Source: an optimization exercise on an open RTL-to-GDS flow (aim: small area, a short achievable clock period and few clock cycles per item). Production flows keep margins and buffers that such runs may drop. RTL that was checked went through simulation tests only; none was proved equivalent to the original. The series may have gaps, and a smaller design here may also do less where the tests do not look. Function not checked in run 12: the RTL went through the layout flow alone.

--- design/flow/design.v ---
`timescale 1ns / 1ps
module SHA256(
clk,
rst_n,
valid_in,
valid_out,
message,
Hash_result);
input clk, rst_n, valid_in;
input [439:0] message;
output reg valid_out;
output [255:0] Hash_result;
localparam [31:0] H0 = 32'h6a09e667, H1 = 32'hbb67ae85, H2 = 32'h3c6ef372, H3 = 32'ha54ff53a,
                  H4 = 32'h510e527f, H5 = 32'h9b05688c, H6 = 32'h1f83d9ab, H7 = 32'h5be0cd19;
function automatic [31:0] kconst(input [5:0] i);
  case (i)
    6'd0:  kconst = 32'h428a2f98; 6'd1:  kconst = 32'h71374491; 6'd2:  kconst = 32'hb5c0fbcf; 6'd3:  kconst = 32'he9b5dba5;
    6'd4:  kconst = 32'h3956c25b; 6'd5:  kconst = 32'h59f111f1; 6'd6:  kconst = 32'h923f82a4; 6'd7:  kconst = 32'hab1c5ed5;
    6'd8:  kconst = 32'hd807aa98; 6'd9:  kconst = 32'h12835b01; 6'd10: kconst = 32'h243185be; 6'd11: kconst = 32'h550c7dc3;
    6'd12: kconst = 32'h72be5d74; 6'd13: kconst = 32'h80deb1fe; 6'd14: kconst = 32'h9bdc06a7; 6'd15: kconst = 32'hc19bf174;
    6'd16: kconst = 32'he49b69c1; 6'd17: kconst = 32'hefbe4786; 6'd18: kconst = 32'h0fc19dc6; 6'd19: kconst = 32'h240ca1cc;
    6'd20: kconst = 32'h2de92c6f; 6'd21: kconst = 32'h4a7484aa; 6'd22: kconst = 32'h5cb0a9dc; 6'd23: kconst = 32'h76f988da;
    6'd24: kconst = 32'h983e5152; 6'd25: kconst = 32'ha831c66d; 6'd26: kconst = 32'hb00327c8; 6'd27: kconst = 32'hbf597fc7;
    6'd28: kconst = 32'hc6e00bf3; 6'd29: kconst = 32'hd5a79147; 6'd30: kconst = 32'h06ca6351; 6'd31: kconst = 32'h14292967;
    6'd32: kconst = 32'h27b70a85; 6'd33: kconst = 32'h2e1b2138; 6'd34: kconst = 32'h4d2c6dfc; 6'd35: kconst = 32'h53380d13;
    6'd36: kconst = 32'h650a7354; 6'd37: kconst = 32'h766a0abb; 6'd38: kconst = 32'h81c2c92e; 6'd39: kconst = 32'h92722c85;
    6'd40: kconst = 32'ha2bfe8a1; 6'd41: kconst = 32'ha81a664b; 6'd42: kconst = 32'hc24b8b70; 6'd43: kconst = 32'hc76c51a3;
    6'd44: kconst = 32'hd192e819; 6'd45: kconst = 32'hd6990624; 6'd46: kconst = 32'hf40e3585; 6'd47: kconst = 32'h106aa070;
    6'd48: kconst = 32'h19a4c116; 6'd49: kconst = 32'h1e376c08; 6'd50: kconst = 32'h2748774c; 6'd51: kconst = 32'h34b0bcb5;
    6'd52: kconst = 32'h391c0cb3; 6'd53: kconst = 32'h4ed8aa4a; 6'd54: kconst = 32'h5b9cca4f; 6'd55: kconst = 32'h682e6ff3;
    6'd56: kconst = 32'h748f82ee; 6'd57: kconst = 32'h78a5636f; 6'd58: kconst = 32'h84c87814; 6'd59: kconst = 32'h8cc70208;
    6'd60: kconst = 32'h90befffa; 6'd61: kconst = 32'ha4506ceb; 6'd62: kconst = 32'hbef9a3f7; default: kconst = 32'hc67178f2;
  endcase
endfunction
reg        busy;
reg  [5:0] cnt;
wire       start = valid_in & ~busy;
wire       last  = (cnt == 6'd63);
always @(posedge clk or negedge rst_n) begin
  if (!rst_n) begin
    busy      <= 1'b0;
    valid_out <= 1'b0;
  end else begin
    valid_out <= busy & last;
    if (start)     busy <= 1'b1;
    else if (last) busy <= 1'b0;
  end
end
always @(posedge clk) begin
  if (start) cnt <= 6'd0;
  else       cnt <= cnt + 6'd1;
end
reg  [31:0] w [0:15];
wire [511:0] blk = {message, 8'h80, 64'd440};
wire [31:0] ss0 = {w[1][6:0], w[1][31:7]} ^ {w[1][17:0], w[1][31:18]} ^ (w[1] >> 3);
wire [31:0] ss1 = {w[14][16:0], w[14][31:17]} ^ {w[14][18:0], w[14][31:19]} ^ (w[14] >> 10);
integer i;
always @(posedge clk) begin
  if (start) begin
    for (i = 0; i < 16; i = i + 1) w[i] <= blk[511 - 32*i -: 32];
  end else begin
    for (i = 0; i < 15; i = i + 1) w[i] <= w[i+1];
    w[15] <= wnew;
  end
end
reg [31:0] a, b, c, d, e, f, g, h;
wire [31:0] S0  = {a[1:0], a[31:2]} ^ {a[12:0], a[31:13]} ^ {a[21:0], a[31:22]};
wire [31:0] S1  = {e[5:0], e[31:6]} ^ {e[10:0], e[31:11]} ^ {e[24:0], e[31:25]};
wire [31:0] maj = (a & b) ^ (a & c) ^ (b & c);
wire [31:0] ch  = (e & f) ^ (~e & g);
wire [31:0] kt  = kconst(cnt);
function automatic [63:0] csa(input [31:0] x, input [31:0] y, input [31:0] z);
  csa = {((x & y) | (x & z) | (y & z)) << 1, x ^ y ^ z};
endfunction
wire [63:0] x1 = csa(h, w[0], kt);
wire [63:0] y1 = csa(S1, ch, S0);
wire [63:0] a2 = csa(x1[31:0], x1[63:32], maj);
wire [63:0] a3 = csa(a2[31:0], a2[63:32], y1[31:0]);
wire [63:0] a4 = csa(a3[31:0], a3[63:32], y1[63:32]);
wire [63:0] e2 = csa(x1[31:0], x1[63:32], d);
wire [63:0] e3 = csa(e2[31:0], e2[63:32], S1);
wire [63:0] e4 = csa(e3[31:0], e3[63:32], ch);
wire [63:0] w1 = csa(w[0], w[9], ss0);
wire [63:0] w2 = csa(w1[31:0], w1[63:32], ss1);
wire [31:0] wnew = w2[31:0] + w2[63:32];
wire [31:0] anew = a4[31:0] + a4[63:32];
wire [31:0] enew = e4[31:0] + e4[63:32];
always @(posedge clk) begin
  if (start) begin
    a <= H0; b <= H1; c <= H2; d <= H3; e <= H4; f <= H5; g <= H6; h <= H7;
  end else begin
    a <= anew; b <= a; c <= b; d <= c;
    e <= enew; f <= e; g <= f; h <= g;
  end
end
assign Hash_result = {a + H0, b + H1, c + H2, d + H3, e + H4, f + H5, g + H6, h + H7};
endmodule
--- design/flow/run.sh ---
#!/bin/bash
# synth_recipe.tcl (not shown) runs the flow's synth.tcl, then flattens the netlist and writes it again
# the make line also repeats each setting of config.mk as NAME=value (left out here)
make -C /OpenROAD-flow-scripts/flow DESIGN_CONFIG=/design/flow/config.mk WORK_HOME=/design/flow/orfs CLKGATE_MAP_FILE= SYNTH_SCRIPT=/design/flow/synth_recipe.tcl finish
--- design/flow/config.mk ---
export PLATFORM = sky130hd
export DESIGN_NAME = SHA256
export DESIGN_NICKNAME = SHA256
export VERILOG_FILES = /design/flow/design.v
export SDC_FILE = /design/flow/constraint.sdc
export NUM_CORES = 4
export LEC_CHECK = 0
export CAP_MARGIN = 20
export CORE_MARGIN = 2
export CORE_UTILIZATION = 40
export SLEW_MARGIN = 20
--- design/flow/constraint.sdc ---
create_clock -name core_clock -period 10.0 [get_ports {clk}]
set_input_delay 2.0000 -clock core_clock [delete_from_list [all_inputs] [get_ports {clk}]]
set_output_delay 2.0000 -clock core_clock [all_outputs]
set_load 0.01 [all_outputs]
### Where the registers sit, run 1

(1 px per um) Other sequential cells in the stronger grey, the rest of the logic in the fainter grey.
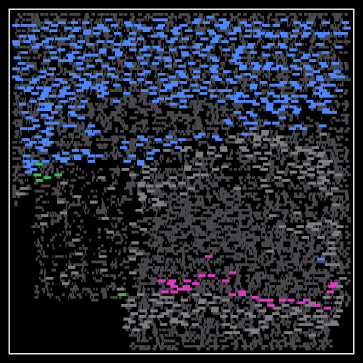
Key: blue = w [sequential cells 512]; green = cnt [sequential cells 6, where left middle]; magenta = a [sequential cells 32]
Another 258 sequential cells are not coloured.

### Routed metal, one colour a layer, run 1

(2 px per um)
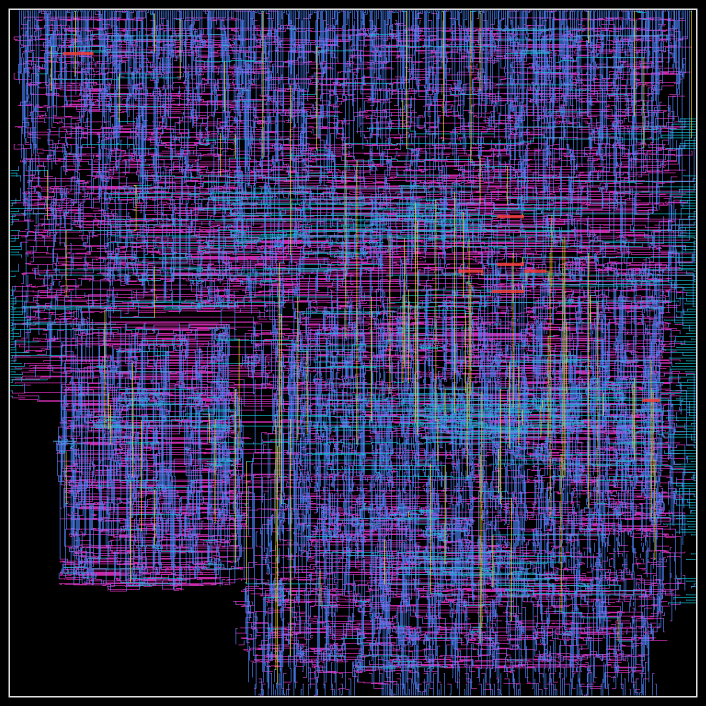
Key: red = metal 5 [wire length 80.0 um]; yellow = metal 4 [wire length 5330 um]; blue = metal 2 [wire length 84.8 mm]; cyan = metal 3 [wire length 15600 um]; magenta = metal 1 [wire length 81.3 mm]
vias: 39500
final wirelength: 187 mm
GRT Util Overall: 0.308
WL/cell: 24.4 um

### Routed clock nets over the placement, run 1

(1.5 px per um)
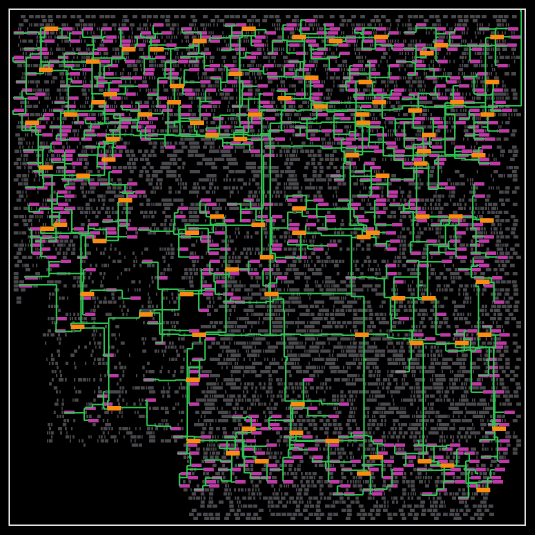
Key: magenta = flip-flops [count 808]; orange = clock drivers [count 90]; green = clock wires [length 11300 um]
There are 91 routed clock nets. Position of the flops: widely spread.

[run 1: placed cells by master, fill, tap and decap left out, types with 91 or more instances in the layout]
| cell type | count |
|---|---|
| a21oi_1 | 183 |
| and2_1 | 127 |
| clkbuf_16 | 91 |
| clkdlybuf4s50_1 | 699 |
| dfxtp_1 | 806 |
| fa_1 | 280 |
| ha_1 | 120 |
| inv_1 | 399 |
| nand2_1 | 1583 |
| nand2b_1 | 121 |
| nor2_1 | 238 |
| o21ai_0 | 147 |
| xnor2_1 | 394 |
| xor2_1 | 191 |
[run 1: how the worst min path moves through the flow]
stage | slack [ns] | from | cells past startpoint | end
2_1_floorplan | 0.40 | w[11][0] | 2 | w[10][0]
3_5_place_dp | 0.40 | w[3][16] | 2 | w[2][16]
4_1_cts | 0.41 | w[8][25] | 2 | w[7][25]
6_report | 0.41 | w[11][6] | 2 | w[10][6]
3_3_place_gp | 0.40 | w[11][26] | 2 | w[10][26]
5_1_grt | 0.42 | w[8][25] | 2 | w[7][25]
==> reports/metrics.csv, run 1 <==
metric,value,unit
TritonCTS buffer count,90,
Setup crit start,h[0],
outcome,no timing/DRC/antenna violations,
NonClk Buf Share,0.128,
critical path's top delay family,simple AND/OR/NAND/NOR gates,
CLK BUF,120,
Worst Setup EP,Hash_result[28],
CP peak stage delay,0.66,ns
area of the multi-input gates,27200,sq um
largest area contributor in the netlist,dfxtp_1,
WP buf/inv,1,
Seq/total area,0.283,
placed insts,7494,
DRT Pass-1 Iters,7,
Yosys top cell area share,0.351,
Simple-Gate Fraction of Synth Area,0.212,
DR iter-0 viols,3790,
post-synthesis adder-cell area fraction,0.164,
Setup WS pre-CTS,3.74,ns
clk slew on worst S/H paths,0.06,ns
Syn Area/Cell,8.30,sq um
"Hold Violations, Final",0,
DR WL met3,15.6,mm
initial antenna violation count,19,
RSZ-0062 raised after global routing,no,
post-route ant nets,0,
io pins,700,
most frequent cells after synthesis,"nand2_1 (1585), dfxtp_1 (806), inv_1 (400)",
multiplexer area fraction after synthesis,0.00822,
busiest grt layer,met2,
Synth Area in XOR/XNOR,0.111,
setup bufs post-CTS,0,
R2R Setup Slk,4.14,ns
RR Startpoint,w[0][1],
Tcrit/Tclk final,0.700,
layout cell share with drive strength beyond 1,0.0413,
largest net degree at the start of global routing,212,
fill cell count,11100,
largest family of logic cells by synthesized area,simple AND/OR/NAND/NOR gates,
vias in the first global route,37700,
Hold Slack,0.409,ns
post-route cell area,57300,sq um
tap cell count,1512,
met1 wire length,81.3,mm
Die Y,343,um
top-count cell post-synth,nand2_1,
sequential fraction of the synthesis area,0.352,
Max Freq,0.143,GHz
Critical Path Most Common Cell,a211oi_1,
"Net Count, Synth",6382,
critical-path maximum fanout,5,
FF+latch area,16200,sq um
number of synthesized flops with an enable pin,0,
Testbench counts for the RTL of run 1, summed over its fixed seeds: cycles 16,648, hashes 256.
==> inputs of run 2 (changes only) <==
--- a/design/flow/design.v
+++ b/design/flow/design.v
@@ -71,2 +71,21 @@
 wire [31:0] kt  = kconst(cnt);
+function automatic [31:0] add32(input [31:0] x, input [31:0] y);
+  reg [31:0] g, p, gn, pn;
+  integer l, j;
+  begin
+    g = x & y; p = x ^ y;
+    for (l = 1; l < 32; l = l * 2) begin
+      for (j = 0; j < 32; j = j + 1) begin
+        if (j >= l) begin
+          gn[j] = g[j] | (p[j] & g[j-l]);
+          pn[j] = p[j] & p[j-l];
+        end else begin
+          gn[j] = g[j]; pn[j] = p[j];
+        end
+      end
+      g = gn; p = pn;
+    end
+    add32 = (x ^ y) ^ {g[30:0], 1'b0};
+  end
+endfunction
 function automatic [63:0] csa(input [31:0] x, input [31:0] y, input [31:0] z);
@@ -84,5 +103,5 @@
 wire [63:0] w2 = csa(w1[31:0], w1[63:32], ss1);
-wire [31:0] wnew = w2[31:0] + w2[63:32];
-wire [31:0] anew = a4[31:0] + a4[63:32];
-wire [31:0] enew = e4[31:0] + e4[63:32];
+wire [31:0] wnew = add32(w2[31:0], w2[63:32]);
+wire [31:0] anew = add32(a4[31:0], a4[63:32]);
+wire [31:0] enew = add32(e4[31:0], e4[63:32]);
 always @(posedge clk) begin
@@ -95,3 +114,4 @@
 end
-assign Hash_result = {a + H0, b + H1, c + H2, d + H3, e + H4, f + H5, g + H6, h + H7};
+assign Hash_result = {add32(a, H0), add32(b, H1), add32(c, H2), add32(d, H3),
+                       add32(e, H4), add32(f, H5), add32(g, H6), add32(h, H7)};
 endmodule
--- a/design/flow/config.mk
+++ b/design/flow/config.mk
@@ -10,2 +10,3 @@
 export CORE_UTILIZATION = 40
+export SETUP_SLACK_MARGIN = 5
 export SLEW_MARGIN = 20
### Full-chip view from the flow's report step, run 2

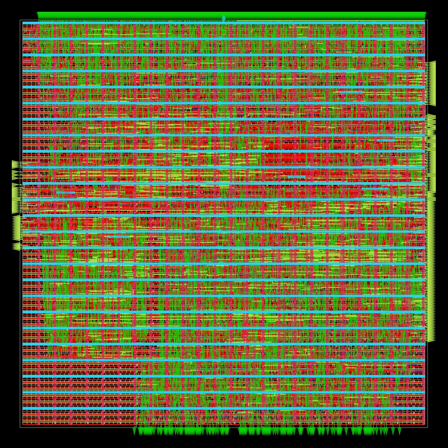
Die Y: 345 um
fin util: 0.524
post-route cell area: 60700 sq um

### Where the registers sit, run 2

(1 px per um) Other sequential cells in the stronger grey, the rest of the logic in the fainter grey.
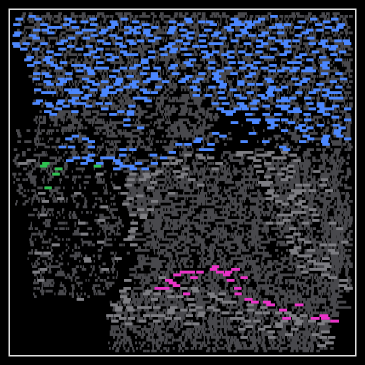
Key: blue = w [sequential cells 512]; green = cnt [sequential cells 6, where left middle]; magenta = a [sequential cells 32]
Another 258 sequential cells are not coloured.

==> run 2 against run 1 <==
  * Still clean on timing, DRC and antenna
  * Sequential share of layout area down 1.3 points
  * Final cell count up 3.3%
  * Via count up 2.8%
  * Register-to-register slack better by 0.93 ns
  * Highest routed layer unchanged
==> reports/metrics.csv, run 2 <==
metric,value,unit
RR Startpoint,e[18],
post-route ant nets,0,
most frequent cells after synthesis,"nand2_1 (1540), dfxtp_1 (806), inv_1 (514)",
outcome,no timing/DRC/antenna violations,
initial antenna violation count,22,
critical-path maximum fanout,4,
DR WL met3,13.7,mm
Slowest cell on crit path,or4_4,
Setup WS pre-CTS,3.52,ns
Setup crit start,d[1],
vias in the first global route,38700,
TritonCTS buffer count,90,
RSZ-0062 raised after global routing,yes,
io pins,700,
critical path's top delay family,compound AO/OA/AOI/OAI gates,
Synth Area in Compound Gates,0.0973,
most frequent cells in the layout,"nand2_1 (1533), dfxtp_1 (727), clkdlybuf4s50_1 (573), inv_1 (493), xnor2_1 (329)",
Post-Syn Area,46500,sq um
number of synthesized flops with an enable pin,0,
DRT Pass-1 Iters,6,
Simple-Gate Fraction of Synth Area,0.212,
Area Overhead vs Synth,30.4,%
layout cell share with drive strength beyond 1,0.123,
kind of critical path,reg -> out,
Syn Area/Cell,8.24,sq um
hold_sp,w[15][15],
CP peak stage delay,0.46,ns
clk slew on worst S/H paths,0.06,ns
"commonest non-fill, non-tap cell in the layout",nand2_1,
largest family of logic cells by synthesized area,simple AND/OR/NAND/NOR gates,
fill cell count,10900,
Tcrit/Tclk final,0.524,
WL/cell,24.1,um
GRT Util Overall,0.309,
setup bufs post-CTS,79,
multiplexer area fraction after synthesis,0.0100,
met1 wire length,84.5,mm
WP buf/inv,1,
Max Freq,0.191,GHz
top-count cell post-synth,nand2_1,
largest area contributor in the netlist,dfxtp_1,
"Net Count, Synth",6492,
post-synthesis adder-cell area fraction,0.159,
Testbench counts for the RTL of run 2, summed over its fixed seeds: cycles 16,648, hashes 256.
### Met1 routing, run 2

(1.5 px per um) Supply wires on this layer in grey. Cells faint in the background.
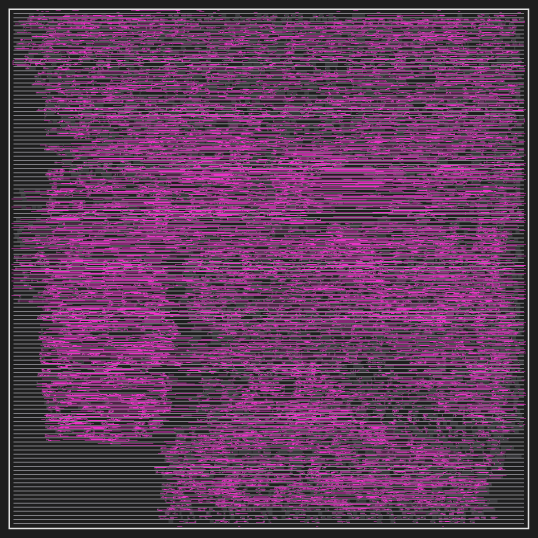
The longest straight run is 203 um. 6680 nets have wire on it. The layer holds 44% of the routed length.
vias: 40600
final wirelength: 191 mm
met1 Use GR: 0.432

-- run 2: worst paths after layout --
path | end | slack (ns) | cells past startpoint
worst max register to register | a[25] | 5.07 | 14
worst min-delay path | w[14][15] | 0.41 | 1
min in group asynchronous | valid_out | 1.48 | 1
max in group asynchronous | busy | 8.40 | 1
worst max-delay path | Hash_result[159] | 4.76 | 10
worst min register to register | w[14][15] | 0.41 | 1
-- run 2: stage by stage --
| stage | instances | hold WS, ns | util |
|---|---|---|---|
| 2_1_floorplan | 5649 | 0.399 | - |
| 3_3_place_gp | 7620 | 0.402 | 0.472 |
| 3_5_place_dp | 7621 | 0.403 | 0.472 |
| 4_1_cts | 7862 | 0.410 | 0.513 |
| 5_1_grt | 7918 | 0.425 | 0.524 |
| 6_report | 7919 | 0.409 | 0.524 |
-- run 2: area by class of cell --
type                       count  area (sq um)  share of cell area
antenna                       12          30.0            0.000495
clock buffer                 126          2590              0.0427
clock inverter                33           350             0.00577
inverter                     520          2010              0.0331
multi-input combinational   4030         29300               0.483
sequential                   808         16400               0.269
tap                         1524          1910              0.0314
timing repair buffer         866          8130               0.134
## Run 3: files that changed since run 2, shown whole
==> design/flow/design.v <==
`timescale 1ns / 1ps
module SHA256(
clk,
rst_n,
valid_in,
valid_out,
message,
Hash_result);
input clk, rst_n, valid_in;
input [439:0] message;
output reg valid_out;
output [255:0] Hash_result;
localparam [31:0] H0 = 32'h6a09e667, H1 = 32'hbb67ae85, H2 = 32'h3c6ef372, H3 = 32'ha54ff53a,
                  H4 = 32'h510e527f, H5 = 32'h9b05688c, H6 = 32'h1f83d9ab, H7 = 32'h5be0cd19;
function automatic [31:0] kconst(input [5:0] i);
  case (i)
    6'd0:  kconst = 32'h428a2f98; 6'd1:  kconst = 32'h71374491; 6'd2:  kconst = 32'hb5c0fbcf; 6'd3:  kconst = 32'he9b5dba5;
    6'd4:  kconst = 32'h3956c25b; 6'd5:  kconst = 32'h59f111f1; 6'd6:  kconst = 32'h923f82a4; 6'd7:  kconst = 32'hab1c5ed5;
    6'd8:  kconst = 32'hd807aa98; 6'd9:  kconst = 32'h12835b01; 6'd10: kconst = 32'h243185be; 6'd11: kconst = 32'h550c7dc3;
    6'd12: kconst = 32'h72be5d74; 6'd13: kconst = 32'h80deb1fe; 6'd14: kconst = 32'h9bdc06a7; 6'd15: kconst = 32'hc19bf174;
    6'd16: kconst = 32'he49b69c1; 6'd17: kconst = 32'hefbe4786; 6'd18: kconst = 32'h0fc19dc6; 6'd19: kconst = 32'h240ca1cc;
    6'd20: kconst = 32'h2de92c6f; 6'd21: kconst = 32'h4a7484aa; 6'd22: kconst = 32'h5cb0a9dc; 6'd23: kconst = 32'h76f988da;
    6'd24: kconst = 32'h983e5152; 6'd25: kconst = 32'ha831c66d; 6'd26: kconst = 32'hb00327c8; 6'd27: kconst = 32'hbf597fc7;
    6'd28: kconst = 32'hc6e00bf3; 6'd29: kconst = 32'hd5a79147; 6'd30: kconst = 32'h06ca6351; 6'd31: kconst = 32'h14292967;
    6'd32: kconst = 32'h27b70a85; 6'd33: kconst = 32'h2e1b2138; 6'd34: kconst = 32'h4d2c6dfc; 6'd35: kconst = 32'h53380d13;
    6'd36: kconst = 32'h650a7354; 6'd37: kconst = 32'h766a0abb; 6'd38: kconst = 32'h81c2c92e; 6'd39: kconst = 32'h92722c85;
    6'd40: kconst = 32'ha2bfe8a1; 6'd41: kconst = 32'ha81a664b; 6'd42: kconst = 32'hc24b8b70; 6'd43: kconst = 32'hc76c51a3;
    6'd44: kconst = 32'hd192e819; 6'd45: kconst = 32'hd6990624; 6'd46: kconst = 32'hf40e3585; 6'd47: kconst = 32'h106aa070;
    6'd48: kconst = 32'h19a4c116; 6'd49: kconst = 32'h1e376c08; 6'd50: kconst = 32'h2748774c; 6'd51: kconst = 32'h34b0bcb5;
    6'd52: kconst = 32'h391c0cb3; 6'd53: kconst = 32'h4ed8aa4a; 6'd54: kconst = 32'h5b9cca4f; 6'd55: kconst = 32'h682e6ff3;
    6'd56: kconst = 32'h748f82ee; 6'd57: kconst = 32'h78a5636f; 6'd58: kconst = 32'h84c87814; 6'd59: kconst = 32'h8cc70208;
    6'd60: kconst = 32'h90befffa; 6'd61: kconst = 32'ha4506ceb; 6'd62: kconst = 32'hbef9a3f7; default: kconst = 32'hc67178f2 + 32'h6a09e667;  
  endcase
endfunction
reg        busy;
reg  [5:0] idx;
wire       start = valid_in & ~busy;
wire       last  = (idx == 6'd1);    
wire       pre   = (idx == 6'd0);    
always @(posedge clk or negedge rst_n) begin
  if (!rst_n) begin
    busy      <= 1'b0;
    valid_out <= 1'b0;
  end else begin
    valid_out <= busy & last;
    if (start)     busy <= 1'b1;
    else if (last) busy <= 1'b0;
  end
end
always @(posedge clk) begin
  if (start) idx <= 6'd2;
  else       idx <= idx + 6'd1;
end
function automatic [31:0] add32(input [31:0] x, input [31:0] y);
  reg [31:0] g, p, gn, pn;
  integer l, j;
  begin
    g = x & y; p = x ^ y;
    for (l = 1; l < 32; l = l * 2) begin
      for (j = 0; j < 32; j = j + 1) begin
        if (j >= l) begin
          gn[j] = g[j] | (p[j] & g[j-l]);
          pn[j] = p[j] & p[j-l];
        end else begin
          gn[j] = g[j]; pn[j] = p[j];
        end
      end
      g = gn; p = pn;
    end
    add32 = (x ^ y) ^ {g[30:0], 1'b0};
  end
endfunction
function automatic [63:0] csa(input [31:0] x, input [31:0] y, input [31:0] z);
  csa = {((x & y) | (x & z) | (y & z)) << 1, x ^ y ^ z};
endfunction
reg  [31:0] w [0:15];
wire [511:0] blk = {message, 8'h80, 64'd440};
wire [31:0] ss0 = {w[1][6:0], w[1][31:7]} ^ {w[1][17:0], w[1][31:18]} ^ (w[1] >> 3);
wire [31:0] ss1 = {w[14][16:0], w[14][31:17]} ^ {w[14][18:0], w[14][31:19]} ^ (w[14] >> 10);
wire [63:0] w1 = csa(w[0], w[9], ss0);
wire [63:0] w2 = csa(w1[31:0], w1[63:32], ss1);
wire [31:0] wnew = add32(w2[31:0], w2[63:32]);
integer i;
always @(posedge clk) begin
  if (start) begin
    for (i = 0; i < 16; i = i + 1) w[i] <= blk[511 - 32*i -: 32];
  end else begin
    for (i = 0; i < 15; i = i + 1) w[i] <= w[i+1];
    w[15] <= wnew;
  end
end
reg [31:0] a, b, c, d, e, f, g, h;
reg [31:0] kn;
reg [31:0] ps, pc;
wire [31:0] S0  = {a[1:0], a[31:2]} ^ {a[12:0], a[31:13]} ^ {a[21:0], a[31:22]};
wire [31:0] S1  = {e[5:0], e[31:6]} ^ {e[10:0], e[31:11]} ^ {e[24:0], e[31:25]};
wire [31:0] maj = (a & b) ^ (a & c) ^ (b & c);
wire [31:0] ch  = (e & f) ^ (~e & g);
localparam [31:0] K0 = 32'h428a2f98;
wire [63:0] pn  = start ? csa(H7, K0, blk[511:480]) : csa(g, kn, w[1]);
wire [63:0] a1 = csa(ps, pc, maj);
wire [63:0] t1 = csa(S1, ch, S0);
wire [63:0] a2 = csa(a1[31:0], a1[63:32], t1[31:0]);
wire [63:0] a3 = csa(a2[31:0], a2[63:32], t1[63:32]);
wire [63:0] e1 = csa(ps, pc, d);
wire [63:0] e2 = csa(e1[31:0], e1[63:32], S1);
wire [63:0] e3 = csa(e2[31:0], e2[63:32], ch);
wire [31:0] anew = add32(a3[31:0], a3[63:32]);
wire [31:0] enew = add32(e3[31:0], e3[63:32]);
wire [31:0] ah1 = add32(a, H1), bh2 = add32(b, H2);
wire [31:0] cd  = add32(c, last ? H3 : H4 - H0);
wire [31:0] eh5 = add32(e, H5), fh6 = add32(f, H6), gh7 = add32(g, H7);
always @(posedge clk) begin
  kn <= start ? 32'h71374491 : kconst(idx);    
  {pc, ps} <= pn;
  if (start) begin
    a <= H0; b <= H1; c <= H2; d <= H3; e <= H4; f <= H5; g <= H6; h <= H7;
  end else begin
    a <= anew; e <= enew;
    if (last) begin
      b <= ah1; c <= bh2; d <= cd;
      f <= eh5; g <= fh6; h <= gh7;
    end else begin
      b <= a; c <= b; d <= (pre ? cd : c);
      f <= e; g <= f; h <= g;
    end
  end
end
assign Hash_result = {a, b, c, d, e, f, g, h};
endmodule
### Where the registers sit, run 3

(1 px per um) Other sequential cells in the stronger grey, the rest of the logic in the fainter grey.
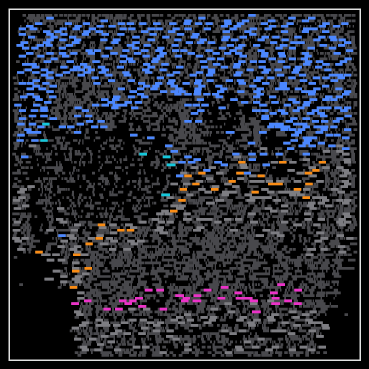
Key: blue = w [sequential cells 512]; cyan = idx [sequential cells 6]; orange = pc [sequential cells 31, where a band across the middle]; magenta = a [sequential cells 32]
Another 290 sequential cells are not coloured.
Seq/total area: 0.292
FF+latch area: 17600 sq um

### Met1 routing, run 3

(1.5 px per um) Supply wires on this layer in grey. Cells faint in the background.
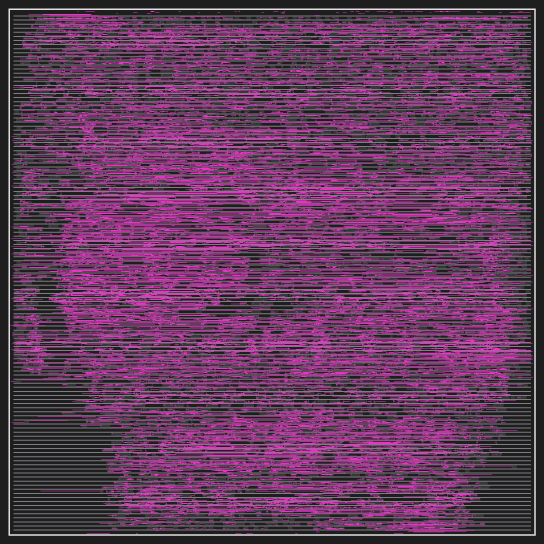
6747 nets have wire on it. The wires run mostly horizontal.
vias: 41300
final wirelength: 193 mm
met1 Use GR: 0.440

==> run 3 against run 2 <==
  * Clock skew increased by 0.029 ns
  * Fmax rose by 4.1%
  * Die area grew 2.5%
  * Count of clock-buffer cells in the layout rose by 6
  * First-iteration DRC count grew 6.2%
==> reports/metrics.csv, run 3 <==
metric,value,unit
most frequent cells in the layout,"nand2_1 (1592), dfxtp_1 (792), clkdlybuf4s50_1 (699), inv_1 (557), fa_1 (306)",
Reg2Reg Depth,15,
outcome,no timing/DRC/antenna violations,
initial antenna violation count,27,
clk slew on worst S/H paths,0.06,ns
DR iter-0 viols,4277,
top-count cell post-synth,nand2_1,
number of synthesized flops with an enable pin,0,
sequential fraction of the synthesis area,0.365,
Tcrit/Tclk final,0.504,
placed insts,7765,
largest family of logic cells by synthesized area,simple AND/OR/NAND/NOR gates,
"Net Count, Synth",6671,
WHS Path Cells,2,
largest net degree at the start of global routing,227,
WL/cell,24.2,um
hold_sp,w[8][5],
Synth Area in XOR/XNOR,0.0827,
Setup WS pre-CTS,4.00,ns
WP depth,15,
busiest grt layer,met2,
kind of critical path,reg -> reg,
layout cell share with drive strength beyond 1,0.0678,
critical-path maximum fanout,7,
hold endpoint,w[7][5],
met1 wire length,86.1,mm
critical path's top delay family,compound AO/OA/AOI/OAI gates,
"Hold Violations, Final",0,
TritonCTS buffer count,98,
Area Overhead vs Synth,26.3,%
WP buf/inv,1,
fin cells,7984,
worst reg2reg endpoint,w[15][28],
Testbench counts for the RTL of run 3, summed over its fixed seeds: cycles 16,648, hashes 256.
### Full-chip view from the flow's report step, run 3

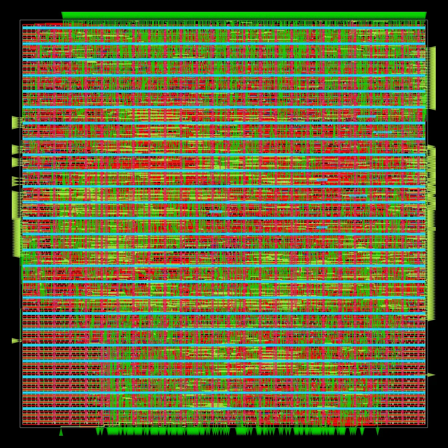
post-route cell area: 60300 sq um
io pins: 700
fin util: 0.510
# rows: 126

==> run 3: changes by cell type in the layout (fill, tap and decap cells not counted), moves of 41 or more <==
cell             previous run  this run
buf_4                     150        61
dlygate4sd2_1              49         0
nor2_1                    212       264
a21oi_1                   139       213
nand2b_1                  133        41
dfxtp_1                   727       792
nand2_1                  1533      1592
nand3_1                    53        94
and2_1                    131        67
inv_1                     493       557
clkdlybuf4s50_1           573       699
xnor2_1                   329       257
o21ai_0                   153       248
==> run 3: worst max-delay path by stage <==
stage / slack [ns] / to
global placement: 3.99 / a[30]
floorplan: 5.02 / a[30]
global route: 4.91 / a[30]
CTS: 4.93 / a[30]
detailed placement: 4.00 / a[30]
finish: 4.96 / w[15][28]
==> run 3: cell type report <==
type                    count  area (sq um)
repair buffers            769          7610
clock inverters            49           583
fillers                 11400         58000
clock buffers             132          2780
multi-input cells        4046         27600
inverters                 563          2120
well taps                1536          1920
diodes                     18          45.0
flip-flops and latches    871         17600
==> inputs of run 4 (changes only) <==
==> design/flow/flow/run.sh (new file) <==
#!/bin/bash
# The standard layout (standard.sh, whose synthesis is unchanged), with
# two changes to how the layout is made:
#  - repair_timing aims for a setup margin of 5.5 ns instead of 5 ns;
#  - the buffer put on every input and output port is buf_1.
# The make output goes to flow_make.log in this folder.
set -euo pipefail
bash standard.sh SETUP_SLACK_MARGIN=5.5 "BUFFER_PORTS_ARGS=-buffer_cell sky130_fd_sc_hd__buf_1" finish > flow_make.log 2>&1
==> design/flow/standard.sh (new file) <==
#!/bin/bash
# synth_recipe.tcl (not shown) runs the flow's synth.tcl, then flattens the netlist and writes it again
# the make line also repeats each setting of config.mk as NAME=value (left out here)
make -C /OpenROAD-flow-scripts/flow DESIGN_CONFIG=/design/flow/config.mk WORK_HOME=/design/flow/orfs CLKGATE_MAP_FILE= SYNTH_SCRIPT=/design/flow/synth_recipe.tcl "${@:-finish}"
removed: design/flow/run.sh
### Met1 routing, run 4

(1.5 px per um) Supply wires on this layer in grey. Cells faint in the background.
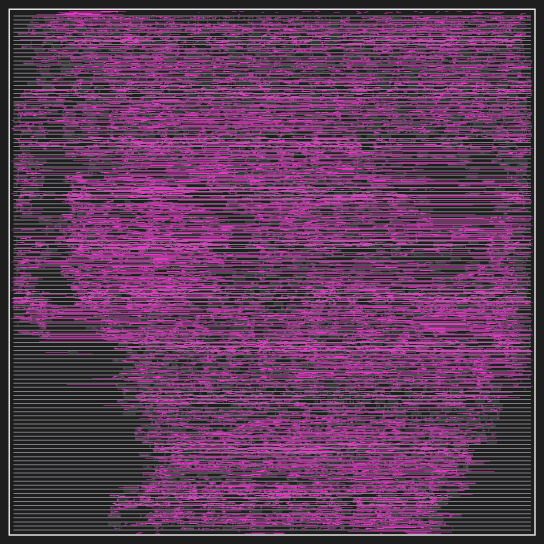
6775 nets have wire on it. The layer holds 44% of the routed length.

### Routed clock nets over the placement, run 4

(1.5 px per um)
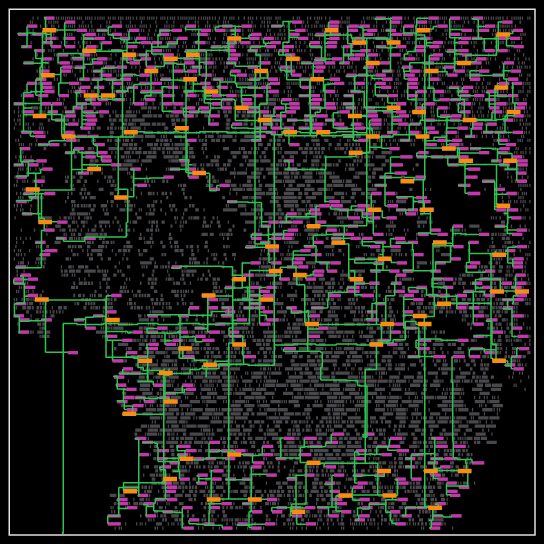
Key: orange = clock drivers [count 96]; green = clock wires [length 12000 um]; magenta = flip-flops [count 871]
There are 97 routed clock nets. Position of the flops: widely spread.
clk_skew: 0.0550 ns
Clk Latency, worst-skew pair: 0.71 ns

==> run 4 against run 3 <==
  * Sequential share of layout area increased by 1.8 points
  * Synthesized cell count unchanged
  * First-iteration DRC count increased by 9.2%
==> reports/metrics.csv, run 4 <==
metric,value,unit
outcome,no timing/DRC/antenna violations,
"commonest non-fill, non-tap cell in the layout",nand2_1,
largest net degree at the start of global routing,212,
vias in the first global route,39600,
WL/cell,24.1,um
Yosys top cell area share,0.364,
final wirelength,193,mm
area of the multi-input gates,28500,sq um
WP buf/inv,3,
clk slew on worst S/H paths,0.06,ns
multiplexer area fraction after synthesis,0.0106,
Simple-Gate Fraction of Synth Area,0.199,
fill cell count,11600,
Syn Area/Cell,8.24,sq um
io pins,700,
Hold Slack,0.413,ns
GRT Util Overall,0.304,
post-route ant nets,0,
vias,42000,
placed insts,7764,
critical path's top delay family,adder cells,
TritonCTS buffer count,96,
number of synthesized flops with an enable pin,0,
largest family of logic cells by synthesized area,simple AND/OR/NAND/NOR gates,
most frequent cells after synthesis,"nand2_1 (1593), dfxtp_1 (869), inv_1 (562)",
most frequent cells in the layout,"nand2_1 (1592), dfxtp_1 (758), buf_1 (699), inv_1 (548), fa_1 (301)",
Synth Area in XOR/XNOR,0.0827,
Reg2Reg Depth,17,
Max Freq,0.212,GHz
Die Y,349,um
critical-path maximum fanout,10,
RSZ-0062 raised after global routing,yes,
post-synthesis adder-cell area fraction,0.169,
sequential fraction of the synthesis area,0.365,
Slowest cell on crit path,fa_1,
R2R Setup Slk,5.27,ns
largest area contributor in the netlist,dfxtp_1,
Tcrit/Tclk final,0.473,
Setup WS pre-CTS,4.05,ns
WP depth,17,
"Net Count, Synth",6671,
Area Overhead vs Synth,20.1,%
initial antenna violation count,18,
### Where the registers sit, run 4

(1 px per um) Other sequential cells in the stronger grey, the rest of the logic in the fainter grey.
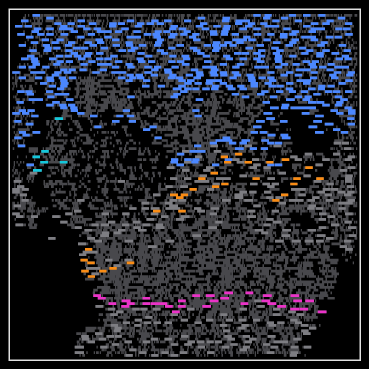
Key: orange = pc [sequential cells 31]; magenta = a [sequential cells 32]; blue = w [sequential cells 512]; cyan = idx [sequential cells 6, where left middle]
Another 290 sequential cells are not coloured.
Seq/total area: 0.310
FF+latch area: 17700 sq um

==> run 4: final timing paths <==
path	start	end
setup / recovery	a[3]	a[27]
hold / removal	w[2][31]	w[1][31]
max in group asynchronous	rst_n	busy
setup reg to reg	a[3]	a[27]
hold reg to reg	w[2][31]	w[1][31]
min in group asynchronous	rst_n	valid_out
==> run 4: final cells by class <==
| cell class | instances | area share |
|---|---|---|
| Inverter | 563 | 0.0371 |
| Multi-Input combinational cell | 4048 | 0.497 |
| Sequential cell | 871 | 0.310 |
| Timing Repair Buffer | 814 | 0.0623 |
| Antenna cell | 7 | 0.000306 |
| Tap cell | 1536 | 0.0335 |
| Clock inverter | 45 | 0.0122 |
| Clock buffer | 129 | 0.0481 |
==> run 4: what timing repair did <==
action / in CTS / in global routing
endpoints found under the setup margin: 90 / 44
setup buffers: 43 / 23
hold endpoints to repair: 0 / 0
gates resized for setup: 241 / 159
hold buffers: 0 / 0
gates cloned: 1 / 1
pin swaps: 57 / 82
==> run 4: per-layer routing <==
metal	track usage	share of wire	wire length, um
met1	0.432	0.44	84400
met2	0.460	0.44	84800
met3	0.0563	0.085	16400
met4	0.108	0.039	7610
met5	0	0.00031	59
--- run 5 (changed files replaced; the others as in run 4) ---
==> design/flow/design.v <==
`timescale 1ns / 1ps
module SHA256(
clk,
rst_n,
valid_in,
valid_out,
message,
Hash_result);
input clk, rst_n, valid_in;
input [439:0] message;
output reg valid_out;
output [255:0] Hash_result;
localparam [31:0] H0 = 32'h6a09e667, H1 = 32'hbb67ae85, H2 = 32'h3c6ef372, H3 = 32'ha54ff53a,
                  H4 = 32'h510e527f, H5 = 32'h9b05688c, H6 = 32'h1f83d9ab, H7 = 32'h5be0cd19;
function automatic [31:0] kconst(input [5:0] i);
  kconst =
    ({32{i == 6'd0}} & 32'h428a2f98) |
    ({32{i == 6'd1}} & 32'h71374491) |
    ({32{i == 6'd2}} & 32'hb5c0fbcf) |
    ({32{i == 6'd3}} & 32'he9b5dba5) |
    ({32{i == 6'd4}} & 32'h3956c25b) |
    ({32{i == 6'd5}} & 32'h59f111f1) |
    ({32{i == 6'd6}} & 32'h923f82a4) |
    ({32{i == 6'd7}} & 32'hab1c5ed5) |
    ({32{i == 6'd8}} & 32'hd807aa98) |
    ({32{i == 6'd9}} & 32'h12835b01) |
    ({32{i == 6'd10}} & 32'h243185be) |
    ({32{i == 6'd11}} & 32'h550c7dc3) |
    ({32{i == 6'd12}} & 32'h72be5d74) |
    ({32{i == 6'd13}} & 32'h80deb1fe) |
    ({32{i == 6'd14}} & 32'h9bdc06a7) |
    ({32{i == 6'd15}} & 32'hc19bf174) |
    ({32{i == 6'd16}} & 32'he49b69c1) |
    ({32{i == 6'd17}} & 32'hefbe4786) |
    ({32{i == 6'd18}} & 32'h0fc19dc6) |
    ({32{i == 6'd19}} & 32'h240ca1cc) |
    ({32{i == 6'd20}} & 32'h2de92c6f) |
    ({32{i == 6'd21}} & 32'h4a7484aa) |
    ({32{i == 6'd22}} & 32'h5cb0a9dc) |
    ({32{i == 6'd23}} & 32'h76f988da) |
    ({32{i == 6'd24}} & 32'h983e5152) |
    ({32{i == 6'd25}} & 32'ha831c66d) |
    ({32{i == 6'd26}} & 32'hb00327c8) |
    ({32{i == 6'd27}} & 32'hbf597fc7) |
    ({32{i == 6'd28}} & 32'hc6e00bf3) |
    ({32{i == 6'd29}} & 32'hd5a79147) |
    ({32{i == 6'd30}} & 32'h06ca6351) |
    ({32{i == 6'd31}} & 32'h14292967) |
    ({32{i == 6'd32}} & 32'h27b70a85) |
    ({32{i == 6'd33}} & 32'h2e1b2138) |
    ({32{i == 6'd34}} & 32'h4d2c6dfc) |
    ({32{i == 6'd35}} & 32'h53380d13) |
    ({32{i == 6'd36}} & 32'h650a7354) |
    ({32{i == 6'd37}} & 32'h766a0abb) |
    ({32{i == 6'd38}} & 32'h81c2c92e) |
    ({32{i == 6'd39}} & 32'h92722c85) |
    ({32{i == 6'd40}} & 32'ha2bfe8a1) |
    ({32{i == 6'd41}} & 32'ha81a664b) |
    ({32{i == 6'd42}} & 32'hc24b8b70) |
    ({32{i == 6'd43}} & 32'hc76c51a3) |
    ({32{i == 6'd44}} & 32'hd192e819) |
    ({32{i == 6'd45}} & 32'hd6990624) |
    ({32{i == 6'd46}} & 32'hf40e3585) |
    ({32{i == 6'd47}} & 32'h106aa070) |
    ({32{i == 6'd48}} & 32'h19a4c116) |
    ({32{i == 6'd49}} & 32'h1e376c08) |
    ({32{i == 6'd50}} & 32'h2748774c) |
    ({32{i == 6'd51}} & 32'h34b0bcb5) |
    ({32{i == 6'd52}} & 32'h391c0cb3) |
    ({32{i == 6'd53}} & 32'h4ed8aa4a) |
    ({32{i == 6'd54}} & 32'h5b9cca4f) |
    ({32{i == 6'd55}} & 32'h682e6ff3) |
    ({32{i == 6'd56}} & 32'h748f82ee) |
    ({32{i == 6'd57}} & 32'h78a5636f) |
    ({32{i == 6'd58}} & 32'h84c87814) |
    ({32{i == 6'd59}} & 32'h8cc70208) |
    ({32{i == 6'd60}} & 32'h90befffa) |
    ({32{i == 6'd61}} & 32'ha4506ceb) |
    ({32{i == 6'd62}} & 32'hbef9a3f7) |
    ({32{i == 6'd63}} & 32'h307b5f59);
endfunction
reg        busy;
reg  [5:0] idx;
wire       start = valid_in & ~busy;
wire       last  = (idx == 6'd0);    
wire       pre   = (idx == 6'd63);   
always @(posedge clk or negedge rst_n) begin
  if (!rst_n) begin
    busy      <= 1'b0;
    valid_out <= 1'b0;
  end else begin
    valid_out <= busy & last;
    if (start)     busy <= 1'b1;
    else if (last) busy <= 1'b0;
  end
end
always @(posedge clk) begin
  if (start) idx <= 6'd1;
  else       idx <= idx + 6'd1;
end
function automatic [31:0] add32(input [31:0] x, input [31:0] y);
  reg [31:0] g, p, gn, pn;
  integer l, j;
  begin
    g = x & y; p = x ^ y;
    for (l = 1; l < 32; l = l * 2) begin
      for (j = 0; j < 32; j = j + 1) begin
        if (j >= l) begin
          gn[j] = g[j] | (p[j] & g[j-l]);
          pn[j] = p[j] & p[j-l];
        end else begin
          gn[j] = g[j]; pn[j] = p[j];
        end
      end
      g = gn; p = pn;
    end
    add32 = (x ^ y) ^ {g[30:0], 1'b0};
  end
endfunction
function automatic [31:0] adds32(input [31:0] x, input [31:0] y);
  reg [31:0] g, p, gn, pn;
  integer l, j, m;
  begin
    g = x & y; p = x ^ y;
    for (l = 1; l < 32; l = l * 2) begin
      for (j = 0; j < 32; j = j + 1) begin
        m = (j / l) * l - 1;              
        if ((j / l) % 2 == 1) begin
          gn[j] = g[j] | (p[j] & g[m]);
          pn[j] = p[j] & p[m];
        end else begin
          gn[j] = g[j]; pn[j] = p[j];
        end
      end
      g = gn; p = pn;
    end
    adds32 = (x ^ y) ^ {g[30:0], 1'b0};
  end
endfunction
function automatic [63:0] csa(input [31:0] x, input [31:0] y, input [31:0] z);
  csa = {((x & y) | (x & z) | (y & z)) << 1, x ^ y ^ z};
endfunction
reg  [31:0] w [0:15];
wire [511:0] blk = {message, 8'h80, 64'd440};
wire [31:0] ss0 = {w[1][6:0], w[1][31:7]} ^ {w[1][17:0], w[1][31:18]} ^ (w[1] >> 3);
wire [31:0] ss1 = {w[14][16:0], w[14][31:17]} ^ {w[14][18:0], w[14][31:19]} ^ (w[14] >> 10);
wire [63:0] w1 = csa(w[0], w[9], ss0);
wire [63:0] w2 = csa(w1[31:0], w1[63:32], ss1);
wire [31:0] wnew = adds32(w2[31:0], w2[63:32]);
integer i;
always @(posedge clk) begin
  if (start) begin
    for (i = 0; i < 16; i = i + 1) w[i] <= blk[511 - 32*i -: 32];
  end else begin
    for (i = 0; i < 15; i = i + 1) w[i] <= w[i+1];
    w[15] <= wnew;
  end
end
reg [31:0] a, b, c, d, e, f, g, h;
reg [31:0] ps, pc;
wire [31:0] S0  = {a[1:0], a[31:2]} ^ {a[12:0], a[31:13]} ^ {a[21:0], a[31:22]};
wire [31:0] S1  = {e[5:0], e[31:6]} ^ {e[10:0], e[31:11]} ^ {e[24:0], e[31:25]};
wire [31:0] maj = (a & b) ^ (a & c) ^ (b & c);
wire [31:0] ch  = (e & f) ^ (~e & g);
localparam [31:0] K0 = 32'h428a2f98;
wire [63:0] pn  = start ? csa(H7, K0, blk[511:480]) : csa(g, kconst(idx), w[1]);
wire [63:0] a1 = csa(ps, pc, maj);
wire [63:0] t1 = csa(S1, ch, S0);
wire [63:0] a2 = csa(a1[31:0], a1[63:32], t1[31:0]);
wire [63:0] a3 = csa(a2[31:0], a2[63:32], t1[63:32]);
wire [63:0] e1 = csa(ps, pc, d);
wire [63:0] e2 = csa(e1[31:0], e1[63:32], S1);
wire [63:0] e3 = csa(e2[31:0], e2[63:32], ch);
wire [31:0] anew = add32(a3[31:0], a3[63:32]);
wire [31:0] enew = add32(e3[31:0], e3[63:32]);
wire [31:0] ah1 = adds32(a, H1), bh2 = adds32(b, H2);
wire [31:0] cd  = adds32(c, last ? H3 : H4 - H0);
wire [31:0] eh5 = adds32(e, H5), fh6 = adds32(f, H6), gh7 = adds32(g, H7);
always @(posedge clk) begin
  {pc, ps} <= pn;
  if (start) begin
    a <= H0; b <= H1; c <= H2; d <= H3; e <= H4; f <= H5; g <= H6; h <= H7;
  end else begin
    a <= anew; e <= enew;
    if (last) begin
      b <= ah1; c <= bh2; d <= cd;
      f <= eh5; g <= fh6; h <= gh7;
    end else begin
      b <= a; c <= b; d <= (pre ? cd : c);
      f <= e; g <= f; h <= g;
    end
  end
end
assign Hash_result = {a, b, c, d, e, f, g, h};
endmodule
==> design/flow/flow/run.sh <==
#!/bin/bash
# The standard layout (standard.sh, whose synthesis is unchanged), with
# two changes to how the layout is made:
#  - repair_timing aims for a setup margin of 6 ns instead of 5 ns;
#  - the buffer put on every input and output port is buf_1.
# The make output goes to flow_make.log in this folder.
set -euo pipefail
bash standard.sh SETUP_SLACK_MARGIN=6 "BUFFER_PORTS_ARGS=-buffer_cell sky130_fd_sc_hd__buf_1" finish > flow_make.log 2>&1
### Where the registers sit, run 5

(1 px per um) Other sequential cells in the stronger grey, the rest of the logic in the fainter grey.
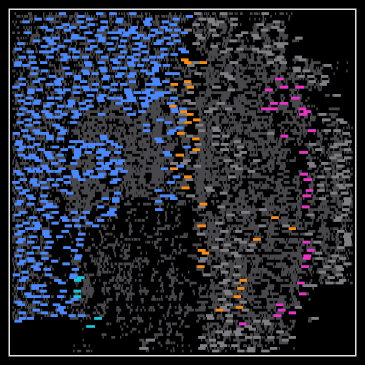
Key: blue = w [sequential cells 512]; magenta = a [sequential cells 32, where a vertical strip on the right]; orange = pc [sequential cells 31]; cyan = idx [sequential cells 6, where bottom left]

### Routed metal, one colour a layer, run 5

(2 px per um)
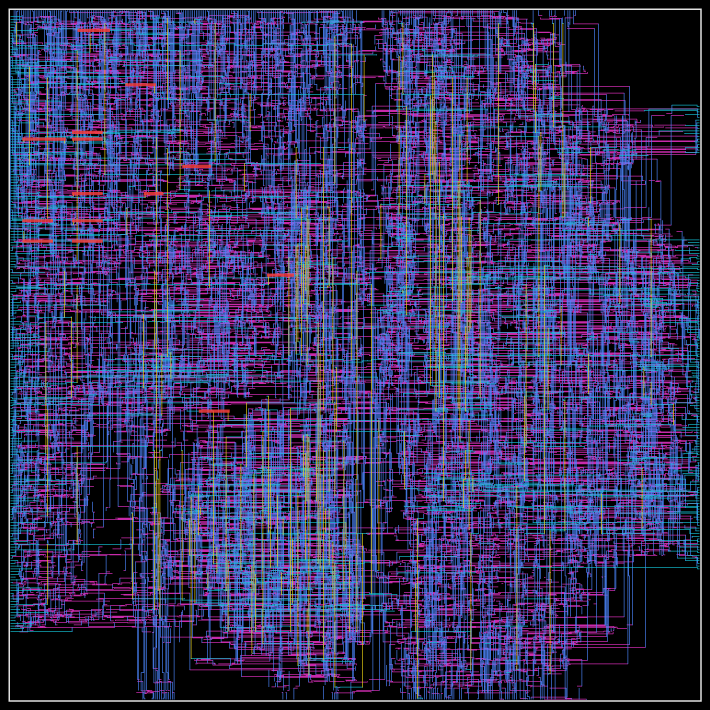
Key: cyan = metal 3 [wire length 16200 um]; magenta = metal 1 [wire length 81.6 mm]; red = metal 5 [wire length 192 um]; blue = metal 2 [wire length 91.8 mm]; yellow = metal 4 [wire length 8430 um]

==> run 5 against run 4 <==
  * The layout now fails its checks (antenna rules)
  * Via count down 2.0%
  * Global-route usage is 1.9 points higher
  * Clock skew decreased by 0.010 ns
  * Final cell count fell by 1.1%
  * Highest routed layer unchanged
==> reports/metrics.csv, run 5 <==
metric,value,unit
outcome,failed layout checks,
layout violations,antenna rules,
RSZ-0062 raised after global routing,yes,
Max Freq,0.204,GHz
top-count cell post-synth,nand2_1,
largest net degree at the start of global routing,235,
initial antenna violation count,29,
Hold Slack,0.392,ns
Resize count post-CTS,339,
CP peak stage delay,0.49,ns
met2 GRT Util,0.528,
"Net Count, Synth",6578,
WP buf/inv,6,
most frequent cells in the layout,"nand2_1 (1529), dfxtp_1 (718), buf_1 (699), inv_1 (576), fa_1 (307)",
most frequent cells after synthesis,"nand2_1 (1539), dfxtp_1 (837), inv_1 (610)",
"commonest non-fill, non-tap cell in the layout",nand2_1,
Tcrit/Tclk final,0.489,
fin cells,7922,
clk slew on worst S/H paths,0.06,ns
DR iter-0 viols,3899,
post-route ant nets,1,
number of synthesized flops with an enable pin,0,
Slowest cell on crit path,fa_1,
WP depth,22,
Testbench counts for the RTL of run 5, summed over its fixed seeds: cycles 16,648, hashes 256.
### Routed clock nets over the placement, run 5

(1.5 px per um)
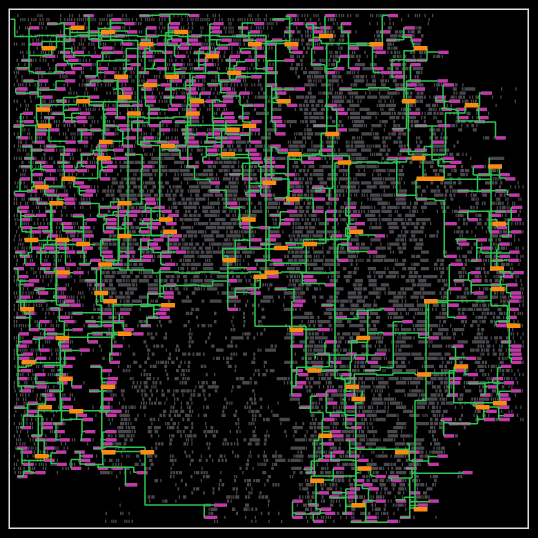
Key: orange = clock drivers [count 93]; green = clock wires [length 11500 um]; magenta = flip-flops [count 839]
There are 94 routed clock nets. Position of the flops: widely spread.
clk_skew: 0.0449 ns
Clk Latency, worst-skew pair: 0.72 ns

==> run 5: cell type report <==
cell class	instances	area [sq um]
Fill cell	11500	59100
Multi-Input combinational cell	3928	28200
Sequential cell	839	17100
Timing Repair Buffer	831	3810
Clock buffer	123	2610
Inverter	616	2330
Tap cell	1524	1910
Clock inverter	48	674
Antenna cell	13	32.5
==> run 5: layer usage <==
layer	share of wire	up-vias
met3	0.082	367
met1	0.41	19900
met5	0.00097	-
li1	-	19100
met2	0.46	1768
met4	0.043	28
==> run 5: path summary, 6_finish.rpt <==
kind,start,endpoint,slack (ns)
max,e[27],a[28],5.11
min reg2reg,w[13][31],w[12][31],0.39
min,w[13][31],w[12][31],0.39
max reg2reg,e[27],a[28],5.11
max in group asynchronous,rst_n,valid_out,8.80
min in group asynchronous,rst_n,busy,1.08
==> run 5: cells by family (layout without fill, tap and decap cells) <==
family | after synthesis | count (layout) | synth area share
simple gates | 2211 | 2211 | 0.198
xor+xnor | 444 | 444 | 0.0836
compound gates | 773 | 773 | 0.101
flops | 839 | 839 | 0.361
buf+inv | 921 | 1618 | 0.0747
other cells | 0 | 13 | 0
mux | 23 | 23 | 0.00495
fa+ha+maj | 477 | 477 | 0.177
==> inputs of run 6 (changes only) <==
==> design/flow/flow/run.sh (replaced) <==
#!/bin/bash
# The standard layout (standard.sh, whose synthesis is unchanged), with
# two changes to how the layout is made:
#  - repair_timing aims for a setup margin of 5.5 ns instead of 5 ns;
#  - the buffer put on every input and output port is buf_1.
# The make output goes to flow_make.log in this folder.
set -euo pipefail
bash standard.sh SETUP_SLACK_MARGIN=5.5 "BUFFER_PORTS_ARGS=-buffer_cell sky130_fd_sc_hd__buf_1" finish > flow_make.log 2>&1
### Where the registers sit, run 6

(1 px per um) Other sequential cells in the stronger grey, the rest of the logic in the fainter grey.
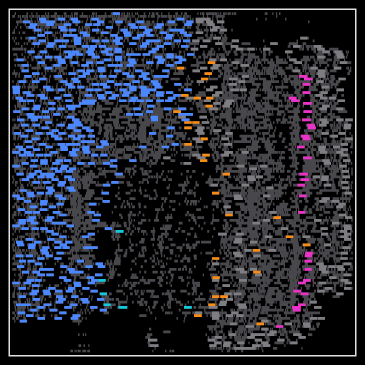
Key: cyan = idx [sequential cells 6]; magenta = a [sequential cells 32, where a vertical strip on the right]; blue = w [sequential cells 512]; orange = pc [sequential cells 31, where a vertical strip down the middle]
Another 258 sequential cells are not coloured.

### Routed clock nets over the placement, run 6

(1.5 px per um)
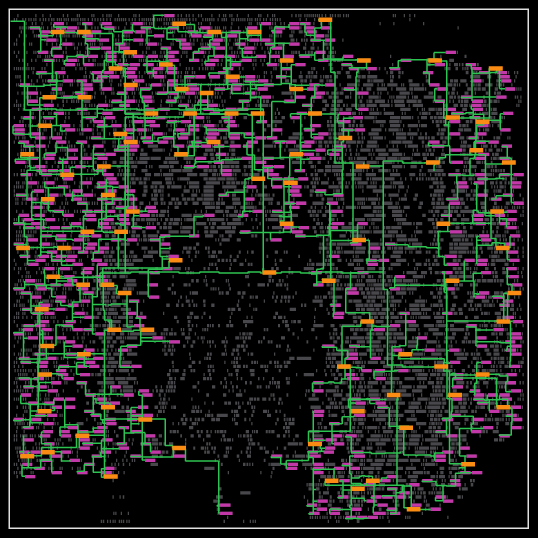
Key: magenta = flip-flops [count 839]; orange = clock drivers [count 95]; green = clock wires [length 11500 um]
There are 96 routed clock nets.

==> run 6 against run 5 <==
  * Now clean on timing, DRC and antenna
  * Wire length shrank 1.9%
  * Synthesized area is the same
  * Setup slack lost 0.018 ns
  * Via count shrank 0.20%
  * Hold slack gained 0.023 ns
  * Sequential share of layout area grew 0.49 points
  * Clock skew shrank 0.016 ns
  * Highest routed layer unchanged
  * Synthesized cell count is the same
  * Cell area shrank 2.0%
  * Critical path depth shrank 1
  * Core utilization shrank 0.98 points
==> reports/metrics.csv, run 6 <==
metric,value,unit
outcome,no timing/DRC/antenna violations,
layout cell share with drive strength beyond 1,0.0845,
NonClk Buf Share,0.0631,
number of synthesized flops with an enable pin,0,
GRT Util Overall,0.317,
clk slew on worst S/H paths,0.06,ns
Synth Area in Compound Gates,0.101,
sequential fraction of the synthesis area,0.361,
most frequent cells in the layout,"nand2_1 (1536), dfxtp_1 (746), buf_1 (699), inv_1 (601), fa_1 (309)",
Seq/total area,0.306,
tap cell count,1524,
fraction of area in multi-input gates,0.497,
CLK BUF,136,
# rows,125,
final wirelength,194,mm
io pins,700,
largest family of logic cells by synthesized area,simple AND/OR/NAND/NOR gates,
largest net degree at the start of global routing,216,
clk_skew,0.0292,ns
post-synthesis adder-cell area fraction,0.177,
largest area contributor in the netlist,dfxtp_1,
DR iter-0 viols,3504,
"commonest non-fill, non-tap cell in the layout",nand2_1,
kind of critical path,reg -> reg,
Resize count post-CTS,199,
fill cell count,11500,
Syn Area/Cell,8.18,sq um
TritonCTS buffer count,95,
Signal buffers,798,
R2R Setup Slk,5.09,ns
Area Overhead vs Synth,19.2,%
Top class by area,multi-input gates,
cts hold-fix bufs,0,
Tcrit/Tclk final,0.491,
Max Freq,0.204,GHz
Non-clock inverters,616,
sequential cell count,839,
"Clk Latency, worst-skew pair",0.71,ns
"Hold Violations, Final",0,
WP buf/inv,5,
vias,41100,
setup bufs post-CTS,22,
area of the multi-input gates,27600,sq um
### Full-chip view from the flow's report step, run 6

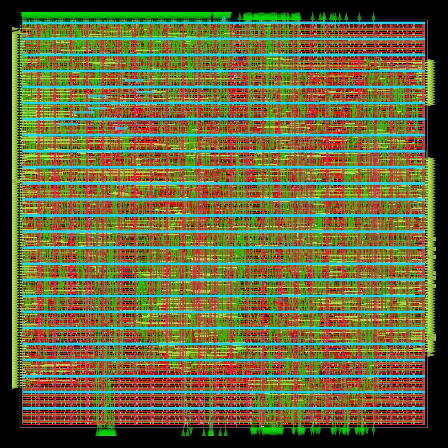
fin util: 0.479
Die W: 345 um
die area: 119000 sq um

run 6: cell counts after synthesis:
Identical to the previous run, type by type.
run 6: layer usage:
metal | GRT usage | routed length, um | part of all wire
met2 | 0.526 | 91400 | 0.47
met1 | 0.404 | 79100 | 0.41
met3 | 0.0591 | 14700 | 0.076
met5 | 0 | 92 | 0.00047
met4 | 0.132 | 9130 | 0.047
run 6: through the flow:
stage | instances | worst slack, ns | util
finish | 7885 | 5.09 | 0.479
floorplan | 5688 | 5.30 | -
CTS | 7857 | 5.20 | 0.473
global placement | 7659 | 4.08 | 0.436
detailed placement | 7659 | 4.08 | 0.436
global route | 7884 | 4.95 | 0.479
run 6: cells by family after synthesis:
kind of cell / count (synthesis)
adder cells (fa/ha/maj): 477
XOR/XNOR: 444
buffers and inverters: 921
AO/OA/AOI/OAI: 773
flip-flops: 839
multiplexers: 23
AND/OR/NAND/NOR: 2211
run 6: worst paths after layout:
path,startpoint,end,cells after the start
max,a[24],a[28],21
max in group asynchronous,rst_n,busy,1
min in group asynchronous,rst_n,valid_out,1
min reg2reg,w[2][4],w[1][4],2
min,w[2][4],w[1][4],2
max reg2reg,a[24],a[28],21
==> inputs of run 7 (changes only) <==
--- a/design/flow/config.mk
+++ b/design/flow/config.mk
@@ -10,2 +10,4 @@
 export CORE_UTILIZATION = 40
+export CTS_CLUSTER_DIAMETER = 80
+export CTS_CLUSTER_SIZE = 20
 export SETUP_SLACK_MARGIN = 5
### Routed clock nets over the placement, run 7

(1.5 px per um)
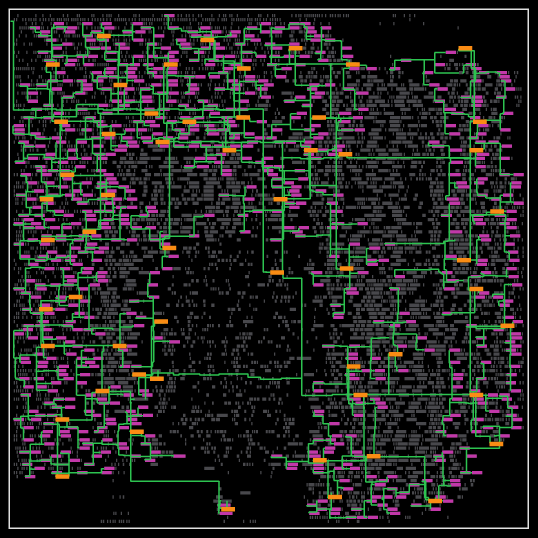
Key: orange = clock drivers [count 55]; green = clock wires [length 10600 um]; magenta = flip-flops [count 839]
There are 56 routed clock nets.

### Where the registers sit, run 7

(1 px per um) Other sequential cells in the stronger grey, the rest of the logic in the fainter grey.
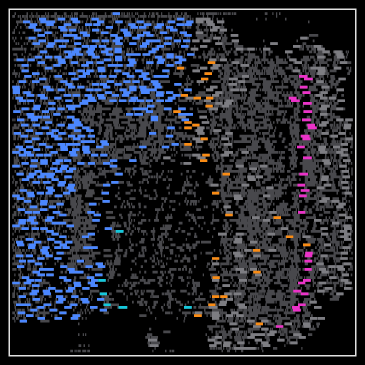
Key: magenta = a [sequential cells 32, where a vertical strip on the right]; cyan = idx [sequential cells 6]; orange = pc [sequential cells 31, where a vertical strip down the middle]; blue = w [sequential cells 512]
Another 258 sequential cells are not coloured.

==> run 7 against run 6 <==
  * Still clean on timing, DRC and antenna
  * Fmax down 0.78%
  * Via count down 1.1%
  * Die area unchanged
  * Highest routed layer unchanged
==> reports/metrics.csv, run 7 <==
metric,value,unit
Simple-Gate Fraction of Synth Area,0.198,
multiplexer area fraction after synthesis,0.00495,
CP peak stage delay,0.54,ns
Syn Area/Cell,8.18,sq um
Max Freq,0.202,GHz
clk tree area frac,0.0319,
outcome,no timing/DRC/antenna violations,
WP depth,21,
largest net degree at the start of global routing,216,
cts hold-fix bufs,0,
initial antenna violation count,19,
Non-clock inverters,616,
GRT Util Overall,0.314,
Synth Area in Compound Gates,0.101,
DR WL met3,13.9,mm
worst reg2reg endpoint,a[30],
Post-Syn Area,46500,sq um
highest metal used,met5,
met2 WL,90.5,mm
TritonCTS buffer count,55,
CLK BUF,58,
Signal buffers,806,
critical-path maximum fanout,3,
fin util,0.466,
Antenna Cells,6,
R2R Setup Slk,5.05,ns
Setup crit start,a[24],
Yosys top cell area share,0.360,
hold_sp,w[11][17],
io pins,700,
RR Startpoint,a[24],
kind of critical path,reg -> reg,
"Clk Latency, worst-skew pair",0.73,ns
most frequent cells after synthesis,"nand2_1 (1539), dfxtp_1 (837), inv_1 (610)",
"Net Count, Synth",6578,
WHS Path Cells,2,
post-synthesis adder-cell area fraction,0.177,
die area,119000,sq um
layout cell share with drive strength beyond 1,0.0731,
fraction of area in multi-input gates,0.508,
Top class by area,multi-input gates,
### Met1 routing, run 7

(1.5 px per um) Supply wires on this layer in grey. Cells faint in the background.
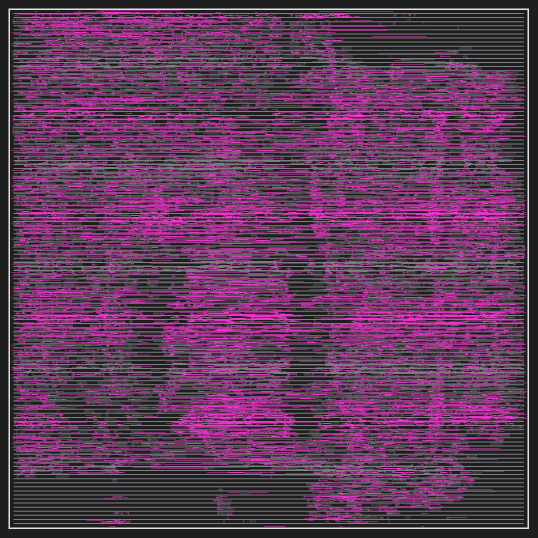
The layer carries 79.1 mm of wire. The wires run mostly horizontal. The layer holds 41% of the routed length. 6575 nets have wire on it. The longest straight run is 109 um.
met1 Use GR: 0.402
final wirelength: 193 mm
vias: 40600

[run 7: what timing repair did]
item,4_1_cts,5_1_grt
buffers inserted,25,28
setup endpoints to repair,77,52
resized for setup,192,115
pin swaps,37,36
gates cloned,1,0
[run 7: through the flow]
step                cell area (sq um)  instances
floorplan                       46600       5688
global placement                50500       7659
detailed placement              50500       7659
CTS                             53200       7765
global route                    53900       7796
finish                          53900       7799
[run 7: cell families after synthesis]
logic type,count (synthesis)
xor gates and xnor gates,444
DFF,839
and+or+nand+nor,2211
muxes,23
AOI/OAI and AO/OA,773
adders and majority gates,477
buffers and inverters,921
[run 7: worst max path at each step]
stage / slack [ns] / end
detailed placement: 4.08 / a[30]
global route: 4.88 / a[30]
CTS: 5.18 / a[28]
finish: 5.05 / a[30]
floorplan: 5.30 / a[30]
global placement: 4.08 / a[30]
[run 7: metal layers]
layer  up-vias  track usage
li1      19000            -
met1     19600        0.402
met2      1672        0.525
met3       363       0.0562
met4        18        0.125
met5         -            0
==> inputs of run 8 (changes only) <==
--- a/design/flow/design.v
+++ b/design/flow/design.v
@@ -166,9 +166,8 @@
 wire [63:0] pn  = start ? csa(H7, K0, blk[511:480]) : csa(g, kconst(idx), w[1]);
-wire [63:0] a1 = csa(ps, pc, maj);
-wire [63:0] t1 = csa(S1, ch, S0);
-wire [63:0] a2 = csa(a1[31:0], a1[63:32], t1[31:0]);
+wire [63:0] x1 = csa(ps, pc, ch);
+wire [63:0] t1 = csa(S1, S0, maj);
+wire [63:0] a2 = csa(x1[31:0], x1[63:32], t1[31:0]);
 wire [63:0] a3 = csa(a2[31:0], a2[63:32], t1[63:32]);
-wire [63:0] e1 = csa(ps, pc, d);
-wire [63:0] e2 = csa(e1[31:0], e1[63:32], S1);
-wire [63:0] e3 = csa(e2[31:0], e2[63:32], ch);
+wire [63:0] e2 = csa(x1[31:0], x1[63:32], d);
+wire [63:0] e3 = csa(e2[31:0], e2[63:32], S1);
 wire [31:0] anew = add32(a3[31:0], a3[63:32]);
==> design/flow/flow/run.sh (replaced) <==
#!/bin/bash
# The standard layout (standard.sh, whose synthesis is unchanged), with
# two changes to how the layout is made:
#  - repair_timing aims for a setup margin of 6 ns instead of 5 ns;
#  - the buffer put on every input and output port is buf_1.
# The make output goes to flow_make.log in this folder.
set -euo pipefail
bash standard.sh SETUP_SLACK_MARGIN=6 "BUFFER_PORTS_ARGS=-buffer_cell sky130_fd_sc_hd__buf_1" finish > flow_make.log 2>&1
--- a/design/flow/config.mk
+++ b/design/flow/config.mk
@@ -7,2 +7,3 @@
 export LEC_CHECK = 0
+export ABC_AREA = 1
 export CAP_MARGIN = 20
### Full-chip view from the flow's report step, run 8

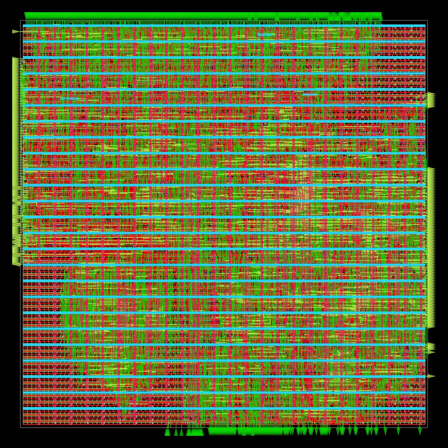
# rows: 125
fin cells: 8703
fin util: 0.494
Die Y: 347 um

### Routed clock nets over the placement, run 8

(1.5 px per um)
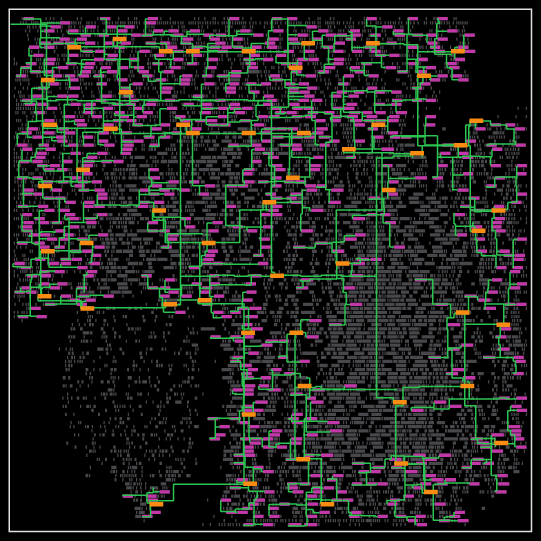
Key: green = clock wires [length 10700 um]; magenta = flip-flops [count 839]; orange = clock drivers [count 55]
There are 56 routed clock nets.
Clk Latency, worst-skew pair: 0.74 ns
clk_skew: 0.0514 ns

==> run 8 against run 7 <==
  * Largest cell class unchanged
  * Synthesized area grew 1.2%
  * Non-clock buffer count grew 115
  * Global-route usage grew 2.6 points
  * First-iteration DRC count grew 63%
  * Via count grew 13%
  * Sequential share of layout area shrank 1.7 points
  * Synthesized cell count grew 13%
  * Clock skew shrank 0.023 ns
  * Cell area grew 6.8%
  * Highest routed layer unchanged
  * Still clean on timing, DRC and antenna
==> reports/metrics.csv, run 8 <==
metric,value,unit
outcome,no timing/DRC/antenna violations,
io pins,700,
post-synthesis adder-cell area fraction,0.155,
met2 GRT Util,0.556,
number of synthesized flops with an enable pin,0,
most frequent cells in the layout,"nand2_1 (1984), inv_1 (818), buf_1 (699), dfxtp_1 (698), nor2_1 (391)",
fill cell count,11700,
"Hold Violations, Final",0,
DR WL met3,17.3,mm
vias,46100,
Area Overhead vs Synth,22.3,%
post-route cell area,57600,sq um
WP depth,16,
Tcrit/Tclk final,0.406,
kind of critical path,reg -> reg,
Worst Setup EP,a[22],
Slowest cell on crit path,fa_2,
sequential fraction of the synthesis area,0.357,
Reg2Reg Depth,16,
worst reg2reg endpoint,a[22],
most frequent cells after synthesis,"nand2_1 (2042), inv_1 (857), dfxtp_1 (837)",
Yosys top cell area share,0.356,
met1 wire length,88.0,mm
Simple-Gate Fraction of Synth Area,0.269,
final wirelength,215,mm
DR iter-0 viols,5534,
clk slew on worst S/H paths,0.09,ns
Max Freq,0.246,GHz
"commonest non-fill, non-tap cell in the layout",nand2_1,
Testbench counts for the RTL of run 8, summed over its fixed seeds: cycles 16,648, hashes 256.
### Congestion heat map, run 8

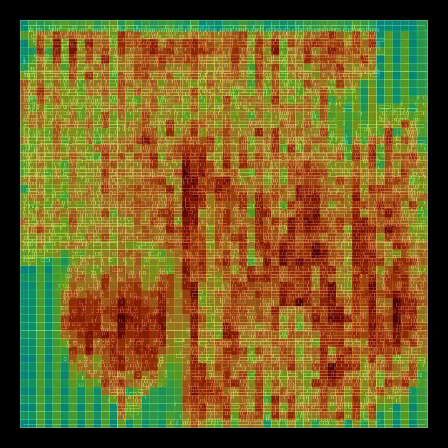
met1 Use GR: 0.453
M3 GR Usage: 0.0508
busiest grt layer: met2
WL/cell: 24.7 um
GRT Util Overall: 0.340

[run 8: cell types whose count changed in the layout (fill, tap and decap cells not counted), moves of 52 or more]
| cell | previous run | this run |
|---|---|---|
| nand2_1 | 1536 | 1984 |
| dfxtp_1 | 750 | 698 |
| nand3_1 | 75 | 279 |
| and2_1 | 63 | 4 |
| nand4_1 | 21 | 99 |
| buf_4 | 98 | 179 |
| inv_1 | 603 | 818 |
| nor2_1 | 269 | 391 |
| xnor2_1 | 257 | 84 |
[run 8: layout make-up]
| cell class | instances | area (sq um) | area share |
|---|---|---|---|
| multi-input combinational | 4467 | 28900 | 0.502 |
| sequential | 839 | 17200 | 0.298 |
| timing repair buffer | 921 | 4640 | 0.0806 |
| inverter | 868 | 3300 | 0.0572 |
| tap | 1524 | 1910 | 0.0331 |
| clock buffer | 58 | 1390 | 0.0241 |
| clock inverter | 20 | 289 | 0.00502 |
| antenna | 6 | 15.0 | 0.000261 |
==> inputs of run 9 (changes only) <==
--- a/design/flow/design.v
+++ b/design/flow/design.v
@@ -139,2 +139,20 @@
 endfunction
+function automatic [31:0] addb32(input [31:0] x, input [31:0] y);
+  reg [31:0] g, p;
+  integer l, j;
+  begin
+    g = x & y; p = x ^ y;
+    for (l = 1; l < 32; l = l * 2)
+      for (j = 2 * l - 1; j < 32; j = j + 2 * l) begin
+        g[j] = g[j] | (p[j] & g[j-l]);
+        p[j] = p[j] & p[j-l];
+      end
+    for (l = 8; l >= 1; l = l / 2)
+      for (j = 3 * l - 1; j < 32; j = j + 2 * l) begin
+        g[j] = g[j] | (p[j] & g[j-l]);
+        p[j] = p[j] & p[j-l];
+      end
+    addb32 = (x ^ y) ^ {g[30:0], 1'b0};
+  end
+endfunction
 function automatic [63:0] csa(input [31:0] x, input [31:0] y, input [31:0] z);
@@ -148,3 +166,3 @@
 wire [63:0] w2 = csa(w1[31:0], w1[63:32], ss1);
-wire [31:0] wnew = adds32(w2[31:0], w2[63:32]);
+wire [31:0] wnew = addb32(w2[31:0], w2[63:32]);
 integer i;
@@ -174,5 +192,5 @@
 wire [31:0] enew = add32(e3[31:0], e3[63:32]);
-wire [31:0] ah1 = adds32(a, H1), bh2 = adds32(b, H2);
-wire [31:0] cd  = adds32(c, last ? H3 : H4 - H0);
-wire [31:0] eh5 = adds32(e, H5), fh6 = adds32(f, H6), gh7 = adds32(g, H7);
+wire [31:0] ah1 = addb32(a, H1), bh2 = addb32(b, H2);
+wire [31:0] cd  = addb32(c, last ? H3 : H4 - H0);
+wire [31:0] eh5 = addb32(e, H5), fh6 = addb32(f, H6), gh7 = addb32(g, H7);
 always @(posedge clk) begin
### Full-chip view from the flow's report step, run 9

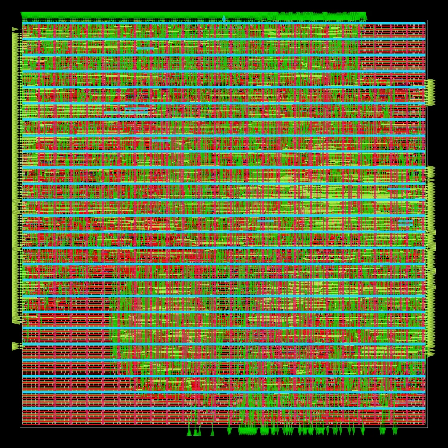
Die W: 345 um
fin util: 0.491

### Congestion heat map, run 9

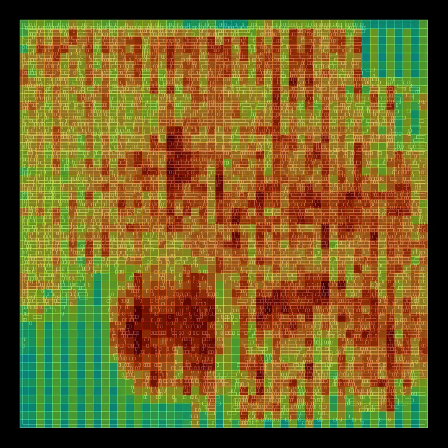
met2 GRT Util: 0.548
WL/cell: 25.1 um
GRT Util Overall: 0.337
met1 Use GR: 0.424
M3 GR Usage: 0.0796

==> run 9 against run 8 <==
  * First-iteration DRC count is 18% lower
  * Wire length is 1.7% lower
  * Die area is 1.1% lower
  * Critical path type unchanged
==> reports/metrics.csv, run 9 <==
metric,value,unit
Synth Area in XOR/XNOR,0.0507,
Area Overhead vs Synth,22.2,%
Setup WS pre-CTS,5.10,ns
"commonest non-fill, non-tap cell in the layout",nand2_1,
TritonCTS buffer count,54,
die area,119000,sq um
post-synthesis adder-cell area fraction,0.179,
post-route ant nets,0,
Max Freq,0.247,GHz
largest family of logic cells by synthesized area,simple AND/OR/NAND/NOR gates,
CP peak stage delay,0.53,ns
critical path's top delay family,adder cells,
DRT Pass-1 Iters,7,
"Clk Latency, worst-skew pair",0.72,ns
Post-Syn Area,46600,sq um
worst setup margin,5.95,ns
placed inst area,50400,sq um
clk slew on worst S/H paths,0.09,ns
outcome,no timing/DRC/antenna violations,
DR iter-0 viols,4519,
post-route cell area,56900,sq um
Synth Area in Compound Gates,0.0885,
largest area contributor in the netlist,dfxtp_1,
vias,44400,
io pins,700,
Tcrit/Tclk final,0.405,
critical-path maximum fanout,6,
multiplexer area fraction after synthesis,0,
layout cell share with drive strength beyond 1,0.132,
"Net Count, Synth",7082,
cts hold-fix bufs,0,
Resize count post-CTS,465,
WP buf/inv,3,
# rows,125,
"Hold Violations, Final",0,
vias in the first global route,41700,
RSZ-0062 raised after global routing,yes,
placed insts,8152,
Slowest cell on crit path,fa_2,
final wirelength,211,mm
initial antenna violation count,15,
DRC,0,
Simple-Gate Fraction of Synth Area,0.234,
Syn Area/Cell,7.58,sq um
setup bufs post-CTS,67,
final net count,7789,
Testbench counts for the RTL of run 9, summed over its fixed seeds: cycles 16,648, hashes 256.
### Routed clock nets over the placement, run 9

(1.5 px per um)
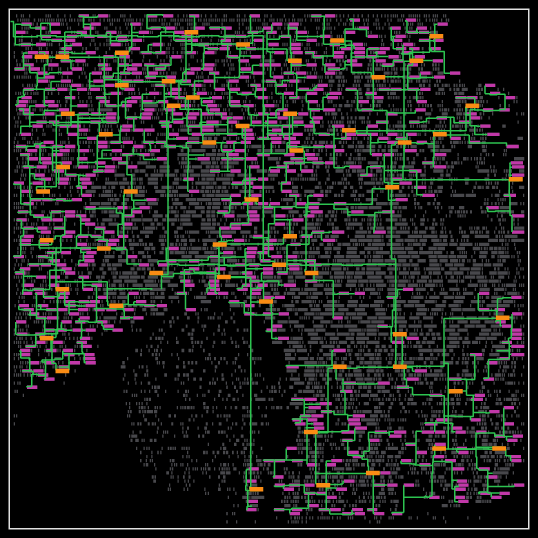
Key: orange = clock drivers [count 54]; magenta = flip-flops [count 839]; green = clock wires [length 10500 um]
There are 55 routed clock nets. Position of the flops: widely spread.
clk_skew: 0.0702 ns

[run 9: cell count changes after synthesis, sizes merged, moves of 26 or more]
cell and delta:
buf -26, clkbuf +26, ha +61, inv -46, nand2 -220, nand3 -123, nand4 -37, nor2 +29
o21ai +80
[run 9: worst paths after layout]
check / startpoint / to / slack, ns / cells past startpoint
worst min register to register: w[15][12] / w[14][12] / 0.41 / 2
worst max-delay path: e[19] / e[28] / 5.95 / 15
worst max register to register: e[19] / e[28] / 5.95 / 15
min in group asynchronous: rst_n / busy / 1.10 / 1
max in group asynchronous: rst_n / valid_out / 8.77 / 1
worst min-delay path: w[15][12] / w[14][12] / 0.41 / 2
[run 9: area by class of cell]
class                      instances  area [sq um]
tap                             1524          1910
multi-input combinational       4247         28600
clock buffer                      58          1380
sequential                       839         17200
antenna                            5          12.5
fill                           11600         59000
timing repair buffer             891          4360
inverter                         822          3160
clock inverter                    20           340
[run 9: metal layers]
layer / up-vias / routed length, um / global-route usage
met3: 467 / 19300 / 0.0796
met2: 2134 / 97700 / 0.548
met5: - / 125 / 0
met4: 18 / 10800 / 0.153
met1: 21400 / 83400 / 0.424
li1: 20400 / - / -
==> inputs of run 10 (changes only) <==
--- a/design/flow/config.mk
+++ b/design/flow/config.mk
@@ -10,3 +10,3 @@
 export CORE_MARGIN = 2
-export CORE_UTILIZATION = 40
+export CORE_UTILIZATION = 55
 export CTS_CLUSTER_DIAMETER = 80
### Routed clock nets over the placement, run 10

(1.5 px per um)
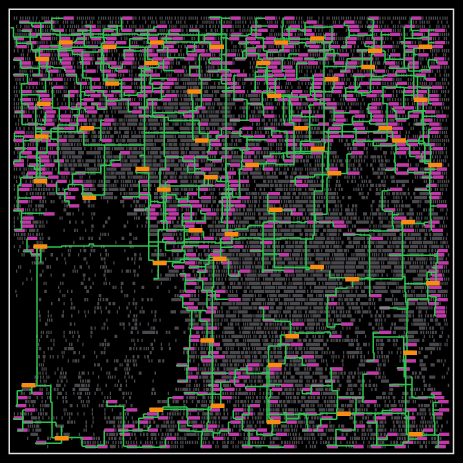
Key: magenta = flip-flops [count 839]; green = clock wires [length 9680 um]; orange = clock drivers [count 54]
Position of the flops: widely spread.

### Where the registers sit, run 10

(1 px per um) Other sequential cells in the stronger grey, the rest of the logic in the fainter grey.
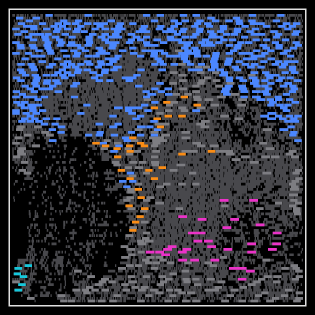
Key: blue = w [sequential cells 512]; orange = pc [sequential cells 31, where middle]; cyan = idx [sequential cells 6, where bottom left]; magenta = a [sequential cells 32]
fin util: 0.669

==> run 10 against run 9 <==
  * Still clean
  * Via count grew 4.1%
  * Setup slack lost 0.042 ns
  * Critical path depth grew 1
  * Clock skew shrank 0.031 ns
==> reports/metrics.csv, run 10 <==
metric,value,unit
largest area contributor in the netlist,dfxtp_1,
WP buf/inv,3,
multiplexer area fraction after synthesis,0,
Syn Area/Cell,7.58,sq um
io pins,700,
post-route ant nets,0,
largest net degree at the start of global routing,227,
cts hold-fix bufs,0,
Synth Area in XOR/XNOR,0.0507,
Setup crit start,g[3],
layout cell share with drive strength beyond 1,0.131,
outcome,no timing/DRC/antenna violations,
DRT Pass-1 Iters,9,
Critical Path Most Common Cell,nand3_1,
hold_sp,w[15][0],
critical path's top delay family,adder cells,
WL/cell,26.0,um
final wirelength,208,mm
"Hold Violations, Final",0,
"commonest non-fill, non-tap cell in the layout",nand2_1,
Tcrit/Tclk final,0.409,
critical-path maximum fanout,7,
met1 wire length,75.5,mm
### Full-chip view from the flow's report step, run 10

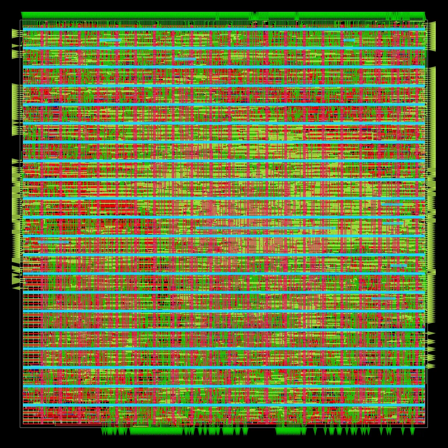
Die W: 295 um
# rows: 106

[run 10: cell count changes in the layout (fill, tap and decap cells not counted), sizes merged]
| cell | before | now |
|---|---|---|
| buf | 887 | 884 |
| bufinv | 3 | 0 |
| clkbuf | 62 | 66 |
| clkinv | 10 | 8 |
| clkinvlp | 17 | 4 |
| diode | 5 | 10 |
| inv | 812 | 825 |
[run 10: stage by stage]
stage | util | std cells
after global placement | 0.596 | 7760
after CTS | 0.635 | 7899
after floorplan | - | 6148
after global routing | 0.669 | 8013
after detailed placement | 0.596 | 7760
final | 0.669 | 8017
[run 10: final cells by class]
cell class              instances  area [sq um]
clock inverters                15           233
fillers                      6958         27700
well taps                    1134          1420
flip-flops and latches        839         17200
inverters                     822          3130
clock buffers                  59          1400
diodes                         10          25.0
repair buffers                891          4320
multi-input cells            4247         28300
[run 10: worst paths after layout]
kind | endpoint | slack [ns] | depth (start not counted)
worst max register to register | e[24] | 5.91 | 16
worst max-delay path | e[24] | 5.91 | 16
max in group asynchronous | busy | 8.78 | 1
worst min register to register | w[14][0] | 0.41 | 2
worst min-delay path | w[14][0] | 0.41 | 2
min in group asynchronous | valid_out | 1.10 | 1
==> inputs of run 11 (changes only) <==
==> design/flow/flow/run.sh (replaced) <==
#!/bin/bash
# The standard layout (standard.sh, whose synthesis is unchanged), with
# two changes to how the layout is made:
#  - repair_timing aims for a setup margin of 6.25 ns instead of 5 ns;
#  - the buffer put on every input and output port is buf_1.
# The make output goes to flow_make.log in this folder.
set -euo pipefail
bash standard.sh SETUP_SLACK_MARGIN=6.25 "BUFFER_PORTS_ARGS=-buffer_cell sky130_fd_sc_hd__buf_1" finish > flow_make.log 2>&1
--- a/design/flow/config.mk
+++ b/design/flow/config.mk
@@ -10,3 +10,3 @@
 export CORE_MARGIN = 2
-export CORE_UTILIZATION = 55
+export CORE_UTILIZATION = 40
 export CTS_CLUSTER_DIAMETER = 80
### Met1 routing, run 11

(1.5 px per um) Supply wires on this layer in grey. Cells faint in the background.
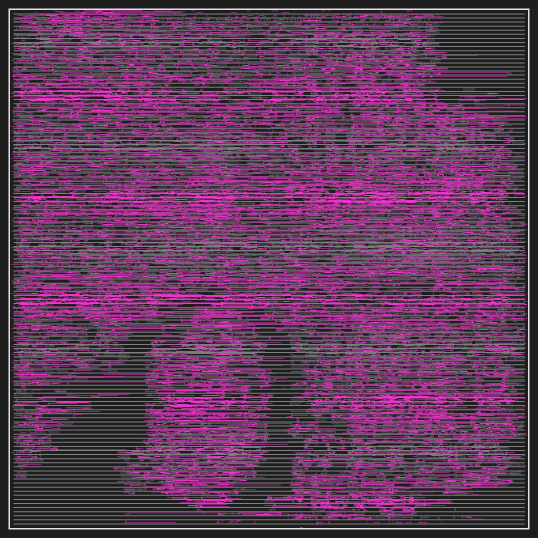
The layer holds 37% of the routed length. 7363 nets have wire on it.
vias: 45300
met1 Use GR: 0.422

### Congestion heat map, run 11

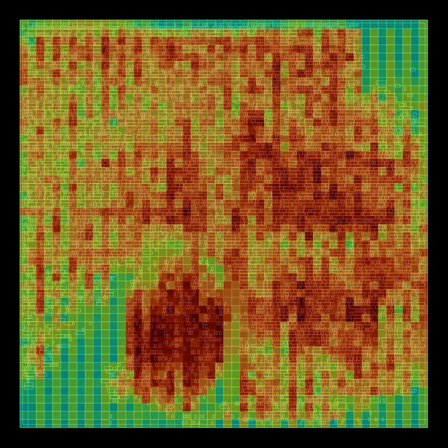
M3 GR Usage: 0.0765
WL/cell: 25.8 um
fin util: 0.520
met2 GRT Util: 0.578

==> run 11 against run 10 <==
  * Die area rose by 37%
  * Count of clock-buffer cells in the layout rose by 2
  * Final cell count rose by 6.6%
  * Cell area rose by 7.4%
  * Still clean on timing, DRC and antenna
==> reports/metrics.csv, run 11 <==
metric,value,unit
outcome,no timing/DRC/antenna violations,
met1 wire length,82.1,mm
Worst Setup EP,a[24],
CP peak stage delay,0.53,ns
initial antenna violation count,20,
Tcrit/Tclk final,0.400,
Resize count post-CTS,800,
io pins,700,
critical path's top delay family,adder cells,
"Clk Latency, worst-skew pair",0.74,ns
RSZ-0062 raised after global routing,yes,
clk_skew,0.0623,ns
post-route cell area,60200,sq um
WP buf/inv,6,
WHS Path Cells,2,
highest metal used,met5,
worst setup margin,6.00,ns
hold_sp,w[15][5],
R2R Setup Slk,6.00,ns
most frequent cells after synthesis,"nand2_1 (1829), dfxtp_1 (837), inv_1 (809)",
critical-path maximum fanout,6,
Setup crit start,e[22],
RR Startpoint,e[22],
fin cells,8548,
vias in the first global route,43200,
top-count cell post-synth,nand2_1,
Yosys top cell area share,0.360,
### Routed metal, one colour a layer, run 11

(2 px per um)
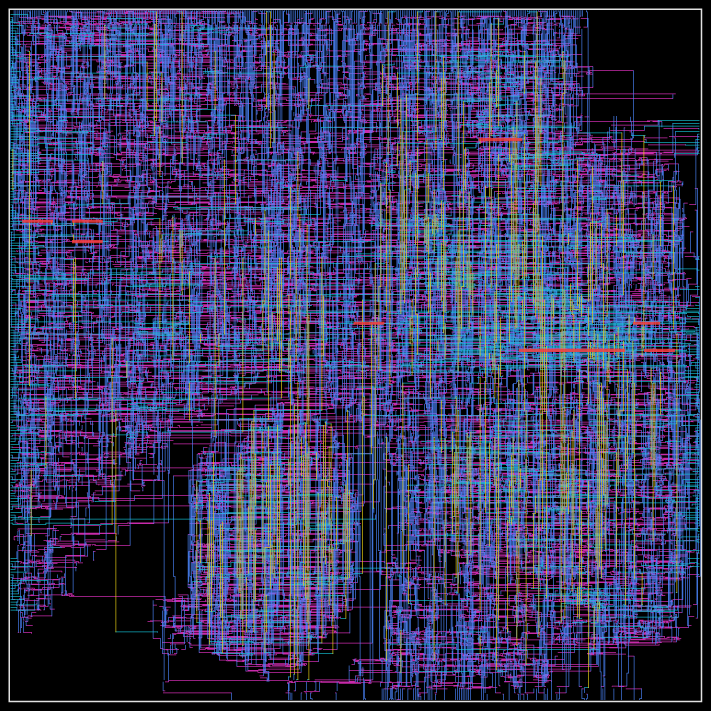
Key: blue = metal 2 [wire length 103 mm]; magenta = metal 1 [wire length 82.1 mm]; red = metal 5 [wire length 153 um]; cyan = metal 3 [wire length 19800 um]; yellow = metal 4 [wire length 15500 um]

==> run 11: cell count changes in the layout (fill, tap and decap cells not counted), sizes merged <==
cell and change:
clkbuf -2, bufbuf +2, clkinv +7, buf +133
inv -16, bufinv +2, clkinvlp +15
==> run 11: cells by family after synthesis <==
kind of cell,count (synthesis)
flip-flops,839
XOR/XNOR,270
adder cells (fa/ha/maj),491
AND/OR/NAND/NOR,2712
AO/OA/AOI/OAI,774
buffers and inverters,1062
==> run 11: layout make-up <==
| type | count | area (sq um) | share of cell area |
|---|---|---|---|
| tap | 1524 | 1910 | 0.0317 |
| antenna | 10 | 25.0 | 0.000415 |
| clock inverter | 23 | 362 | 0.00600 |
| timing repair buffer | 1022 | 5680 | 0.0943 |
| sequential | 839 | 17300 | 0.287 |
| clock buffer | 61 | 1440 | 0.0239 |
| inverter | 822 | 3220 | 0.0535 |
| multi-input combinational | 4247 | 30300 | 0.504 |
## Run 12: files that changed since run 11, shown whole
removed: design/flow/flow/run.sh
removed: design/flow/standard.sh
==> design/flow/design.v <==
`timescale 1ns / 1ps
module SHA256(
clk,
rst_n,
valid_in,
valid_out,
message,
Hash_result);
input clk, rst_n, valid_in;
input [439:0] message;
output reg valid_out;
output reg [255:0] Hash_result;
reg [1:0] next_state,state;
reg [6:0] count;
reg [31:0] a_temp, b_temp, c_temp, d_temp, e_temp, f_temp, g_temp, h_temp;
reg [31:0] k;
reg [511:0] chunk;
reg [31:0] mreg_0, mreg_1, mreg_2, mreg_3, mreg_4, mreg_5, mreg_6, mreg_7, mreg_8, mreg_9, mreg_10, mreg_11, mreg_12, mreg_13, mreg_14, mreg_15;
wire [31:0] sigma_0, sigma_1, cap_sigma_0, cap_sigma_1, maj, ch;
parameter H0 = 32'h6a09e667;
parameter H1 = 32'hbb67ae85;
parameter H2 = 32'h3c6ef372;
parameter H3 = 32'ha54ff53a;
parameter H5 = 32'h9b05688c;
parameter H4 = 32'h510e527f;
parameter H6 = 32'h1f83d9ab;
parameter H7 = 32'h5be0cd19;
parameter K0 = 32'h428a2f98;
parameter K1 = 32'h71374491;
parameter K2 = 32'hb5c0fbcf;
parameter K3 = 32'he9b5dba5;
parameter K4 = 32'h3956c25b;
parameter K5 = 32'h59f111f1;
parameter K6 = 32'h923f82a4;
parameter K7 = 32'hab1c5ed5;
parameter K8 = 32'hd807aa98;
parameter K9 = 32'h12835b01;
parameter K10 = 32'h243185be;
parameter K11 = 32'h550c7dc3;
parameter K12 = 32'h72be5d74;
parameter K13 = 32'h80deb1fe;
parameter K14 = 32'h9bdc06a7;
parameter K15 = 32'hc19bf174;
parameter K16 = 32'he49b69c1;
parameter K17 = 32'hefbe4786;
parameter K18 = 32'h0fc19dc6;
parameter K19 = 32'h240ca1cc;
parameter K20 = 32'h2de92c6f;
parameter K21 = 32'h4a7484aa;
parameter K22 = 32'h5cb0a9dc;
parameter K23 = 32'h76f988da;
parameter K24 = 32'h983e5152;
parameter K25 = 32'ha831c66d;
parameter K26 = 32'hb00327c8;
parameter K27 = 32'hbf597fc7;
parameter K28 = 32'hc6e00bf3;
parameter K29 = 32'hd5a79147;
parameter K30 = 32'h06ca6351;
parameter K31 = 32'h14292967;
parameter K32 = 32'h27b70a85;
parameter K33 = 32'h2e1b2138;
parameter K34 = 32'h4d2c6dfc;
parameter K35 = 32'h53380d13;
parameter K36 = 32'h650a7354;
parameter K37 = 32'h766a0abb;
parameter K38 = 32'h81c2c92e;
parameter K39 = 32'h92722c85;
parameter K40 = 32'ha2bfe8a1;
parameter K41 = 32'ha81a664b;
parameter K42 = 32'hc24b8b70;
parameter K43 = 32'hc76c51a3;
parameter K44 = 32'hd192e819;
parameter K45 = 32'hd6990624;
parameter K46 = 32'hf40e3585;
parameter K47 = 32'h106aa070;
parameter K48 = 32'h19a4c116;
parameter K49 = 32'h1e376c08;
parameter K50 = 32'h2748774c;
parameter K51 = 32'h34b0bcb5;
parameter K52 = 32'h391c0cb3;
parameter K53 = 32'h4ed8aa4a;
parameter K54 = 32'h5b9cca4f;
parameter K55 = 32'h682e6ff3;
parameter K56 = 32'h748f82ee;
parameter K57 = 32'h78a5636f;
parameter K58 = 32'h84c87814;
parameter K59 = 32'h8cc70208;
parameter K60 = 32'h90befffa;
parameter K61 = 32'ha4506ceb;
parameter K62 = 32'hbef9a3f7;
parameter K63 = 32'hc67178f2;
parameter PADDING = 'd0;
parameter COMPUTE = 'd1;
parameter IDLE = 'd2;
always@(next_state)begin   
	case(next_state)
		IDLE:  state = IDLE;
		COMPUTE:  state = COMPUTE;
		default:  state = IDLE;
	endcase
end
always@(posedge clk or negedge rst_n)begin
	if(!rst_n)begin
		next_state <= IDLE;
	end
	else begin
		if(next_state == IDLE && valid_in)begin
			next_state <= COMPUTE;
		end
      	else if(next_state == COMPUTE && count == 'd64)begin
			next_state <= IDLE;
		end
		else begin
			next_state <= next_state;
		end
	end
end
assign sigma_0 = ({a_temp[1:0], a_temp[31:2]}) ^ ({a_temp[12:0], a_temp[31:13]}) ^ ({a_temp[21:0], a_temp[31:22]});
assign sigma_1 = ({e_temp[5:0], e_temp[31:6]}) ^ ({e_temp[10:0], e_temp[31:11]}) ^ ({e_temp[24:0], e_temp[31:25]});
assign maj = (a_temp & b_temp) ^ (a_temp & c_temp) ^ (b_temp & c_temp);
assign ch = (e_temp & f_temp) ^ (~e_temp & g_temp);
assign cap_sigma_0 = {mreg_1[6:0], mreg_1[31:7]} ^ {mreg_1[17:0], mreg_1[31:18]} ^ (mreg_1[31:0] >> 2'b11) ;
  assign cap_sigma_1 = {mreg_14[16:0], mreg_14[31:17]} ^ {mreg_14[18:0], mreg_14[31:19]} ^ (mreg_14[31:0] >> 4'b1010);
always@(posedge clk or negedge rst_n)begin		 
	if(!rst_n)begin
		count <= 'd0;
	end
	else begin
		if(state == COMPUTE)begin
			count <= count + 'd1;
		end
		else begin
			count <= 0;
		end
	end
end
always@(posedge clk or negedge rst_n)begin		 
	if(!rst_n)begin
		chunk <= 'd0;
	end
	else begin
		if(state == IDLE && valid_in)begin
          chunk <= {message[408:0], {8'b10000000}, {55'b0,9'b110111000}, {32'b0}};
		end
		else if(state == IDLE)begin
			chunk <= chunk;
		end
		else begin
			chunk <= chunk << 'd32;
		end
	end
end
always@(posedge clk or negedge rst_n)begin		 
	if(!rst_n)begin
		a_temp <= 'd0;
		b_temp <= 'd0;
		c_temp <= 'd0;
		d_temp <= 'd0;
		e_temp <= 'd0;
		f_temp <= 'd0;
		g_temp <= 'd0;
		h_temp <= 'd0;
	end
	else begin
		if(state == IDLE)begin
			a_temp <= H0;
			b_temp <= H1;
			c_temp <= H2;
			d_temp <= H3;
			e_temp <= H4;
			f_temp <= H5;
			g_temp <= H6;
			h_temp <= H7;
		end
		else if(state == COMPUTE)begin
			a_temp <= h_temp + sigma_1 + ch + k + mreg_15 + sigma_0 + maj; 	 
			b_temp <= a_temp;
			c_temp <= b_temp;
			d_temp <= c_temp;
			e_temp <= d_temp + h_temp + sigma_1 + ch + k + mreg_15;		 
			f_temp <= e_temp;
			g_temp <= f_temp;
			h_temp <= g_temp;
		end
		else begin
			a_temp <= a_temp;
			b_temp <= b_temp;
			c_temp <= c_temp;
			d_temp <= d_temp;
			e_temp <= e_temp;
			f_temp <= f_temp;
			g_temp <= g_temp;
			h_temp <= h_temp;
		end
	end
end
always@(*)begin		 
	case(count)
		0: k = K0;
		1: k = K1;
		2: k = K2;
		3: k = K3;
		4: k = K4;
		5: k = K5;
		6: k = K6;
		7: k = K7;
		8: k = K8;
		9: k = K9;
		10: k = K10;
		11: k = K11;
		12: k = K12;
		13: k = K13;
		14: k = K14;
		15: k = K15;
		16: k = K16;
		17: k = K17;
		18: k = K18;
		19: k = K19;
		20: k = K20;
		21: k = K21;
		22: k = K22;
		23: k = K23;
		24: k = K24;
		25: k = K25;
		26: k = K26;
		27: k = K27;
		28: k = K28;
		29: k = K29;
		30: k = K30;
		31: k = K31;
		32: k = K32;
		33: k = K33;
		34: k = K34;
		35: k = K35;
		36: k = K36;
		37: k = K37;
		38: k = K38;
		39: k = K39;
		40: k = K40;
		41: k = K41;
		42: k = K42;
		43: k = K43;
		44: k = K44;
		45: k = K45;
		46: k = K46;
		47: k = K47;
		48: k = K48;
		49: k = K49;
		50: k = K50;
		51: k = K51;
		52: k = K52;
		53: k = K53;
		54: k = K54;
		55: k = K55;
		56: k = K56;
		57: k = K57;
		58: k = K58;
		59: k = K59;
		60: k = K60;
		61: k = K61;
		62: k = K62;
		63: k = K63;
		default: k = 32'd0;
	endcase
end
always@(posedge clk or negedge rst_n)begin		 
	if(!rst_n)begin
      	valid_out <= 'd0;
		Hash_result <= 'd0;
	end
	else begin
      if(state == COMPUTE && count == 'd64)begin
          	valid_out <= 'd1;
			Hash_result <= {H0 + a_temp, H1 + b_temp, H2 + c_temp, H3 + d_temp, H4 + e_temp, H5 + f_temp, H6 + g_temp, H7 + h_temp};
        end
      	else begin
          	valid_out <= 'd0;
			Hash_result <= 'd0;
        end
	end
end
always@(posedge clk or negedge rst_n)begin		 
	if(!rst_n)begin
		mreg_15 <= 'd0;
		mreg_14 <= 'd0;
		mreg_13 <= 'd0;
		mreg_12 <= 'd0;
		mreg_11 <= 'd0;
		mreg_10 <= 'd0;
		mreg_9 <= 'd0;
		mreg_8 <= 'd0;
		mreg_7 <= 'd0;
		mreg_6 <= 'd0;
		mreg_5 <= 'd0;
		mreg_4 <= 'd0;
		mreg_3 <= 'd0;
		mreg_2 <= 'd0;
		mreg_1 <= 'd0;
		mreg_0 <= 'd0;
	end
	else begin
      if(state== IDLE  && valid_in)begin
        mreg_15 <= message[439:408];
			mreg_14 <= mreg_15;
			mreg_13 <= mreg_14;
			mreg_12 <= mreg_13;
			mreg_11 <= mreg_12;
			mreg_10 <= mreg_11;
			mreg_9 <= mreg_10;
			mreg_8 <= mreg_9;
			mreg_7 <= mreg_8;
			mreg_6 <= mreg_7;
			mreg_5 <= mreg_6;
			mreg_4 <= mreg_5;
			mreg_3 <= mreg_4;
			mreg_2 <= mreg_3;
			mreg_1 <= mreg_2;
			mreg_0 <= mreg_1;
		end
      else if((count < 15 && state == COMPUTE))begin
			mreg_15 <= chunk[511:480];
			mreg_14 <= mreg_15;
			mreg_13 <= mreg_14;
			mreg_12 <= mreg_13;
			mreg_11 <= mreg_12;
			mreg_10 <= mreg_11;
			mreg_9 <= mreg_10;
			mreg_8 <= mreg_9;
			mreg_7 <= mreg_8;
			mreg_6 <= mreg_7;
			mreg_5 <= mreg_6;
			mreg_4 <= mreg_5;
			mreg_3 <= mreg_4;
			mreg_2 <= mreg_3;
			mreg_1 <= mreg_2;
			mreg_0 <= mreg_1;
		end
      else if(count >= 15 && state == COMPUTE)begin
			mreg_15 <= (mreg_0 + cap_sigma_0 + mreg_9 + cap_sigma_1);
			mreg_14 <= mreg_15;
			mreg_13 <= mreg_14;
			mreg_12 <= mreg_13;
			mreg_11 <= mreg_12;
			mreg_10 <= mreg_11;
			mreg_9 <= mreg_10;
			mreg_8 <= mreg_9;
			mreg_7 <= mreg_8;
			mreg_6 <= mreg_7;
			mreg_5 <= mreg_6;
			mreg_4 <= mreg_5;
			mreg_3 <= mreg_4;
			mreg_2 <= mreg_3;
			mreg_1 <= mreg_2;
			mreg_0 <= mreg_1;
		end
		else begin
			mreg_15 <= mreg_15;
			mreg_14 <= mreg_14;
			mreg_13 <= mreg_13;
			mreg_12 <= mreg_12;
			mreg_11 <= mreg_11;
			mreg_10 <= mreg_10;
			mreg_9 <= mreg_9;
			mreg_8 <= mreg_8;
			mreg_7 <= mreg_7;
			mreg_6 <= mreg_6;
			mreg_5 <= mreg_5;
			mreg_4 <= mreg_4;
			mreg_3 <= mreg_3;
			mreg_2 <= mreg_2;
			mreg_1 <= mreg_1;
			mreg_0 <= mreg_0;
		end
	end
end
endmodule
==> design/flow/run.sh <==
#!/bin/bash
# synth_recipe.tcl (not shown) runs the flow's synth.tcl, then flattens the netlist and writes it again
# the make line also repeats each setting of config.mk as NAME=value (left out here)
make -C /OpenROAD-flow-scripts/flow DESIGN_CONFIG=/design/flow/config.mk WORK_HOME=/design/flow/orfs CLKGATE_MAP_FILE= SYNTH_SCRIPT=/design/flow/synth_recipe.tcl finish
==> design/flow/config.mk <==
export PLATFORM = sky130hd
export DESIGN_NAME = SHA256
export DESIGN_NICKNAME = SHA256
export VERILOG_FILES = /design/flow/design.v
export SDC_FILE = /design/flow/constraint.sdc
export NUM_CORES = 4
export LEC_CHECK = 0
export CAP_MARGIN = 20
export CORE_MARGIN = 2
export CORE_UTILIZATION = 40
export SLEW_MARGIN = 20
### Where the registers sit, run 12

(1 px per um) Other sequential cells in the stronger grey, the rest of the logic in the fainter grey.
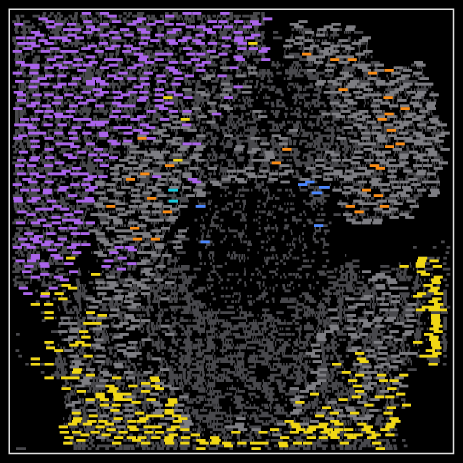
Key: yellow = Hash_result [sequential cells 256]; blue = count [sequential cells 7]; purple = chunk [sequential cells 412]; cyan = next_state [sequential cells 2]; orange = mreg_9 [sequential cells 32]
Another 737 sequential cells are not coloured.

### Full-chip view from the flow's report step, run 12

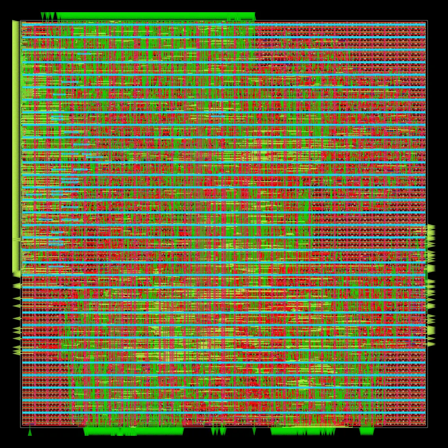
final wirelength: 285 mm
post-route cell area: 91700 sq um

==> run 12 against run 11 <==
  * Synthesized area is 65% higher
  * Final cell count is 31% higher
  * Largest cell class unchanged
  * Wire length is 29% higher
  * Clock skew is 0.0062 ns higher
  * Core utilization is 4.1 points lower
==> reports/metrics.csv, run 12 <==
metric,value,unit
Hold Slack,0.454,ns
post-route ant nets,0,
Reg2Reg Depth,24,
"commonest non-fill, non-tap cell in the layout",nand2_1,
largest area contributor in the netlist,dfrtp_1,
Die W,443,um
placed insts,10800,
critical-path maximum fanout,22,
final net count,9386,
setup bufs post-CTS,0,
largest net degree at the start of global routing,288,
outcome,no timing/DRC/antenna violations,
WHS Path Cells,2,
layout cell share with drive strength beyond 1,0.0454,
vias,58900,
most frequent cells in the layout,"nand2_1 (1855), dfrtp_1 (1442), clkdlybuf4s50_1 (697), o21ai_0 (650), inv_1 (596)",
CP peak stage delay,0.90,ns
"Clk Latency, worst-skew pair",0.86,ns
WL/cell,25.5,um
vias in the first global route,58100,
Setup WS pre-CTS,1.81,ns
TritonCTS buffer count,161,
"Hold Violations, Final",0,
R2R Setup Slk,1.58,ns
post-synthesis adder-cell area fraction,0.112,
multiplexer area fraction after synthesis,0.0614,
fin cells,11200,
io pins,700,
clk slew on worst S/H paths,0.06,ns
Simple-Gate Fraction of Synth Area,0.153,
most frequent cells after synthesis,"nand2_1 (1856), dfrtp_1 (1445), o21ai_0 (650)",
sequential fraction of the synthesis area,0.470,
clk_skew,0.0685,ns
Tcrit/Tclk final,0.842,
kind of critical path,reg -> reg,
Area Overhead vs Synth,19.2,%
Worst Setup EP,a_temp[29],
hold_sp,mreg_2[11],
RSZ-0062 raised after global routing,no,
Resize count post-CTS,0,
GRT Util Overall,0.288,
Setup crit start,count[0],
### Routed clock nets over the placement, run 12

(1 px per um)
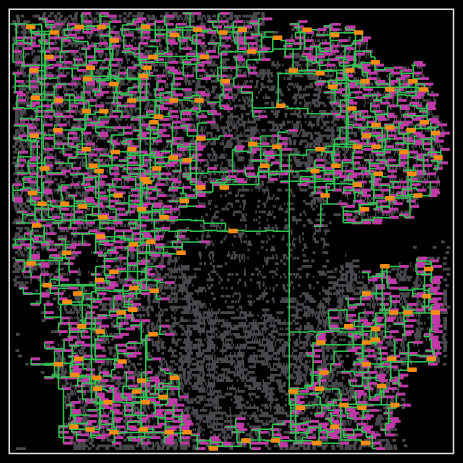
Key: green = clock wires [length 19700 um]; orange = clock drivers [count 161]; magenta = flip-flops [count 1446]
There are 162 routed clock nets. Position of the flops: widely spread.

==> run 12: cell types whose count changed after synthesis, sizes merged, moves of 129 or more <==
cell    before   now
nand2b       0   129
o21ai      399   671
xnor2      143   345
clkbuf     204   462
inv        822   597
dfrtp        2  1445
mux2i        0   453
dfxtp      837     0
==> run 12: layer usage <==
metal	part of all wire	GRT usage	routed length (um)	vias up
met2	0.44	0.424	125000	2053
met5	0.0013	0	357	-
met1	0.44	0.407	126000	29600
met4	0.044	0.121	12400	52
met3	0.075	0.0677	21300	414
li1	-	-	-	26800
==> run 12: worst max-delay path: cells and delay by family (launching register included) <==
family,cells,cell delay [ns]
AND/OR/NAND/NOR,4,1.41
flip-flops,1,0.32
multiplexers,1,0.21
buffers and inverters,3,0.81
adder cells (fa/ha/maj),7,3.39
AO/OA/AOI/OAI,9,2.15
==> run 12: cell type report <==
type | instances | area [sq um]
flip-flops and latches | 1446 | 36200
clock inverters | 65 | 965
inverters | 600 | 2250
multi-input cells | 5500 | 36700
fillers | 18200 | 100000
clock buffers | 229 | 4630
well taps | 2526 | 3160
repair buffers | 773 | 7740
diodes | 31 | 77.6

## Gallery

Routed clock nets over the placement.
(1.5 px per um)
picture 1
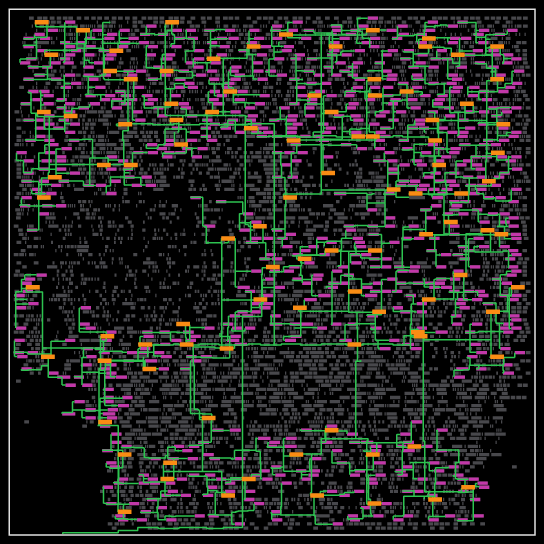
picture 2
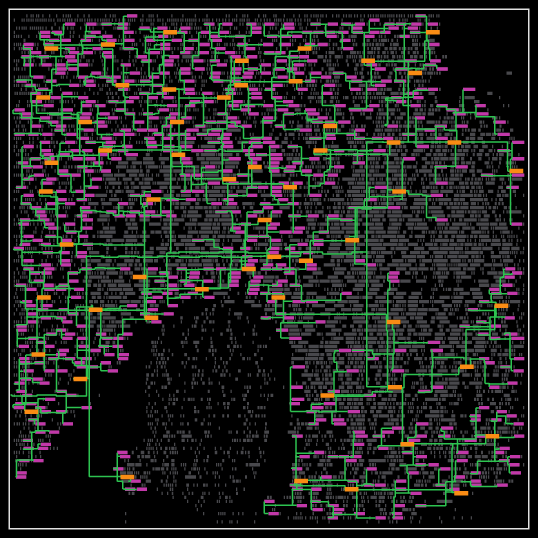
picture 3
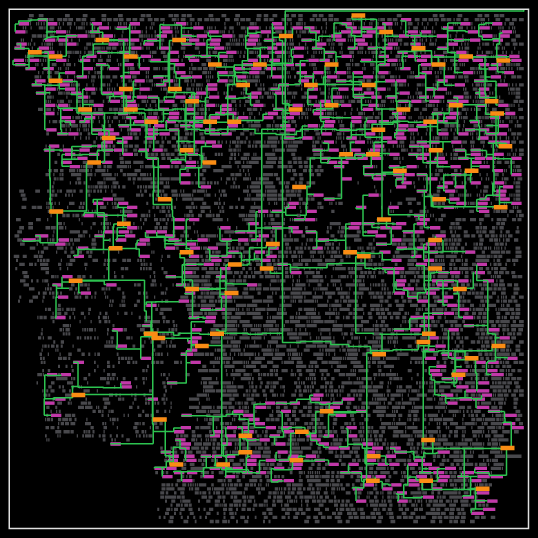
Run 11 is picture 2.
Run 3 is picture 1.
Run 2 is picture 3.


==> layout pictures side by side <==
Congestion heat map.
image #1
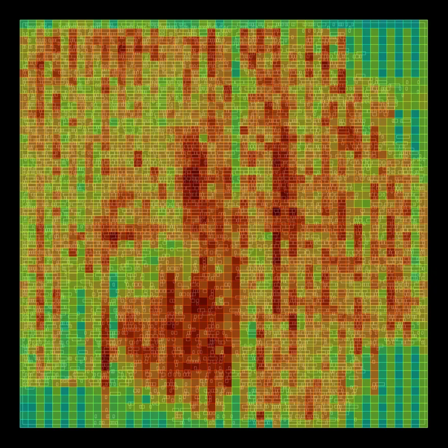
image #2
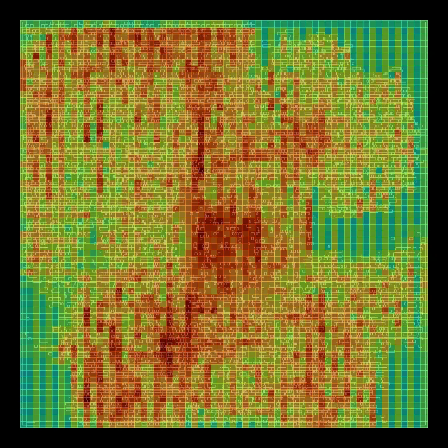
image #3
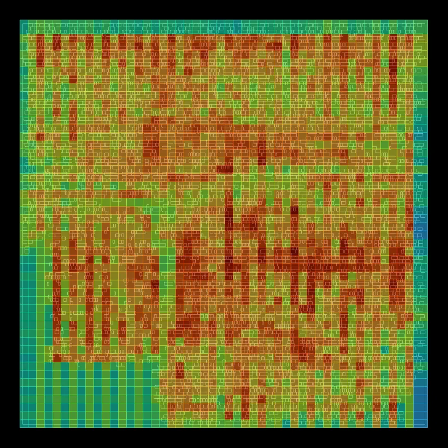
image #4
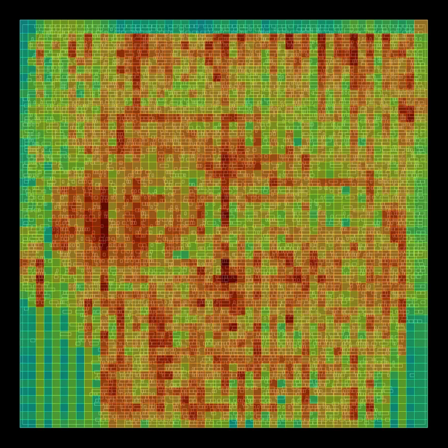
image #5
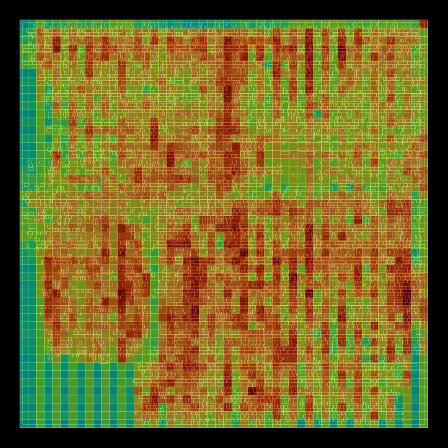
image #6
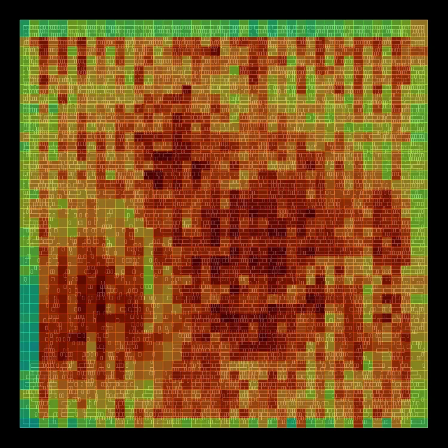
run 3: image #4
run 5: image #1
run 10: image #6
run 1: image #3
run 2: image #5
run 12: image #2
The one with the highest utilization is image #6.

## static timing again, ports no longer ideal
The flow's constraints put no driver on any port. The routed layouts listed below were extracted and timed again, unchanged, in two steps. Step 1 assumes that a clkbuf_16 drives the clock port and a buf_2 every other input. Step 2 also shifts input and output timing later by t, the mid clock arrival at the registers, as if the neighbouring blocks saw the same clock. a / b / c = ideal ports / drivers / drivers and shift; a / b = the first two.
run | t (ns) | slack for setup (ns) | worst data-port slew with drivers (ns)
run 1 | 0.760 | 3.005 / 2.928 / 3.642 | 0.14
run 2 | 0.746 | 4.759 / 4.677 / 4.402 | 0.13
run 3 | 0.757 | 4.964 / 4.964 / 4.638 | 0.18
run 4 | 0.752 | 5.272 / 5.272 / 5.008 | 0.19
run 5 | 0.784 | 5.109 / 5.109 / 5.109 | 0.21
run 6 | 0.778 | 5.092 / 5.092 / 5.092 | 0.19
run 7 | 0.779 | 5.053 / 5.053 / 5.053 | 0.18
run 8 | 0.792 | 5.938 / 5.938 / 5.501 | 0.17
run 9 | 0.775 | 5.949 / 5.949 / 5.368 | 0.14
run 10 | 0.749 | 5.908 / 5.908 / 5.297 | 0.09
run 11 | 0.779 | 6.004 / 6.004 / 5.608 | 0.13
run 12 | 0.922 | 1.581 / 1.581 / 1.581 | 0.18
The setup slack of run 10, which loses most, moves by 0.000 ns with the drivers and by -0.611 ns with both steps.
